From an optimization exercise on the open Yosys and OpenROAD flow, aimed at small area; shortcuts taken in it are not production practice. The RTL was checked by simulation tests, not by an equivalence proof against the original design. The series may have gaps, and a smaller design here may also do less where the tests do not look. No activity file was given, so power comes from the tool's default toggle rates.

## design/flow/config.mk

```make
export PLATFORM = sky130hd
export DESIGN_NAME = piso_tge
export DESIGN_NICKNAME = piso_tge
export VERILOG_FILES = /design/flow/design.v
export SDC_FILE = /design/flow/constraint.sdc
export NUM_CORES = 4
export LEC_CHECK = 0
export CAP_MARGIN = 20
export CORE_AREA = 10 10 410 410
export DIE_AREA = 0 0 420 420
export SLEW_MARGIN = 20
```

## design/flow/constraint.sdc

```tcl
create_clock -name core_clock -period 3.0 [get_ports {clk}]
set_input_delay 0.6000 -clock core_clock [delete_from_list [all_inputs] [get_ports {clk}]]
set_output_delay 0.6000 -clock core_clock [all_outputs]
set_load 0.01 [all_outputs]
```

## design/flow/design.v

```verilog
module piso_tge #(
    parameter INPUT_SIZE = 1024,
    parameter OUTPUT_SIZE = 64
)
(
    input wire clk,
    input wire ce,
    input wire rst,
    input wire [1023:0] i_parallel,
    output wire [63:0] o_serial,
    input wire      fifo_empty,
    output wire     fifo_re,
    output wire     valid
);
localparam CYCLES_BTW = INPUT_SIZE/OUTPUT_SIZE; 
localparam IDLE = 2'b0;
localparam BUSY = 2'b1;
reg [$clog2(CYCLES_BTW)-1:0] counter;
reg re, valid_r;  
reg state, next_state;
always@(posedge clk)begin
    if(rst)
        state <= IDLE;
    else
        state <= next_state;
end
always@(*)begin
    case(state)
        IDLE:   begin
            if(~fifo_empty)     next_state = BUSY;
            else                next_state = IDLE;
        end
        BUSY:   begin
            if(counter==(CYCLES_BTW)-1) next_state = IDLE;
            else                        next_state = BUSY;
        end
    endcase 
end
always@(posedge clk)begin
    case(state)
        IDLE: begin
            counter<=0;
            valid_r <= 0;
        end
        BUSY: begin
            valid_r<= 1;
            counter <= counter +1;
        end
    endcase
end
always@(posedge clk)begin
    re = ~state && next_state && ~rst;
end
assign fifo_re = re; 
reg [OUTPUT_SIZE-1:0] serial_out;
always@(posedge clk)begin
    case(counter)
        1: serial_out = i_parallel[OUTPUT_SIZE-1:0];   
        2: serial_out = i_parallel[2*OUTPUT_SIZE-1:1*OUTPUT_SIZE];
        3: serial_out = i_parallel[3*OUTPUT_SIZE-1:2*OUTPUT_SIZE];
        4: serial_out = i_parallel[4*OUTPUT_SIZE-1:3*OUTPUT_SIZE];
        5: serial_out = i_parallel[5*OUTPUT_SIZE-1:4*OUTPUT_SIZE];
        6: serial_out = i_parallel[6*OUTPUT_SIZE-1:5*OUTPUT_SIZE];
        7: serial_out = i_parallel[7*OUTPUT_SIZE-1:6*OUTPUT_SIZE];
        8: serial_out = i_parallel[8*OUTPUT_SIZE-1:7*OUTPUT_SIZE];
        9: serial_out = i_parallel[9*OUTPUT_SIZE-1:8*OUTPUT_SIZE];
        10: serial_out = i_parallel[10*OUTPUT_SIZE-1:9*OUTPUT_SIZE];
        11: serial_out = i_parallel[11*OUTPUT_SIZE-1:10*OUTPUT_SIZE];
        12: serial_out = i_parallel[12*OUTPUT_SIZE-1:11*OUTPUT_SIZE];
        13: serial_out = i_parallel[13*OUTPUT_SIZE-1:12*OUTPUT_SIZE];
        14: serial_out = i_parallel[14*OUTPUT_SIZE-1:13*OUTPUT_SIZE];
        15: serial_out = i_parallel[15*OUTPUT_SIZE-1:14*OUTPUT_SIZE];
        0: serial_out = i_parallel[16*OUTPUT_SIZE-1:15*OUTPUT_SIZE];
    endcase
end
reg valid_delay;
always@(posedge clk)begin
    valid_delay = valid_r;
end
assign valid = valid_delay; 
assign o_serial = serial_out; 
endmodule 
```

## design/flow/run.sh

```bash
#!/bin/bash
# synth_recipe.tcl (not shown) runs the flow's synth.tcl, then flattens the netlist and writes it again
# the make line also repeats each setting of config.mk as NAME=value (left out here)
make -C /OpenROAD-flow-scripts/flow DESIGN_CONFIG=/design/flow/config.mk WORK_HOME=/design/flow/orfs CLKGATE_MAP_FILE= SYNTH_SCRIPT=/design/flow/synth_recipe.tcl finish
```

==> summary.txt, run 1 <==
outcome=no timing/DRC/antenna violations; reg2reg path depth=7; vias in the first global route=between 15000 and 20000; Synth top area share=0.159; Slew HR=0.313; DRC=0; worst slew pin tran=1.00 ns; Crit Reg-Reg Endpoint=serial_out[11]; Placer Congestion=0.959; post-synthesis cell count=1237; YS warnings=1; Worst setup SP type=flop; Post-synth EDFFs=0; worst min-delay path class=flop to flop; Power, Total=6660 uW; Clock Sinks=72; CTS tree=yes; routed len/inst=41.1 um; reg2reg setup slack=approximately 0.21 ns; drt total wl=182000 um; H-tree level count=3; DRT antenna net count=0; mapped cell area=just over 9000 um^2; site row count=146; reg-to-reg startpoint=counter[0]; vias per inst=3.91; Core ar.=159000 um^2; Comb pwr share=0.585; critical path arrival=3.09 ns; number of CTS-inserted buffers=9; Net Sw Power=2700 uW; IO buf count=1092; Crit Path Class=flop to flop; Final Setup Violations=0; CTS Root Cell=clkbuf_16; Setup WS pre-CTS=-0.00520 ns; # hold bufs at CTS=0; Final WS setup=0.214 ns; power per cell area=between 200 and 300 nW/um^2; Final min period=2.79 ns; top-level I/O count=1094; CTS clk-pin slew, worst paths=0.10 ns; Chip Height=420 um; grt total ovfl=0; Max rail drop VDD=~0.32 mV; clock latency at the later pin of the worst-skew pair=about 0.45 ns; clock power share=0.231; CTS Buffer Depth=2; Mapped Avg Cell Area=7.32 um^2; Internal Pwr Total=3960 uW; share of cells above drive strength 1=0.0708; register bit total from synthesis=72; DRT Pass-1 Iters=8; Yosys top cell by area=dfxtp_1; die area=176000 um^2; Reg power frac=0.184; pin count of the biggest net entering global routing=between 50 and 60; worst clock skew=0.0355 ns; final hold viol count=0; Critical Path RT=3.30 ns; Fmax=359 MHz; top cells by area, synth=dfxtp_1 (16%), a22oi_1 (13%), a22o_1 (12%); Layout Utilization=0.149; Max FO, Critical Path=48
-- run 1: timing repair --
item,in CTS,in global routing
resized for setup,1,1
gates cloned,0,0
endpoints found under the setup margin,1,1
-- run 1: stage by stage --
step	instances	instance area [um^2]	hold WS [ns]	setup TNS [ns]
floorplan	1237	9050	0.310	0
global placement	4373	23300	0.319	0
detailed placement	4373	23300	0.314	-0.00520
CTS	4389	23600	0.349	0
global route	4396	23600	0.351	0
finish	4427	23700	0.347	0
-- run 1: synth_stat cells, drive strengths merged (2+ instances only) --
library cell / instances
o2bb2ai: 12
a2111oi: 40
a21oi: 109
a31oi: 64
o22ai: 10
and2: 3
nand2: 31
nor2: 154
mux2i: 90
inv: 5
ha: 4
o211ai: 12
nand3: 3
a22o: 122
a222oi: 10
nor3: 11
clkbuf: 66
nand2b: 3
a21boi: 12
a32oi: 9
a221o: 14
nor2b: 4
nor3b: 2
a21o: 9
dfxtp: 72
o21ai: 66
a221oi: 35
buf: 89
a22oi: 162
-- run 1: power by group through the flow --
| stage | Clock, uW | Combinational, uW | Sequential [uW] |
|---|---|---|---|
| 2_1_floorplan | 0 | 826 | 1300 |
| 3_3_place_gp | 0 | 3930 | 1250 |
| 3_5_place_dp | 0 | 3930 | 1240 |
| 4_1_cts | 1670 | 3950 | 1230 |
| 5_1_grt | 1650 | 4050 | 1240 |
| 6_report | 1540 | 3890 | 1220 |
-- run 1: worst max-delay path: stages, from the launching register on --
cell,delay (ns)
dfxtp_1,0.49
inv_1,0.17
ha_4,0.25
buf_12,0.19
a221oi_2,0.59
a21oi_1,0.07
o21ai_0,0.69
a31oi_1,0.14
-- run 1: logic make-up after synthesis --
group	synth area share
AND/OR/NAND/NOR	0.0987
buffers and inverters	0.0800
AO/OA/AOI/OAI	0.555
adder cells (fa/ha/maj)	0.00553
flip-flops	0.159
multiplexers	0.101
XOR/XNOR	0.000968
-- run 1: worst min-delay path by stage --
stage	slack, ns	to	from	cells past startpoint
after CTS	0.35	valid_delay	valid_r	0
after global placement	0.32	valid_delay	valid_r	0
after floorplan	0.31	valid_delay	valid_r	0
after global routing	0.35	valid_delay	valid_r	0
after detailed placement	0.31	valid_delay	valid_r	0
final	0.35	valid_delay	valid_r	0
-- run 1: area by class of cell --
type,count,area (um^2)
Tap cell,2072,2590
Clock inverter,4,76.3
Sequential cell,72,1450
Timing Repair Buffer,1219,12200
Multi-Input combinational cell,1005,7010
Inverter,5,21.3
Fill cell,17996,135000
Clock buffer,12,258
Antenna cell,38,95.1
-- run 1: state kept, by name (all words and copies together), names as in the netlist --
signal	flops
state	1
serial_out	64
re	1
valid_r	1
valid_delay	1
counter	4
-- run 1: routing by layer --
metal / vias up / share of wire / track usage
met5: - / 0.0044 / 0
met4: 122 / 0.027 / 0.0466
met3: 422 / 0.12 / 0.0844
met2: 1335 / 0.51 / 0.354
met1: 8209 / 0.34 / 0.205
li1: 7213 / - / -
-- run 1: cell usage in the layout, fill, tap and decap left out, types with 2 or more instances in the layout --
cell type           n
inv_1               4
dfxtp_4             2
dfxtp_1            70
nand2b_4            2
clkbuf_16          10
nor3_1             11
a2111oi_0          31
ha_4                4
buf_4             102
nand2_1            30
o2bb2ai_1          12
a31oi_1            64
a21oi_1           109
clkdlybuf4s50_1  1092
and2_1              2
a221o_1            14
a22oi_1           162
nand3_1             3
nor2b_4             2
a22o_1            122
diode_2            38
buf_12             25
mux2i_1            90
o21ai_0            66
a21o_1              9
bufinv_16           2
o22ai_1            10
clkbuf_1            2
a221oi_1           34
a2111oi_1           8
o211ai_1           12
a32oi_1             9
nor2_1            153
a222oi_1           10
a21boi_0           12
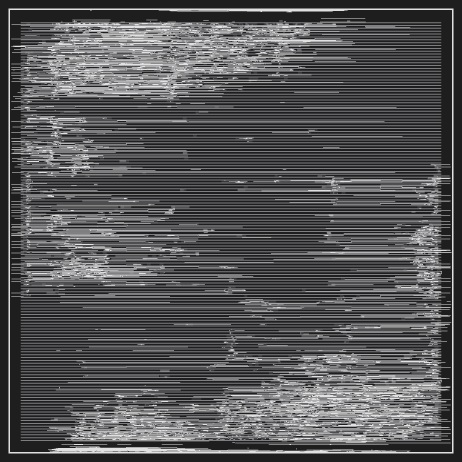
Run 1: met1 routing
Supply wires on this layer in grey. Cells faint in the background.
share of all routed wire: 34%
main direction: horizontal
nets with wire on the layer: 3030

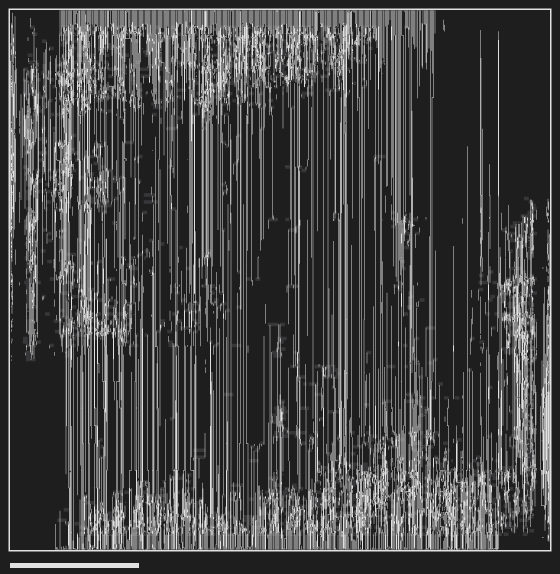
Run 1: metal 2
The bar under the picture is 100 um long. Cells faint in the background.
longest straight run: 357 um
nets with wire on the layer: 2905
wire length on this layer: 92.6 mm

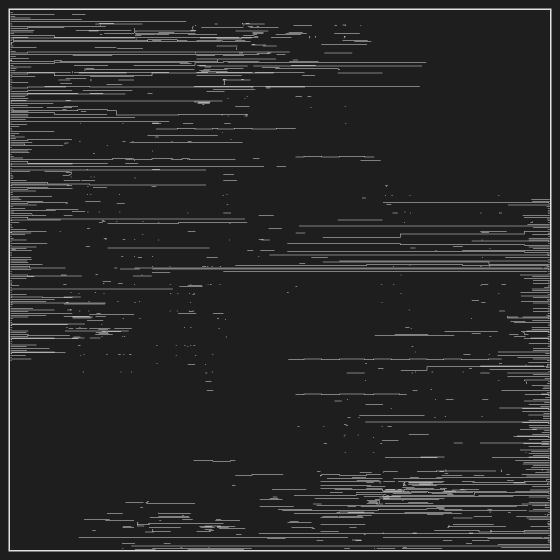
Run 1: the metal 3 layer
nets with wire on the layer: 750
longest straight run: 325 um
wire length on this layer: 21.1 mm

==> inputs of run 2 (changes only) <==
==> design/flow/design.v (replaced) <==
module piso_tge (
    input  wire          clk,
    input  wire          ce,
    input  wire          rst,
    input  wire [1023:0] i_parallel,
    output wire [63:0]   o_serial,
    input  wire          fifo_empty,
    output wire          fifo_re,
    output wire          valid
);
reg        busy;
reg  [3:0] k;
reg        re;
reg        v1;
reg        valid_r;
reg [63:0] serial_out;
always @(posedge clk) begin
    busy    <= !rst && (busy ? (k != 4'd15) : !fifo_empty);
    k       <= busy ? k + 4'd1 : 4'd0;
    re      <= !busy && !fifo_empty && !rst;
    v1      <= busy;
    valid_r <= v1;
end
wire [15:0] sel;
genvar j;
generate
    for (j = 0; j < 16; j = j + 1) begin : g_sel
        assign sel[j] = (k == ((j + 1) % 16));
    end
endgenerate
wire [63:0] mux;
generate
    for (j = 0; j < 64; j = j + 1) begin : g_bit
        piso_mux16 u_mux (
            .d({i_parallel[960+j], i_parallel[896+j], i_parallel[832+j], i_parallel[768+j],
                i_parallel[704+j], i_parallel[640+j], i_parallel[576+j], i_parallel[512+j],
                i_parallel[448+j], i_parallel[384+j], i_parallel[320+j], i_parallel[256+j],
                i_parallel[192+j], i_parallel[128+j], i_parallel[64+j],  i_parallel[j]}),
            .s(sel),
            .y(mux[j])
        );
    end
endgenerate
always @(posedge clk)
    serial_out <= mux;
assign fifo_re  = re;
assign valid    = valid_r;
assign o_serial = serial_out;
endmodule
module piso_mux16 (
    input  wire [15:0] d,
    input  wire [15:0] s,
    output wire        y
);
    wire [4:0] n;
    wire       t, a;
    piso_aoi222 u0 (.a(d[2:0]),   .b(s[2:0]),   .y(n[0]));
    piso_aoi222 u1 (.a(d[5:3]),   .b(s[5:3]),   .y(n[1]));
    piso_aoi222 u2 (.a(d[8:6]),   .b(s[8:6]),   .y(n[2]));
    piso_aoi222 u3 (.a(d[11:9]),  .b(s[11:9]),  .y(n[3]));
    piso_aoi222 u4 (.a(d[14:12]), .b(s[14:12]), .y(n[4]));
    piso_nand2  u5 (.a(d[15]), .b(s[15]), .y(t));
    piso_and3   u6 (.a(n[0]), .b(n[1]), .c(n[2]), .y(a));
    piso_nand4  u7 (.a(a), .b(n[3]), .c(n[4]), .d(t), .y(y));
endmodule
module piso_aoi222 (
    input  wire [2:0] a,
    input  wire [2:0] b,
    output wire       y
);
    assign y = ~((a[0] & b[0]) | (a[1] & b[1]) | (a[2] & b[2]));
endmodule
module piso_nand2 (
    input  wire a,
    input  wire b,
    output wire y
);
    assign y = ~(a & b);
endmodule
module piso_and3 (
    input  wire a,
    input  wire b,
    input  wire c,
    output wire y
);
    assign y = a & b & c;
endmodule
module piso_nand4 (
    input  wire a,
    input  wire b,
    input  wire c,
    input  wire d,
    output wire y
);
    assign y = ~(a & b & c & d);
endmodule
==> design/flow/flow/run.sh (new file) <==
#!/bin/bash
# Standard ORFS layout, with the port buffers inserted as buf_1 cells
# (the default picks clkdlybuf4s50_1, 2.7x the area).
set -euo pipefail
export BUFFER_PORTS_ARGS="-buffer_cell sky130_fd_sc_hd__buf_1"
bash standard.sh finish > standard.log 2>&1
==> design/flow/standard.sh (new file) <==
#!/bin/bash
# synth_recipe.tcl (not shown) runs the flow's synth.tcl, then flattens the netlist and writes it again
# the make line also repeats each setting of config.mk as NAME=value (left out here)
make -C /OpenROAD-flow-scripts/flow DESIGN_CONFIG=/design/flow/config.mk WORK_HOME=/design/flow/orfs CLKGATE_MAP_FILE= SYNTH_SCRIPT=/design/flow/synth_recipe.tcl "${@:-finish}"
--- a/design/flow/config.mk
+++ b/design/flow/config.mk
@@ -6,6 +6,7 @@
 export NUM_CORES = 4
 export LEC_CHECK = 0
 export CAP_MARGIN = 20
-export CORE_AREA = 10 10 410 410
-export DIE_AREA = 0 0 420 420
+export CORE_AREA = 4 4 226 226
+export DIE_AREA = 0 0 230 230
 export SLEW_MARGIN = 20
+export SYNTH_HIERARCHICAL = 1
removed: design/flow/run.sh
==> run 2 against run 1 <==
Net effect:
- the flow now stops in 3_2_place_iop
- synthesized cell count is 50% lower
- area after synthesis shrank 34%
==> summary.txt, run 2 <==
async set-reset flop share out of synthesis=0 (unchanged); top_reg_cell synth=dfxtp_1 (unchanged); Simple-Gate Fraction of Synth Area=0.204 (was 0.0987); Initial Utilization=0.122 (was 0.0570); post-synthesis cell count=622 (was 1237); most numerous cell in the Yosys netlist=a222oi_1 (was a22oi_1); Post-synth EDFFs=0 (unchanged); mapped cell area=5960 um^2 (was 9050 um^2); Post-Synth Adder-Cell Area=0.00839 (was 0.00553); site row count=81 (was 146); Mapped Nets=1654 (was 2269); post-synthesis sequential area ratio=0.242 (was 0.159); Mapped Avg Cell Area=9.59 um^2 (was 7.32 um^2); Stopped at=3_2_place_iop; Synth top cells by count=a222oi_1 (320), dfxtp_1 (72), and3_1 (67) (was a22oi_1 (162), nor2_1 (154), a22o_1 (122)); First Error=[ERROR PPL-0024] Number of IO pins (1094) exceeds maximum number of available positions (826). Increase the die perimeter from 920.00um to 1487.84um.; top cells by area, synth=a222oi_1 (54%), dfxtp_1 (24%), and3_1 (7.0%) (was dfxtp_1 (16%), a22oi_1 (13%), a22o_1 (12%)); Compound-Gate Fraction of Synth Area=0.539 (was 0.555); Synth cell types=22 (was 49); outcome=did not finish (was no timing/DRC/antenna violations); Synth top area share=0.537 (was 0.159); Yosys top cell by area=a222oi_1 (was dfxtp_1); die width=230 um (was 420 um); multiplexer share of the synthesized area=0.00168 (was 0.101); YS warnings=7 (was 1); XOR/XNOR Fraction of Synth Area=0.00147 (was 0.000968); register bit total from synthesis=72 (unchanged); largest family of logic cells by synthesized area=compound AO/OA/AOI/OAI gates (unchanged); Chip Height=230 um (was 420 um)
[run 2: cells by family after synthesis]
| kind of cell | count (synthesis) |
|---|---|
| AOI/OAI and AO/OA | 321 |
| xor gates and xnor gates | 1 |
| adders and majority gates | 4 |
| buffers and inverters | 4 |
| DFF | 72 |
| muxes | 1 |
| and+or+nand+nor | 219 |
[run 2: Yosys stat by module (local to each module, per instance), a selection]
| module | times used | flip-flops and latches | cells |
|---|---|---|---|
| piso_tge | 1 | 72 | 110 |
| piso_and3 | 64 | 0 | 1 |
| piso_nand4 | 64 | 0 | 1 |
| piso_aoi222 | 320 | 0 | 1 |
| piso_nand2 | 64 | 0 | 1 |
==> inputs of run 3 (changes only) <==
--- a/design/flow/config.mk
+++ b/design/flow/config.mk
@@ -6,7 +6,7 @@
 export NUM_CORES = 4
 export LEC_CHECK = 0
 export CAP_MARGIN = 20
-export CORE_AREA = 4 4 226 226
-export DIE_AREA = 0 0 230 230
+export CORE_AREA = 4 4 176 176
+export DIE_AREA = 0 0 180 180
 export SLEW_MARGIN = 20
 export SYNTH_HIERARCHICAL = 1
==> run 3 against run 2 <==
Net effect:
- the flow again stops in 3_2_place_iop
- synthesized cell count unchanged
- area after synthesis unchanged
==> summary.txt, run 3 <==
Synth top area share=0.537 (unchanged); top cells by area, synth=a222oi_1 (54%), dfxtp_1 (24%), and3_1 (7.0%) (unchanged); async set-reset flop share out of synthesis=0 (unchanged); Yosys top cell by area=a222oi_1 (unchanged); Synth top cells by count=a222oi_1 (320), dfxtp_1 (72), and3_1 (67) (unchanged); most numerous cell in the Yosys netlist=a222oi_1 (unchanged); Stopped at=3_2_place_iop (unchanged); Initial Utilization=0.206 (was 0.122); YS warnings=7 (unchanged); Mapped Avg Cell Area=9.59 um^2 (unchanged); post-synthesis sequential area ratio=0.242 (unchanged); top_reg_cell synth=dfxtp_1 (unchanged); Synth cell types=22 (unchanged); post-synthesis cell count=622 (unchanged); First Error=[ERROR PPL-0024] Number of IO pins (1094) exceeds maximum number of available positions (644). Increase the die perimeter from 720.00um to 1487.84um. (was [ERROR PPL-0024] Number of IO pins (1094) exceeds maximum number of available positions (826). Increase the die perimeter from 920.00um to 1487.84um.); Chip Height=180 um (was 230 um); mapped cell area=5960 um^2 (unchanged); site row count=62 (was 81); register bit total from synthesis=72 (unchanged); Post-synth EDFFs=0 (unchanged); outcome=did not finish (unchanged); die width=180 um (was 230 um); Mapped Nets=1654 (unchanged)
## run 3: cell counts after synthesis
No cell type changed its count.
## run 3: per-module statistics from Yosys, one instance, submodules excluded, a selection
module	cells inside	flip-flops and latches	area, um^2	times used
piso_nand2	1	0	3.75	64
piso_nand4	1	0	6.26	64
piso_tge	110	72	1720	1
piso_and3	1	0	6.26	64
piso_aoi222	1	0	10.0	320
## run 3: cell families after synthesis
family                     after synthesis  synth area share
muxes                                    1           0.00168
buffers and inverters                    4           0.00399
DFF                                     72             0.242
adders and majority gates                4           0.00839
xor gates and xnor gates                 1           0.00147
AOI/OAI and AO/OA                      321             0.539
and+or+nand+nor                        219             0.204
==> inputs of run 4 (changes only) <==
==> design/flow/flow/run.sh (replaced) <==
#!/bin/bash
# Standard ORFS layout, with two changes:
#  - the port buffers are inserted as buf_1 cells (the default picks
#    clkdlybuf4s50_1, 2.7x the area);
#  - IO pins may sit on adjacent routing tracks, so the die can be smaller.
set -euo pipefail
export BUFFER_PORTS_ARGS="-buffer_cell sky130_fd_sc_hd__buf_1"
export PLACE_PINS_ARGS="-min_distance 1 -min_distance_in_tracks"
bash standard.sh finish > standard.log 2>&1
--- a/design/flow/config.mk
+++ b/design/flow/config.mk
@@ -6,7 +6,7 @@
 export NUM_CORES = 4
 export LEC_CHECK = 0
 export CAP_MARGIN = 20
-export CORE_AREA = 4 4 176 176
-export DIE_AREA = 0 0 180 180
+export CORE_AREA = 4 4 156 156
+export DIE_AREA = 0 0 160 160
 export SLEW_MARGIN = 20
 export SYNTH_HIERARCHICAL = 1
==> run 4 against run 3 <==
Net effect:
- the flow stops in 5_1_grt
- synthesized cell count did not move
- area after synthesis stayed put
==> summary.txt, run 4 <==
die width=160 um (was 180 um); # hold bufs at CTS=0; # resized after CTS=0; vias in the first global route=15075; CTS Buffer Depth=2; Post-synth EDFFs=0 (unchanged); largest family of logic cells by synthesized area=compound AO/OA/AOI/OAI gates (unchanged); Compound-Gate Fraction of Synth Area=0.539 (unchanged); post-synthesis cell count=622 (unchanged); Stopped at=5_1_grt (was 3_2_place_iop); dpl cells=just over 2000; global-route wire length before repair=106000 um; multiplexer share of the synthesized area=0.00168 (unchanged); top_reg_cell synth=dfxtp_1 (unchanged); H-tree level count=3; DP HPWL=57600 um; grt total ovfl=17; outcome=did not finish (unchanged); Initial Utilization=0.263 (was 0.206); CTS Root Cell=clkbuf_16; Synth top area share=0.537 (unchanged); top-level I/O count=1094; Synth top cells by count=a222oi_1 (320), dfxtp_1 (72), and3_1 (67) (unchanged); placed cell areas=10800 um^2; site row count=55 (was 62); register bit total from synthesis=72 (unchanged); Simple-Gate Fraction of Synth Area=0.204 (unchanged); Yosys top cell by area=a222oi_1 (unchanged); pin count of the biggest net entering global routing=48; First Error=[ERROR GRT-0116] Global routing finished with congestion. Check the congestion regions in the DRC Viewer. (was [ERROR PPL-0024] Number of IO pins (1094) exceeds maximum number of available positions (644). Increase the die perimeter from 720.00um to 1487.84um.); most numerous cell in the Yosys netlist=a222oi_1 (unchanged); setup bufs post-CTS=0; number of CTS-inserted buffers=9; Chip Height=160 um (was 180 um); post-synthesis sequential area ratio=0.242 (unchanged); mapped cell area=5960 um^2 (unchanged); YS warnings=7 (unchanged); async set-reset flop share out of synthesis=0 (unchanged); Mapped Avg Cell Area=9.59 um^2 (unchanged); Post-Synth Adder-Cell Area=0.00839 (unchanged); XOR/XNOR Fraction of Synth Area=0.00147 (unchanged); Clock Sinks=72; Mapped Nets=1654 (unchanged); IO buf count=1092; top cells by area, synth=a222oi_1 (54%), dfxtp_1 (24%), and3_1 (7.0%) (unchanged); gr usage total=0.570; Placer Congestion=1.19; Synth cell types=22 (unchanged)
## run 4: cell counts after synthesis
Identical to the previous run, type by type.
## run 4: cell families after synthesis
kind of cell	count (synthesis)
XOR/XNOR	1
adder cells (fa/ha/maj)	4
AND/OR/NAND/NOR	219
AO/OA/AOI/OAI	321
multiplexers	1
flip-flops	72
buffers and inverters	4
## run 4: layer usage
metal | overflow | GRT usage
met1 | 0 | 0.576
met3 | 0 | 0.336
met2 | 13 | 0.783
met4 | 4 | 0.577
met5 | 0 | 0.0814
## run 4: worst max path at each step
stage / endpoint / slack (ns) / depth (start not counted)
2_1_floorplan: serial_out[0] / 0.60 / 5
3_3_place_gp: serial_out[35] / 0.61 / 6
3_5_place_dp: serial_out[62] / 0.57 / 6
4_1_cts: serial_out[35] / 0.54 / 6
## run 4: stage by stage
| stage | hold WS, ns | utilization | setup WS (ns) |
|---|---|---|---|
| detailed placement | 0.316 | 0.476 | 0.574 |
| global placement | 0.311 | 0.476 | 0.614 |
| floorplan | 0.310 | - | 0.604 |
| CTS | 0.331 | 0.490 | 0.538 |
## run 4: per-module statistics from Yosys, one instance, submodules excluded, a selection
module       flip-flops and latches  cell area (um^2)  copies in the design  cells inside
piso_and3                         0              6.26                    64             1
piso_aoi222                       0              10.0                   320             1
piso_nand2                        0              3.75                    64             1
piso_nand4                        0              6.26                    64             1
piso_tge                         72              1720                     1           110
## run 4: power groups by stage
stage	sequential [uW]	combinational [uW]	clock [uW]
CTS	1140	1170	1220
detailed placement	1160	1160	0
global placement	1150	1150	0
floorplan	1230	288	0
==> inputs of run 5 (changes only) <==
==> design/flow/flow/run.sh (replaced) <==
#!/bin/bash
# Standard ORFS layout, with these changes:
#  - the port buffers are inserted as buf_1 cells (the default picks
#    clkdlybuf4s50_1, 2.7x the area);
#  - IO pins may sit on adjacent routing tracks, so the die can be smaller;
#  - the clock pin is placed first, mid left edge, with the tracks next to it
#    kept free of other pins.
set -euo pipefail
DIE_H=$(sed -n 's/^export DIE_AREA *= *[0-9.]* [0-9.]* [0-9.]* \([0-9.]*\).*/\1/p' config.mk)
MID=$(python3 -c "print(round($DIE_H/2, 2))")
LO=$(python3 -c "print(int($DIE_H/2 - 2))")
HI=$(python3 -c "print(int($DIE_H/2 + 3))")
cat > pre_io.tcl <<EOT
place_pin -pin_name clk -layer met3 -location {0.4 $MID} -force_to_die_boundary
EOT
export PRE_IO_PLACEMENT_TCL=$PWD/pre_io.tcl
export BUFFER_PORTS_ARGS="-buffer_cell sky130_fd_sc_hd__buf_1"
export PLACE_PINS_ARGS="-min_distance 1 -min_distance_in_tracks -exclude left:$LO-$HI"
bash standard.sh finish > standard.log 2>&1
--- a/design/flow/config.mk
+++ b/design/flow/config.mk
@@ -6,7 +6,7 @@
 export NUM_CORES = 4
 export LEC_CHECK = 0
 export CAP_MARGIN = 20
-export CORE_AREA = 4 4 156 156
-export DIE_AREA = 0 0 160 160
+export CORE_AREA = 4 4 168 168
+export DIE_AREA = 0 0 172 172
 export SLEW_MARGIN = 20
 export SYNTH_HIERARCHICAL = 1
==> run 5 against run 4 <==
Net effect:
- synthesized cell count did not move
- now clean on timing, DRC and antenna
- area after synthesis did not move
==> summary.txt, run 5 <==
outcome=no timing/DRC/antenna violations (was did not finish); Placer Congestion=1.08 (was 1.19); Synth top area share=0.537 (unchanged); Critical Path RT=3.22 ns; vias per inst=6.77; CP Capture Type=flop; CTS clk-pin slew, worst paths=about 0.07 ns; number of CTS-inserted buffers=9 (unchanged); area of the multi-input gates=4530 um^2; grt total ovfl=0; mapped cell area=5960 um^2 (unchanged); IO buf count=1092 (unchanged); DRC=0; setup TNS=0 ns; top cells by area, synth=a222oi_1 (54%), dfxtp_1 (24%), and3_1 (7.0%) (unchanged); # hold bufs at CTS=0 (unchanged); sequential standard cell area=1440 um^2; Crit Path Class=flop to flop; initial antenna violation count=61; gr usage total=0.438; clock latency at the later pin of the worst-skew pair=roughly 0.35 ns; Crit Reg-Reg Endpoint=serial_out[48]; async set-reset flop share out of synthesis=0 (unchanged); post-synthesis cell count=622 (unchanged); register bit total from synthesis=72 (unchanged); Max rail drop VDD=0.220 mV; Final WS setup=0.398 ns; Max FO, Critical Path=20; Slew Limit Fails=0; RSZ-0062 raised after global routing=false; Yosys top cell by area=a222oi_1 (unchanged); reg2reg setup slack=0.40 ns; critical path arrival=2.82 ns; Slew HR=0.443; Final min period=2.60 ns; worst clock skew=0.00940 ns; die width=172 um (was 160 um); Synth top cells by count=a222oi_1 (320), dfxtp_1 (72), and3_1 (67) (unchanged); total number of vias=14602; most frequent cells in the layout=buf_1 (1092), a222oi_1 (320), dfxtp_1 (72), nand2_1 (65); Worst path slowest cell=a222oi_1; H-tree level count=3 (unchanged); Core ar.=26300 um^2; Setup WS pre-CTS=0.631 ns (was 0.574 ns); most numerous cell in the Yosys netlist=a222oi_1 (unchanged); Synth cell types=22 (unchanged); top_reg_cell synth=dfxtp_1 (unchanged); Tcrit/Tclk final=0.867; critical-path cell list=inv_1 > ha_1 > and2_2 > a222oi_1 > and3_1 > nand4_1; top-level I/O count=1093 (was 1094); post-synthesis sequential area ratio=0.242 (unchanged); reg-to-reg startpoint=k[0]; worst slew pin tran=0.835 ns; hold endpoint=valid_r; global-route wire length before repair=93300 um; LEAKAGE=~0.0034 uW; CTS Root Cell=clkbuf_16 (unchanged); Chip Height=172 um (was 160 um); setup bufs post-CTS=0 (unchanged); pin count of the biggest net entering global routing=41; power per cell area=318 nW/um^2; # resized after CTS=0 (unchanged); Filler cells=2917; worst min-delay path class=flop to flop; final hold viol count=0; Post-synth EDFFs=0 (unchanged); slowest stage delay, CP=between 0.8 and 0.9 ns; routed len/inst=34.1 um; vias in the first global route=13453; DP HPWL=58700 um (was 57600 um); share of cells above drive strength 1=0.0391; DRT antenna net count=0; Mapped Avg Cell Area=9.59 um^2 (unchanged); nets=2790; initial drt markers=~4000; Clock Sinks=72 (unchanged); Fmax=between 300 and 400 MHz; Max-Cap Viols=0; drt total wl=73400 um; area delta synth->final=90.6%; CTS Buffer Depth=2 (unchanged); Final Setup Violations=0; Hold Path Stages=0; Worst setup SP type=flop; min-delay src=v1; CTS tree=yes; most common cell after layout, fill and taps aside=buf_1; YS warnings=7 (unchanged); Initial Utilization=0.227 (was 0.263); Mapped Nets=1654 (unchanged); reg2reg path depth=6; die area=29600 um^2; DRT Pass-1 Iters=22; max reg flops=64
-- run 5: cell counts after synthesis --
Identical to the previous run, type by type.
-- run 5: where the power goes --
group / switching (uW) / internal [uW]
clock: 494 / 755
combinational: 695 / 532
sequential: 42.6 / 1100
total: 1230 / 2380
-- run 5: worst max-delay path by stage --
stage | from | endpoint | slack, ns | cells past startpoint
6_report | k[0] | serial_out[48] | 0.40 | 6
5_1_grt | k[1] | serial_out[35] | 0.45 | 6
4_1_cts | k[2] | serial_out[22] | 0.61 | 6
3_5_place_dp | k[2] | serial_out[22] | 0.63 | 6
3_3_place_gp | k[2] | serial_out[22] | 0.70 | 6
2_1_floorplan | k[0] | serial_out[0] | 0.60 | 5
-- run 5: modules after synthesis, one instance, submodules excluded, excerpt --
module | flip-flops and latches | cells inside
piso_and3 | 0 | 1
piso_aoi222 | 0 | 1
piso_nand2 | 0 | 1
piso_nand4 | 0 | 1
piso_tge | 72 | 110
-- run 5: routing by layer --
layer / vias up / global-route usage / wire, um
met1: 6572 / 0.463 / 22700
met2: 1752 / 0.657 / 31400
li1: 5698 / - / -
met3: 560 / 0.174 / 10400
met4: 20 / 0.416 / 8780
met5: - / 0.0268 / 155
-- run 5: cells by family (layout without fill, tap and decap cells) --
group           count (synthesis)  in the layout  share of synthesized area
other cells                     0             58                          0
mux                             1              1                    0.00168
buf+inv                         4           1145                    0.00399
simple gates                  219            219                      0.204
xor+xnor                        1              1                    0.00147
flops                          72             72                      0.242
fa+ha+maj                       4              4                    0.00839
compound gates                321            321                      0.539
-- run 5: stage by stage --
stage                util  instance area (um^2)  hold slack (ns)  cells  total power [uW]
global route        0.432                 11300            0.343   2146              3750
finish              0.433                 11400            0.328   2156              3610
global placement    0.415                 10900            0.311   2082              2320
CTS                 0.427                 11200            0.329   2098              3590
detailed placement  0.415                 10900            0.318   2082              2330
floorplan               -                  5980            0.310    622              1510
-- run 5: final cells by class --
class                           instances  share of cell area
Multi-Input combinational cell        546               0.398
Timing Repair Buffer                 1127               0.396
Sequential cell                        72               0.127
Tap cell                              335              0.0369
Clock buffer                           10              0.0210
Antenna cell                           58              0.0128
Clock inverter                          6             0.00803
Inverter                                2            0.000660
-- run 5: critical path, delay by kind of cell, from the launching register on --
family	cells	cell delay [ns]
and+or+nand+nor	3	0.89
AOI/OAI and AO/OA	1	0.82
DFF	1	0.41
adders and majority gates	1	0.24
buffers and inverters	1	0.09
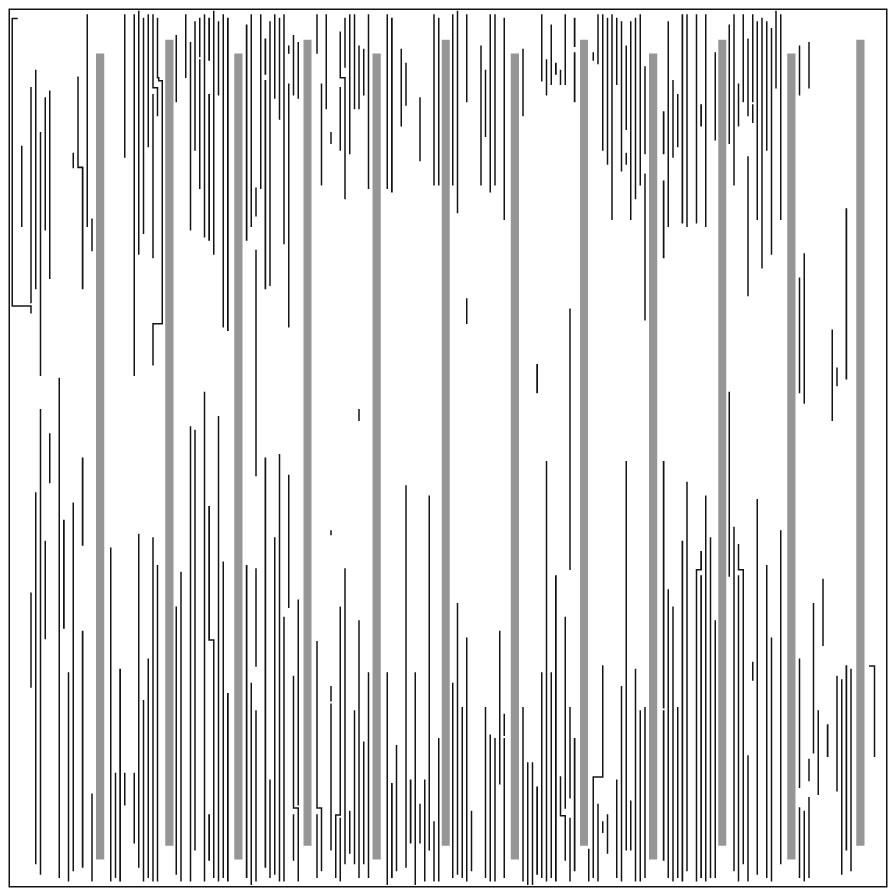
Run 5: the metal 4 layer
Supply wires on this layer in grey.
main direction: vertical
wire length on this layer: 8780 um
nets with wire on the layer: 257
longest straight run: 97.9 um

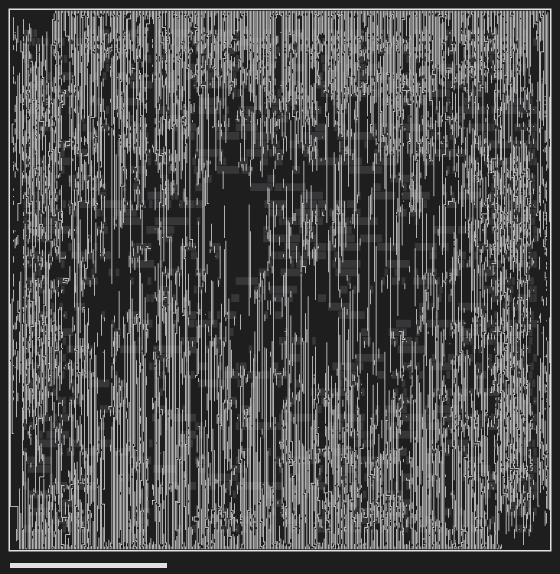
Run 5: metal 2
The bar under the picture is 50 um long. Cells faint in the background.
share of all routed wire: 43%
longest straight run: 82.5 um
main direction: vertical

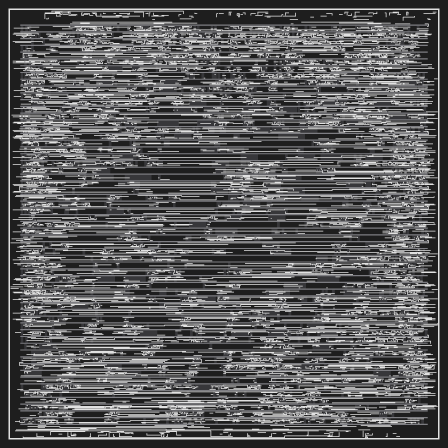
Run 5: met1 routing
Supply wires on this layer in grey. Cells faint in the background.
longest straight run: 105 um
nets with wire on the layer: 2434

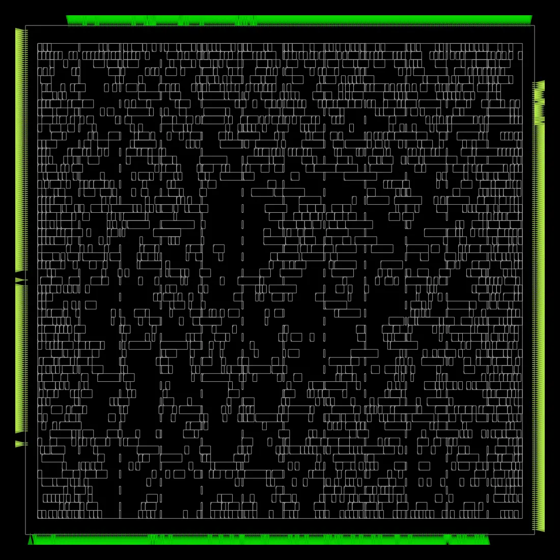
Run 5: placement view
seq_cells: 72
sequential fraction of total cell area: 0.127
site row count: 59
Layout Utilization: 0.433

==> inputs of run 6 (changes only) <==
--- a/design/flow/design.v
+++ b/design/flow/design.v
@@ -9,14 +9,14 @@
     output wire          valid
 );
 reg        busy;
-reg  [3:0] k;
+reg  [3:0] s;    
 reg        re;
 reg        v1;
 reg        valid_r;
 reg [63:0] serial_out;
 always @(posedge clk) begin
-    busy    <= !rst && (busy ? (k != 4'd15) : !fifo_empty);
-    k       <= busy ? k + 4'd1 : 4'd0;
+    busy    <= !rst && (busy ? (s != 4'd14) : !fifo_empty);
+    s       <= busy ? s + 4'd1 : 4'd15;
     re      <= !busy && !fifo_empty && !rst;
     v1      <= busy;
     valid_r <= v1;
@@ -25,7 +25,7 @@
 genvar j;
 generate
     for (j = 0; j < 16; j = j + 1) begin : g_sel
-        assign sel[j] = (k == ((j + 1) % 16));
+        assign sel[j] = (s == j);
     end
 endgenerate
 wire [63:0] mux;
--- a/design/flow/config.mk
+++ b/design/flow/config.mk
@@ -7,6 +7,7 @@
 export LEC_CHECK = 0
 export CAP_MARGIN = 20
 export CORE_AREA = 4 4 168 168
+export CTS_BUF_LIST = sky130_fd_sc_hd__clkbuf_4 sky130_fd_sc_hd__clkbuf_8
 export DIE_AREA = 0 0 172 172
 export SLEW_MARGIN = 20
 export SYNTH_HIERARCHICAL = 1
==> run 6 against run 5 <==
Net effect:
- utilization is 0.41 points lower
- total power is 23% higher
- flip-flop and latch count unchanged
- critical path type unchanged
- largest cell class unchanged
==> summary.txt, run 6 <==
Slew HR=0.293 (was 0.443); routed len/inst=34.4 um (was 34.1 um); Final Setup Violations=0 (unchanged); initial drt markers=4653 (was 4026); # resized after CTS=0 (unchanged); Fmax=387 MHz (was 384 MHz); Final min period=2.59 ns (was 2.60 ns); clock latency at the later pin of the worst-skew pair=0.38 ns (was 0.35 ns); post-synthesis sequential area ratio=0.242 (about the same); top_reg_cell synth=dfxtp_1 (unchanged); Clock Sinks=72 (unchanged); Final Cell Area=11300 um^2 (was 11400 um^2); Worst setup SP type=flop (unchanged); area delta synth->final=88.7% (was 90.6%); worst slew pin tran=1.06 ns (was 0.835 ns); placed cell areas=10900 um^2 (about the same); Placer Congestion=1.09 (was 1.08); top cells by area, synth=a222oi_1 (54%), dfxtp_1 (24%), and3_1 (6.7%) (was a222oi_1 (54%), dfxtp_1 (24%), and3_1 (7.0%)); worst min-delay path class=flop to flop (unchanged); Synth cell types=23 (was 22); Max-Cap Viols=0 (unchanged); power per cell area=396 nW/um^2 (was 318 nW/um^2); pin count of the biggest net entering global routing=42 (was 41); most frequent cells in the layout=buf_1 (1092), a222oi_1 (320), dfxtp_1 (72), nand2_1 (67) (was buf_1 (1092), a222oi_1 (320), dfxtp_1 (72), nand2_1 (65)); H-tree level count=3 (unchanged); CP bufs+invs=1 (unchanged); Post-synth EDFFs=0 (unchanged); most common cell after layout, fill and taps aside=buf_1 (unchanged); Max FO, Critical Path=27 (was 20); YS warnings=7 (unchanged); Core ar.=26300 um^2 (unchanged); total number of vias=15048 (was 14602); DRT Pass-1 Iters=31 (was 22); reg2reg path depth=6 (unchanged); die width=172 um (unchanged); grt total ovfl=0 (unchanged); Initial Utilization=0.227 (about the same); number of CTS-inserted buffers=9 (unchanged); register bit total from synthesis=72 (unchanged); share of cells above drive strength 1=0.0408 (was 0.0391); die area=29600 um^2 (unchanged); nets=2794 (was 2790); critical path's top delay family=simple AND/OR/NAND/NOR gates (unchanged); Synth top cells by count=a222oi_1 (320), dfxtp_1 (72), nand2_1 (67) (was a222oi_1 (320), dfxtp_1 (72), and3_1 (67)); Tcrit/Tclk final=0.862 (was 0.867); Synth top area share=0.537 (about the same); min-delay src=v1 (unchanged); Slew Limit Fails=0 (unchanged); CTS clk-pin slew, worst paths=0.08 ns (was 0.07 ns); post-synthesis cell count=622 (unchanged); Crit Path Class=flop to flop (unchanged); DRC=0 (unchanged); CP Capture Type=flop (unchanged); max reg flops=64 (unchanged); Filler cells=2911 (was 2917); most numerous cell in the Yosys netlist=a222oi_1 (unchanged); Layout Utilization=0.429 (was 0.433); Critical Path RT=3.30 ns (was 3.22 ns); global-route wire length before repair=94800 um (was 93300 um); critical-path cell list=and2b_1 > and2_2 > buf_4 > a222oi_1 > and3_1 > nand4_1 (was inv_1 > ha_1 > and2_2 > a222oi_1 > and3_1 > nand4_1); Max rail drop VDD=0.227 mV (was 0.220 mV); LEAKAGE=0.00338 uW (was 0.00344 uW); drt total wl=75000 um (was 73400 um); RSZ-0062 raised after global routing=false (unchanged); reg2reg setup slack=0.41 ns (was 0.40 ns); Mapped Nets=1654 (unchanged); Chip Height=172 um (unchanged); slowest stage delay, CP=0.72 ns (was 0.82 ns); area of the multi-input gates=4520 um^2 (was 4530 um^2); gr usage total=0.446 (was 0.438); # hold bufs at CTS=0 (unchanged); DRT antenna net count=0 (unchanged); Worst path slowest cell=and2_2 (was a222oi_1); critical path arrival=2.88 ns (was 2.82 ns); Mapped Avg Cell Area=9.59 um^2 (about the same); hold endpoint=valid_r (unchanged); initial antenna violation count=79 (was 61); sequential standard cell area=1440 um^2 (unchanged); CTS Buffer Depth=2 (unchanged); worst clock skew=0.0134 ns (was 0.00940 ns); reg-to-reg startpoint=s[3] (was k[0]); site row count=59 (unchanged); async set-reset flop share out of synthesis=0 (unchanged); Fin Hold WS=0.333 ns (was 0.328 ns); CTS Root Cell=clkbuf_8 (was clkbuf_16); setup TNS=0 ns (unchanged); vias in the first global route=13552 (was 13453); top-level I/O count=1093 (unchanged); vias per inst=6.91 (was 6.77); Hold Path Stages=0 (unchanged); IO buf count=1092 (unchanged); Yosys top cell by area=a222oi_1 (unchanged); setup bufs post-CTS=0 (unchanged); DP HPWL=59100 um (was 58700 um); Crit Reg-Reg Endpoint=serial_out[59] (was serial_out[48]); mapped cell area=5970 um^2 (was 5960 um^2); outcome=no timing/DRC/antenna violations (unchanged); CTS tree=yes (unchanged); final hold viol count=0 (unchanged)
## run 6: area by class of cell
type | instances | area share
Antenna cell | 76 | 0.0169
Multi-Input combinational cell | 546 | 0.402
Clock inverter | 4 | 0.00400
Timing Repair Buffer | 1131 | 0.399
Clock buffer | 11 | 0.0129
Sequential cell | 72 | 0.128
Inverter | 2 | 0.000667
Tap cell | 335 | 0.0372
## run 6: report_power, final
part           total, uW  switching, uW  internal (uW)
Combinational       2210           1360            853
Clock                851            442            409
Sequential          1390            116           1280
## run 6: layer usage
layer / wire [um] / part of all wire / track usage / vias up
met1: 22800 / 0.30 / 0.470 / 6719
met3: 11200 / 0.15 / 0.193 / 683
li1: - / - / - / 5727
met2: 31800 / 0.42 / 0.656 / 1905
met4: 9130 / 0.12 / 0.429 / 14
met5: 79 / 0.0011 / 0.0217 / -
## run 6: through the flow
| step | instances | worst slack (ns) | power, uW |
|---|---|---|---|
| floorplan | 622 | 0.586 | 2250 |
| global placement | 2086 | 0.609 | 3490 |
| detailed placement | 2086 | 0.552 | 3510 |
| CTS | 2101 | 0.521 | 4370 |
| global route | 2167 | 0.369 | 4610 |
| finish | 2177 | 0.414 | 4460 |
## run 6: how the worst max path moves through the flow
stage,startpoint,endpoint,slack [ns],cells past startpoint
after floorplan,s[0],serial_out[0],0.59,5
after global placement,s[3],serial_out[59],0.61,6
after detailed placement,s[3],serial_out[59],0.55,6
after CTS,s[3],serial_out[59],0.52,6
after global routing,s[3],serial_out[59],0.37,6
final,s[3],serial_out[59],0.41,6
## run 6: cells by family after synthesis
group / synth area share
xor gates and xnor gates: 0.00147
and+or+nand+nor: 0.203
adders and majority gates: 0.00839
AOI/OAI and AO/OA: 0.541
DFF: 0.242
buffers and inverters: 0.00503
## run 6: modules after synthesis, one instance, submodules excluded, a selection
module / cells / flip-flops and latches / area, um^2
piso_and3: 1 / 0 / 6.26
piso_aoi222: 1 / 0 / 10.0
piso_nand2: 1 / 0 / 3.75
piso_nand4: 1 / 0 / 6.26
piso_tge: 110 / 72 / 1720
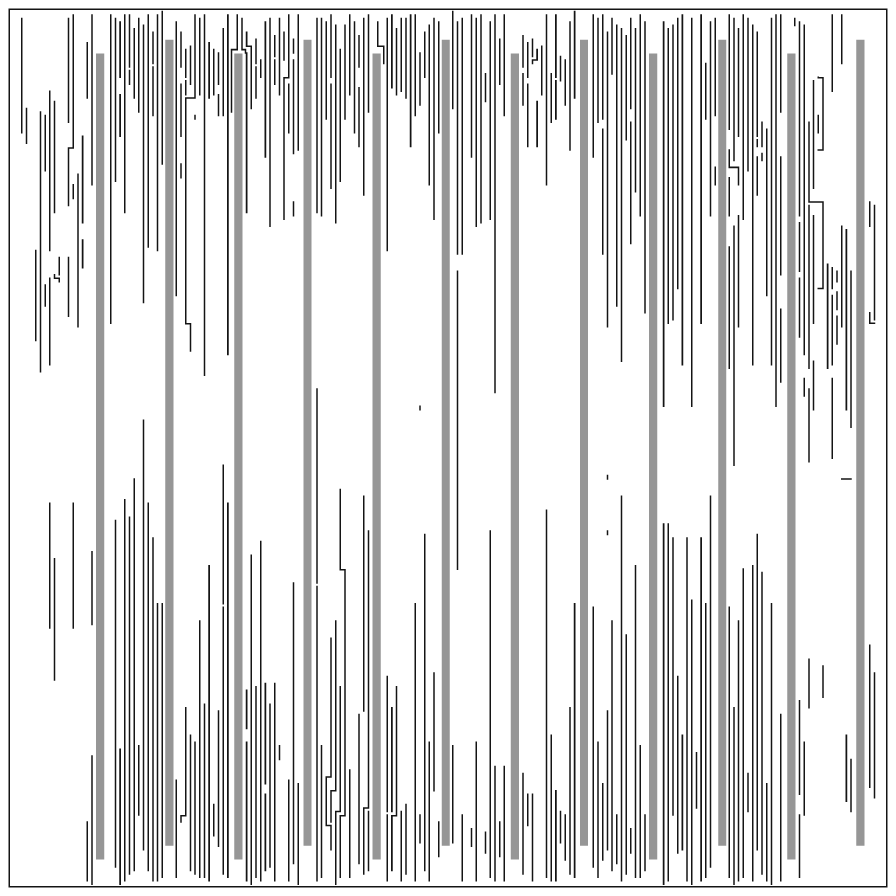
Run 6: the metal 4 layer
Supply wires on this layer in grey.
nets with wire on the layer: 301
share of all routed wire: 12%

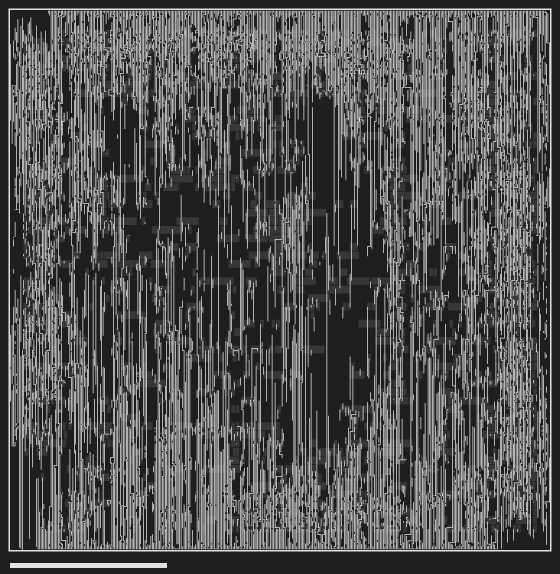
Run 6: metal 2
The bar under the picture is 50 um long. Cells faint in the background.
wire length on this layer: 31.8 mm
share of all routed wire: 42%

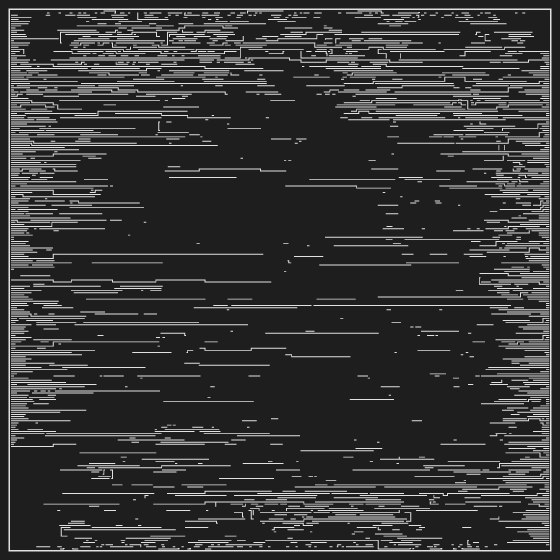
Run 6: the metal 3 layer
main direction: horizontal
longest straight run: 66.7 um

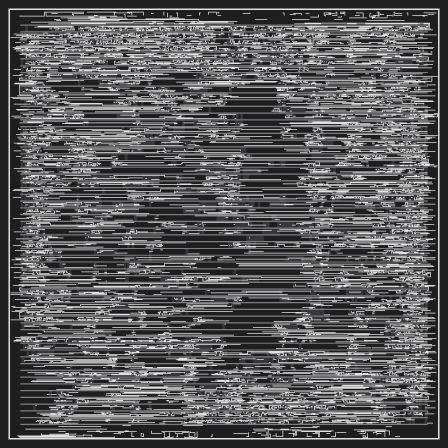
Run 6: met1 routing
Supply wires on this layer in grey. Cells faint in the background.
wire length on this layer: 22.8 mm
share of all routed wire: 30%
longest straight run: 56.6 um

==> inputs of run 7 (changes only) <==
--- a/design/flow/config.mk
+++ b/design/flow/config.mk
@@ -5,9 +5,9 @@
 export SDC_FILE = /design/flow/constraint.sdc
 export NUM_CORES = 4
 export LEC_CHECK = 0
-export CAP_MARGIN = 20
+export CAP_MARGIN = 0
 export CORE_AREA = 4 4 168 168
 export CTS_BUF_LIST = sky130_fd_sc_hd__clkbuf_4 sky130_fd_sc_hd__clkbuf_8
 export DIE_AREA = 0 0 172 172
-export SLEW_MARGIN = 20
+export SLEW_MARGIN = 0
 export SYNTH_HIERARCHICAL = 1
==> run 7 against run 6 <==
Net effect:
- wire length stayed put
- clock power is essentially flat
- clock skew stayed put
- die area is the same
- utilization unchanged
- worst setup slack did not move
- total power stayed put
- first-iteration DRC count unchanged
- critical endpoint unchanged
- largest power group unchanged
==> summary.txt, run 7 <==
outcome=no timing/DRC/antenna violations (unchanged); vias in the first global route=13552 (unchanged); mapped cell area=5970 um^2 (unchanged); critical path's top delay family=simple AND/OR/NAND/NOR gates (unchanged); Yosys top cell by area=a222oi_1 (unchanged); critical path arrival=2.88 ns (about the same); most common cell after layout, fill and taps aside=buf_1 (unchanged); Internal Pwr Total=2540 uW (unchanged); Max FO, Critical Path=27 (unchanged); drt total wl=75000 um (unchanged); Fmax=387 MHz (unchanged); nets=2794 (unchanged); Initial Utilization=0.227 (unchanged); Worst path slowest cell=and2_2 (unchanged); pin count of the biggest net entering global routing=42 (unchanged); Max-Cap Viols=0 (unchanged); Mapped Nets=1654 (unchanged); site row count=59 (unchanged); gr usage total=0.446 (unchanged); Crit. Startpoint=s[3] (unchanged); Slew Limit Fails=0 (unchanged); YS warnings=7 (unchanged); initial drt markers=4653 (unchanged); worst min-delay path class=flop to flop (unchanged); IO buf count=1092 (unchanged); Clock Sinks=72 (unchanged); DRT antenna net count=0 (unchanged); Chip Height=172 um (unchanged); register bit total from synthesis=72 (unchanged); DRC=0 (unchanged); top cells by area, synth=a222oi_1 (54%), dfxtp_1 (24%), and3_1 (6.7%) (unchanged); Comb pwr share=0.497 (about the same); most frequent cells in the layout=buf_1 (1092), a222oi_1 (320), dfxtp_1 (72), nand2_1 (67) (unchanged); met2 GRT Util=0.656 (unchanged); max reg flops=64 (unchanged); Final Setup Violations=0 (unchanged); Synth top area share=0.537 (unchanged); H-tree level count=3 (unchanged); share of cells above drive strength 1=0.0408 (unchanged); grt total ovfl=0 (unchanged); final hold viol count=0 (unchanged); Post-synth EDFFs=0 (unchanged); CTS Buffer Depth=2 (unchanged); critical-path cell list=and2b_1 > and2_2 > buf_4 > a222oi_1 > and3_1 > nand4_1 (unchanged); Net Sw Power=1920 uW (unchanged); min-delay src=v1 (unchanged); Worst setup SP type=flop (unchanged); setup TNS=0 ns (unchanged); Reg power frac=0.312 (about the same); Tcrit/Tclk final=0.862 (unchanged); Crit Path Class=flop to flop (unchanged); Synth top cells by count=a222oi_1 (320), dfxtp_1 (72), nand2_1 (67) (unchanged); CP Capture Type=flop (unchanged); Slew HR=0.293 (unchanged); Filler cells=2911 (unchanged); placed cell areas=10900 um^2 (unchanged); CTS clk-pin slew, worst paths=0.08 ns (about the same); number of CTS-inserted buffers=9 (unchanged); Layout Utilization=0.429 (unchanged); vias per inst=6.91 (unchanged); Final WS setup=0.414 ns (unchanged); total number of vias=15048 (unchanged); Final Cell Area=11300 um^2 (unchanged); power per cell area=396 nW/um^2 (unchanged); routed len/inst=34.4 um (unchanged); initial antenna violation count=79 (unchanged); met1 GRT Util=0.470 (unchanged); DP HPWL=59100 um (unchanged); area delta synth->final=88.7% (unchanged); RSZ-0062 raised after global routing=false (unchanged); CP bufs+invs=1 (unchanged); most numerous cell in the Yosys netlist=a222oi_1 (unchanged); slowest stage delay, CP=0.72 ns (about the same); M3 GR Usage=0.193 (unchanged); busiest layer in global routing=met2 (unchanged); post-synthesis cell count=622 (unchanged); clock power share=0.191 (about the same); Placer Congestion=1.09 (unchanged); LEAKAGE=0.00338 uW (unchanged); worst slew pin tran=1.06 ns (unchanged); setup bufs post-CTS=0 (unchanged); reg-to-reg startpoint=s[3] (unchanged); die width=172 um (unchanged); top-level I/O count=1093 (unchanged); Max rail drop VDD=0.227 mV (unchanged); CTS tree=yes (unchanged); DRT Pass-1 Iters=31 (unchanged); async set-reset flop share out of synthesis=0 (unchanged); Synth cell types=23 (unchanged); Setup WS pre-CTS=0.552 ns (unchanged); die area=29600 um^2 (unchanged); Critical Path RT=3.30 ns (about the same); Core ar.=26300 um^2 (unchanged); # hold bufs at CTS=0 (unchanged); Sw Share=0.430 (unchanged); clock latency at the later pin of the worst-skew pair=0.38 ns (about the same); Power, Total=4460 uW (unchanged); Final min period=2.59 ns (unchanged); worst clock skew=0.0134 ns (unchanged); top_reg_cell synth=dfxtp_1 (unchanged); Mapped Avg Cell Area=9.59 um^2 (unchanged); # resized after CTS=0 (unchanged); post-synthesis sequential area ratio=0.242 (unchanged); global-route wire length before repair=94800 um (unchanged); CTS Root Cell=clkbuf_8 (unchanged)
[run 7: cell counts after synthesis]
Identical to the previous run, type by type.
[run 7: power by group through the flow]
| stage | Clock (uW) | Combinational [uW] | Sequential, uW |
|---|---|---|---|
| after global routing | 908 | 2290 | 1420 |
| after CTS | 869 | 2120 | 1380 |
| after detailed placement | 0 | 2110 | 1410 |
| final | 851 | 2210 | 1390 |
| after floorplan | 0 | 706 | 1550 |
| after global placement | 0 | 2090 | 1410 |
[run 7: routing by layer]
layer / vias up / wire [um]
met1: 6719 / 22800
met3: 683 / 11200
li1: 5727 / -
met4: 14 / 9130
met2: 1905 / 31800
met5: - / 79
[run 7: Yosys stat by module (local to each module, per instance), excerpt]
module / copies in the design / flip-flops and latches
piso_nand4: 64 / 0
piso_nand2: 64 / 0
piso_and3: 64 / 0
piso_tge: 1 / 72
piso_aoi222: 320 / 0
[run 7: kinds of logic after synthesis]
| family | Yosys count | synth area share |
|---|---|---|
| compound gates | 323 | 0.541 |
| xor+xnor | 1 | 0.00147 |
| fa+ha+maj | 4 | 0.00839 |
| buf+inv | 4 | 0.00503 |
| flops | 72 | 0.242 |
| simple gates | 218 | 0.203 |
[run 7: path summary, 6_finish.rpt]
kind	slack, ns	endpoint	cells past startpoint
min	0.33	valid_r	0
max	0.41	serial_out[59]	6
min reg2reg	0.33	valid_r	0
max reg2reg	0.41	serial_out[59]	6
[run 7: per-stage QoR]
stage / std cells / hold slack, ns
6_report: 2177 / 0.333
5_1_grt: 2167 / 0.354
4_1_cts: 2101 / 0.334
3_5_place_dp: 2086 / 0.314
3_3_place_gp: 2086 / 0.312
2_1_floorplan: 622 / 0.310
[run 7: area by class of cell]
class / count / area (um^2) / share of cell area
Multi-Input combinational cell: 546 / 4520 / 0.402
Timing Repair Buffer: 1131 / 4490 / 0.399
Sequential cell: 72 / 1440 / 0.128
Tap cell: 335 / 419 / 0.0372
Antenna cell: 76 / 190 / 0.0169
Clock buffer: 11 / 145 / 0.0129
Clock inverter: 4 / 45.0 / 0.00400
Inverter: 2 / 7.51 / 0.000667
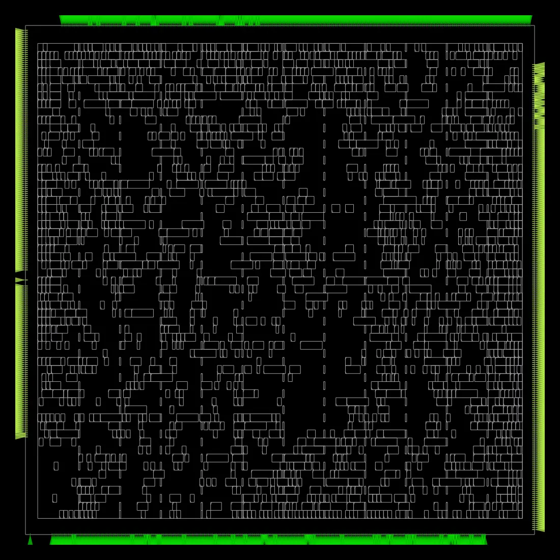
Run 7: placement view
non-filler cells, final: 2177
sequential fraction of total cell area: 0.128

==> inputs of run 8 (changes only) <==
--- a/design/flow/flow/run.sh
+++ b/design/flow/flow/run.sh
@@ -4,7 +4,9 @@
 #    clkdlybuf4s50_1, 2.7x the area);
 #  - IO pins may sit on adjacent routing tracks, so the die can be smaller;
 #  - the clock pin is placed first, mid left edge, with the tracks next to it
-#    kept free of other pins.
+#    kept free of other pins;
+#  - after global placement each input buffer is moved halfway towards its pin
+#    (near_pins.tcl), so the port nets are shorter and need fewer antenna diodes.
 set -euo pipefail
 DIE_H=$(sed -n 's/^export DIE_AREA *= *[0-9.]* [0-9.]* [0-9.]* \([0-9.]*\).*/\1/p' config.mk)
 MID=$(python3 -c "print(round($DIE_H/2, 2))")
@@ -14,6 +16,7 @@
 place_pin -pin_name clk -layer met3 -location {0.4 $MID} -force_to_die_boundary
 EOT
 export PRE_IO_PLACEMENT_TCL=$PWD/pre_io.tcl
+export POST_GLOBAL_PLACE_TCL=$PWD/flow/near_pins.tcl
 export BUFFER_PORTS_ARGS="-buffer_cell sky130_fd_sc_hd__buf_1"
 export PLACE_PINS_ARGS="-min_distance 1 -min_distance_in_tracks -exclude left:$LO-$HI"
 bash standard.sh finish > standard.log 2>&1
==> design/flow/flow/near_pins.tcl (new file) <==
# After global placement: move each input port buffer halfway towards its pin, so
# the unbuffered port net is shorter and rarely needs an antenna diode. Detailed
# placement legalizes the result.
set block [ord::get_db_block]
set core [$block getCoreArea]
set cx0 [$core xMin]; set cy0 [$core yMin]
set cx1 [$core xMax]; set cy1 [$core yMax]
set moved 0
foreach bterm [$block getBTerms] {
  if {[$bterm getIoType] ne "INPUT"} { continue }
  set net [$bterm getNet]
  if {$net eq "NULL"} { continue }
  if {[$bterm getName] eq "clk"} { continue }
  set iterms [$net getITerms]
  if {[llength $iterms] != 1} { continue }
  set inst [[lindex $iterms 0] getInst]
  if {![string match "*buf*" [[$inst getMaster] getName]]} { continue }
  set bb [$bterm getBBox]
  set px [expr {([$bb xMin] + [$bb xMax]) / 2}]
  set py [expr {([$bb yMin] + [$bb yMax]) / 2}]
  set w [[$inst getMaster] getWidth]
  set h [[$inst getMaster] getHeight]
  set ox [lindex [$inst getLocation] 0]; set oy [lindex [$inst getLocation] 1]
  set px [expr {($px + $ox) / 2}]; set py [expr {($py + $oy) / 2}]
  set x [expr {max($cx0, min($cx1 - $w, $px - $w / 2))}]
  set y [expr {max($cy0, min($cy1 - $h, $py - $h / 2))}]
  $inst setLocation $x $y
  $inst setPlacementStatus PLACED
  incr moved
}
puts "near_pins: moved $moved input buffers next to their pins"
--- a/design/flow/config.mk
+++ b/design/flow/config.mk
@@ -5,9 +5,9 @@
 export SDC_FILE = /design/flow/constraint.sdc
 export NUM_CORES = 4
 export LEC_CHECK = 0
-export CAP_MARGIN = 0
+export CAP_MARGIN = 20
 export CORE_AREA = 4 4 168 168
 export CTS_BUF_LIST = sky130_fd_sc_hd__clkbuf_4 sky130_fd_sc_hd__clkbuf_8
 export DIE_AREA = 0 0 172 172
-export SLEW_MARGIN = 0
+export SLEW_MARGIN = 20
 export SYNTH_HIERARCHICAL = 1
==> run 8 against run 7 <==
Net effect:
- first-iteration DRC count grew 11%
- final cell count shrank 3.3%
- critical path depth is the same
- sequential share of layout area grew 0.20 points
- combinational power grew 7%
- via count grew 2.9%
- area after synthesis is the same
- global-route usage shrank 0.13 points
- wire length is essentially flat
- die area is the same
- critical endpoint unchanged
- largest power group unchanged
==> summary.txt, run 8 <==
initial antenna violation count=4 (was 79); Worst path slowest cell=and2_2 (unchanged); DP HPWL=58400 um (was 59100 um); initial drt markers=5174 (was 4653); Max FO, Critical Path=27 (unchanged); CTS tree=yes (unchanged); Synth cell types=23 (unchanged); H-tree level count=3 (unchanged); reg2reg path depth=6 (unchanged); DRC=0 (unchanged); Synth top area share=0.537 (unchanged); async set-reset flop share out of synthesis=0 (unchanged); number of CTS-inserted buffers=9 (unchanged); critical-path cell list=and2b_1 > and2_2 > buf_4 > a222oi_1 > and3_1 > nand4_1 (unchanged); RSZ-0062 raised after global routing=false (unchanged); post-synthesis sequential area ratio=0.242 (unchanged); Initial Utilization=0.227 (unchanged); setup bufs post-CTS=0 (unchanged); Mapped Avg Cell Area=9.59 um^2 (unchanged); slowest stage delay, CP=0.74 ns (was 0.72 ns); die area=29600 um^2 (unchanged); CTS Buffer Depth=2 (unchanged); CTS clk-pin slew, worst paths=0.10 ns (was 0.08 ns); YS warnings=7 (unchanged); vias per inst=7.35 (was 6.91); Yosys top cell by area=a222oi_1 (unchanged); Max-Cap Viols=0 (unchanged); worst min-delay path class=flop to flop (unchanged); dpl cells=2086 (unchanged); worst slew pin tran=1.04 ns (was 1.06 ns); CTS Root Cell=clkbuf_8 (unchanged); routed len/inst=35.6 um (was 34.4 um); share of cells above drive strength 1=0.0413 (was 0.0408); top-level I/O count=1093 (unchanged); die width=172 um (unchanged); Synth top cells by count=a222oi_1 (320), dfxtp_1 (72), nand2_1 (67) (unchanged); gr usage total=0.445 (was 0.446); Worst setup SP type=flop (unchanged); Clock Sinks=72 (unchanged); post-synthesis cell count=622 (unchanged); grt total ovfl=0 (unchanged); pin count of the biggest net entering global routing=42 (unchanged); drt total wl=75000 um (about the same); min-delay src=v1 (unchanged); clock latency at the later pin of the worst-skew pair=0.38 ns (about the same); Crit Reg-Reg Endpoint=serial_out[59] (unchanged); site row count=59 (unchanged); DRT antenna net count=0 (unchanged); most frequent cells in the layout=buf_1 (1092), a222oi_1 (320), dfxtp_1 (72), nand2_1 (67) (unchanged); top_reg_cell synth=dfxtp_1 (unchanged); mapped cell area=5970 um^2 (unchanged); max reg flops=64 (unchanged); final hold viol count=0 (unchanged); Final Setup Violations=0 (unchanged); Crit. Startpoint=s[3] (unchanged); worst clock skew=0.0139 ns (was 0.0134 ns); critical path arrival=2.91 ns (was 2.88 ns); IO buf count=1092 (unchanged); vias in the first global route=15168 (was 13552); Tcrit/Tclk final=0.873 (was 0.862); register bit total from synthesis=72 (unchanged); CP Capture Type=flop (unchanged); setup TNS=0 ns (unchanged); Core ar.=26300 um^2 (unchanged); Mapped Nets=1654 (unchanged); # resized after CTS=0 (unchanged); total number of vias=15477 (was 15048); # hold bufs at CTS=0 (unchanged); area delta synth->final=85.9% (was 88.7%); Max rail drop VDD=0.219 mV (was 0.227 mV); nets=2794 (unchanged); Worst setup endpoint=serial_out[59] (unchanged); Final min period=2.62 ns (was 2.59 ns); Chip Height=172 um (unchanged); reg-to-reg startpoint=s[3] (unchanged); most common cell after layout, fill and taps aside=buf_1 (unchanged); Fmax=382 MHz (was 387 MHz); top cells by area, synth=a222oi_1 (54%), dfxtp_1 (24%), and3_1 (6.7%) (unchanged); Post-synth EDFFs=0 (unchanged); reg2reg setup slack=0.38 ns (was 0.41 ns); global-route wire length before repair=96700 um (was 94800 um); Slew Limit Fails=0 (unchanged); DRT Pass-1 Iters=28 (was 31); power per cell area=418 nW/um^2 (was 396 nW/um^2); Crit Path Class=flop to flop (unchanged); LEAKAGE=0.00338 uW (about the same); outcome=no timing/DRC/antenna violations (unchanged); Critical Path RT=3.29 ns (was 3.30 ns); most numerous cell in the Yosys netlist=a222oi_1 (unchanged); Slew HR=0.306 (was 0.293)
## run 8: cell counts after synthesis
No cell type changed its count.
## run 8: logic make-up after synthesis
| family | Yosys count | share of synthesized area |
|---|---|---|
| xor gates and xnor gates | 1 | 0.00147 |
| DFF | 72 | 0.242 |
| adders and majority gates | 4 | 0.00839 |
| buffers and inverters | 4 | 0.00503 |
| and+or+nand+nor | 218 | 0.203 |
| AOI/OAI and AO/OA | 323 | 0.541 |
## run 8: how the worst min path moves through the flow
stage	end	slack [ns]	cells after the start
6_report	valid_r	0.32	0
5_1_grt	valid_r	0.34	0
4_1_cts	valid_r	0.34	0
3_5_place_dp	valid_r	0.32	0
3_3_place_gp	valid_r	0.31	0
2_1_floorplan	valid_r	0.31	0
## run 8: Yosys stat by module, one instance, submodules excluded, a selection
module       copies in the design  cells  cell area (um^2)  flops+latches
piso_aoi222                   320      1              10.0              0
piso_nand2                     64      1              3.75              0
piso_and3                      64      1              6.26              0
piso_tge                        1    110              1720             72
piso_nand4                     64      1              6.26              0
## run 8: critical path: cells and delay by family, from the launching register on
| kind | cells | cell delay (ns) |
|---|---|---|
| simple gates | 4 | 1.36 |
| buf+inv | 1 | 0.47 |
| flops | 1 | 0.54 |
| compound gates | 1 | 0.14 |
## run 8: metrics by stage
| stage | hold slack, ns | utilization | setup slack [ns] | total power, uW | area [um^2] |
|---|---|---|---|---|---|
| 4_1_cts | 0.336 | 0.422 | 0.527 | 4500 | 11100 |
| 2_1_floorplan | 0.310 | - | 0.586 | 2250 | 5980 |
| 6_report | 0.323 | 0.422 | 0.380 | 4640 | 11100 |
| 3_5_place_dp | 0.316 | 0.414 | 0.551 | 3620 | 10900 |
| 3_3_place_gp | 0.312 | 0.414 | 0.609 | 3490 | 10900 |
| 5_1_grt | 0.344 | 0.422 | 0.385 | 4770 | 11100 |
## run 8: cell type report
| type | count | area, um^2 |
|---|---|---|
| Fill cell | 2802 | 15200 |
| Multi-Input combinational cell | 546 | 4520 |
| Timing Repair Buffer | 1131 | 4490 |
| Sequential cell | 72 | 1440 |
| Tap cell | 335 | 419 |
| Clock buffer | 11 | 145 |
| Clock inverter | 5 | 56.3 |
| Inverter | 2 | 7.51 |
| Antenna cell | 3 | 7.51 |
## run 8: power by group
| part | switching, uW | leakage (uW) | internal, uW |
|---|---|---|---|
| Combinational | 1510 | 0.00267 | 853 |
| Clock | 462 | 0.000103 | 416 |
| Sequential | 124 | 0.000606 | 1280 |
## run 8: per-layer routing
layer	track usage	wire [um]	vias up
met2	0.708	32700	2062
li1	-	-	5642
met4	0.314	7820	0
met1	0.459	23000	6974
met5	0.0268	0	-
met3	0.210	11500	799
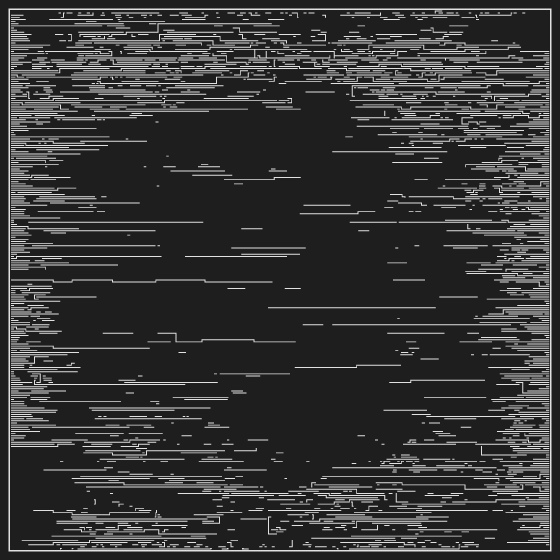
Run 8: the metal 3 layer
share of all routed wire: 15%
wire length on this layer: 11500 um
nets with wire on the layer: 1047
main direction: horizontal
longest straight run: 60.7 um

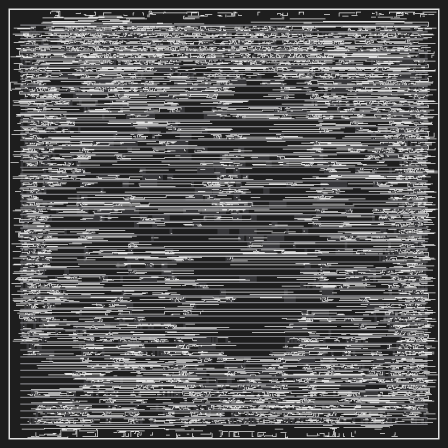
Run 8: met1 routing
Supply wires on this layer in grey. Cells faint in the background.
nets with wire on the layer: 2471
share of all routed wire: 31%
main direction: horizontal
longest straight run: 71.3 um

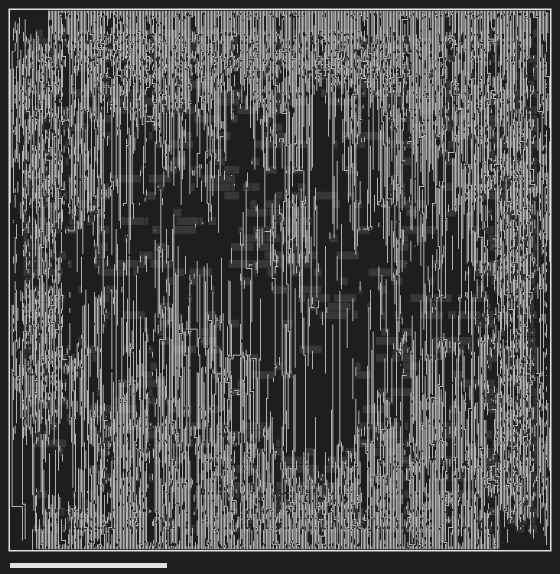
Run 8: metal 2
The bar under the picture is 50 um long. Cells faint in the background.
nets with wire on the layer: 2584
share of all routed wire: 44%
main direction: vertical

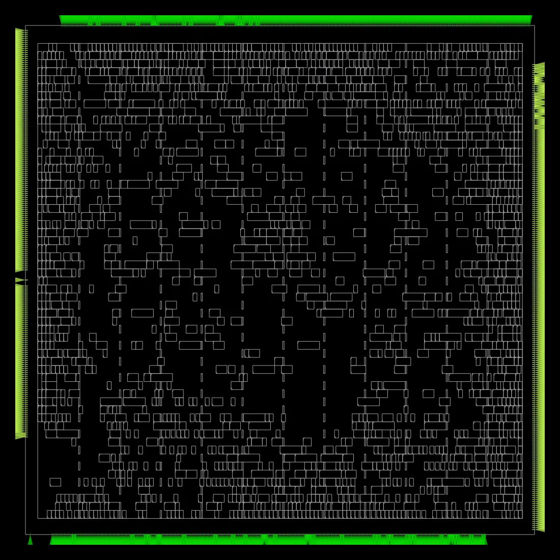
Run 8: placement view
sequential fraction of total cell area: 0.130
Tap Count: 335
Filler cells: 2802
non-filler cells, final: 2105

## afterwards: timing with drivers on the ports
How much do the figures lean on ideal ports? The routed layouts below were timed once more, with nothing changed but the port constraints. Step 1 (the two cells are an assumption about what drives the block):
set clk [get_ports {clk}]
set_driving_cell -lib_cell sky130_fd_sc_hd__clkbuf_16 $clk
set_driving_cell -lib_cell sky130_fd_sc_hd__buf_2 [delete_from_list [all_inputs] $clk]
Step 2 times the ports against the registers' clock, not the clock port: input delays grow and output delays shrink by t, the midpoint of the rising clock arrivals with the driver on. Three values: no drivers, after step 1, after step 2; two values: the first two.
| run | shift t [ns] | slack for setup (ns) | worst setup path after step 2 | clock arrival spread, ns | cell pins on the clock port's net |
|---|---|---|---|---|---|
| run 1 | 0.518 | 0.214 / 0.214 / 0.214 | register to register | 0.036 / 0.037 | 1 |
| run 5 | 0.386 | 0.398 / 0.398 / 0.398 | register to register | 0.011 / 0.010 | 1 |
| run 6 | 0.410 | 0.414 / 0.414 / 0.414 | register to register | 0.013 / 0.014 | 1 |
| run 7 | 0.410 | 0.414 / 0.414 / 0.414 | register to register | 0.013 / 0.014 | 1 |
| run 8 | 0.407 | 0.380 / 0.380 / 0.380 | register to register | 0.014 / 0.014 | 1 |
After both steps every run listed still meets setup and hold.
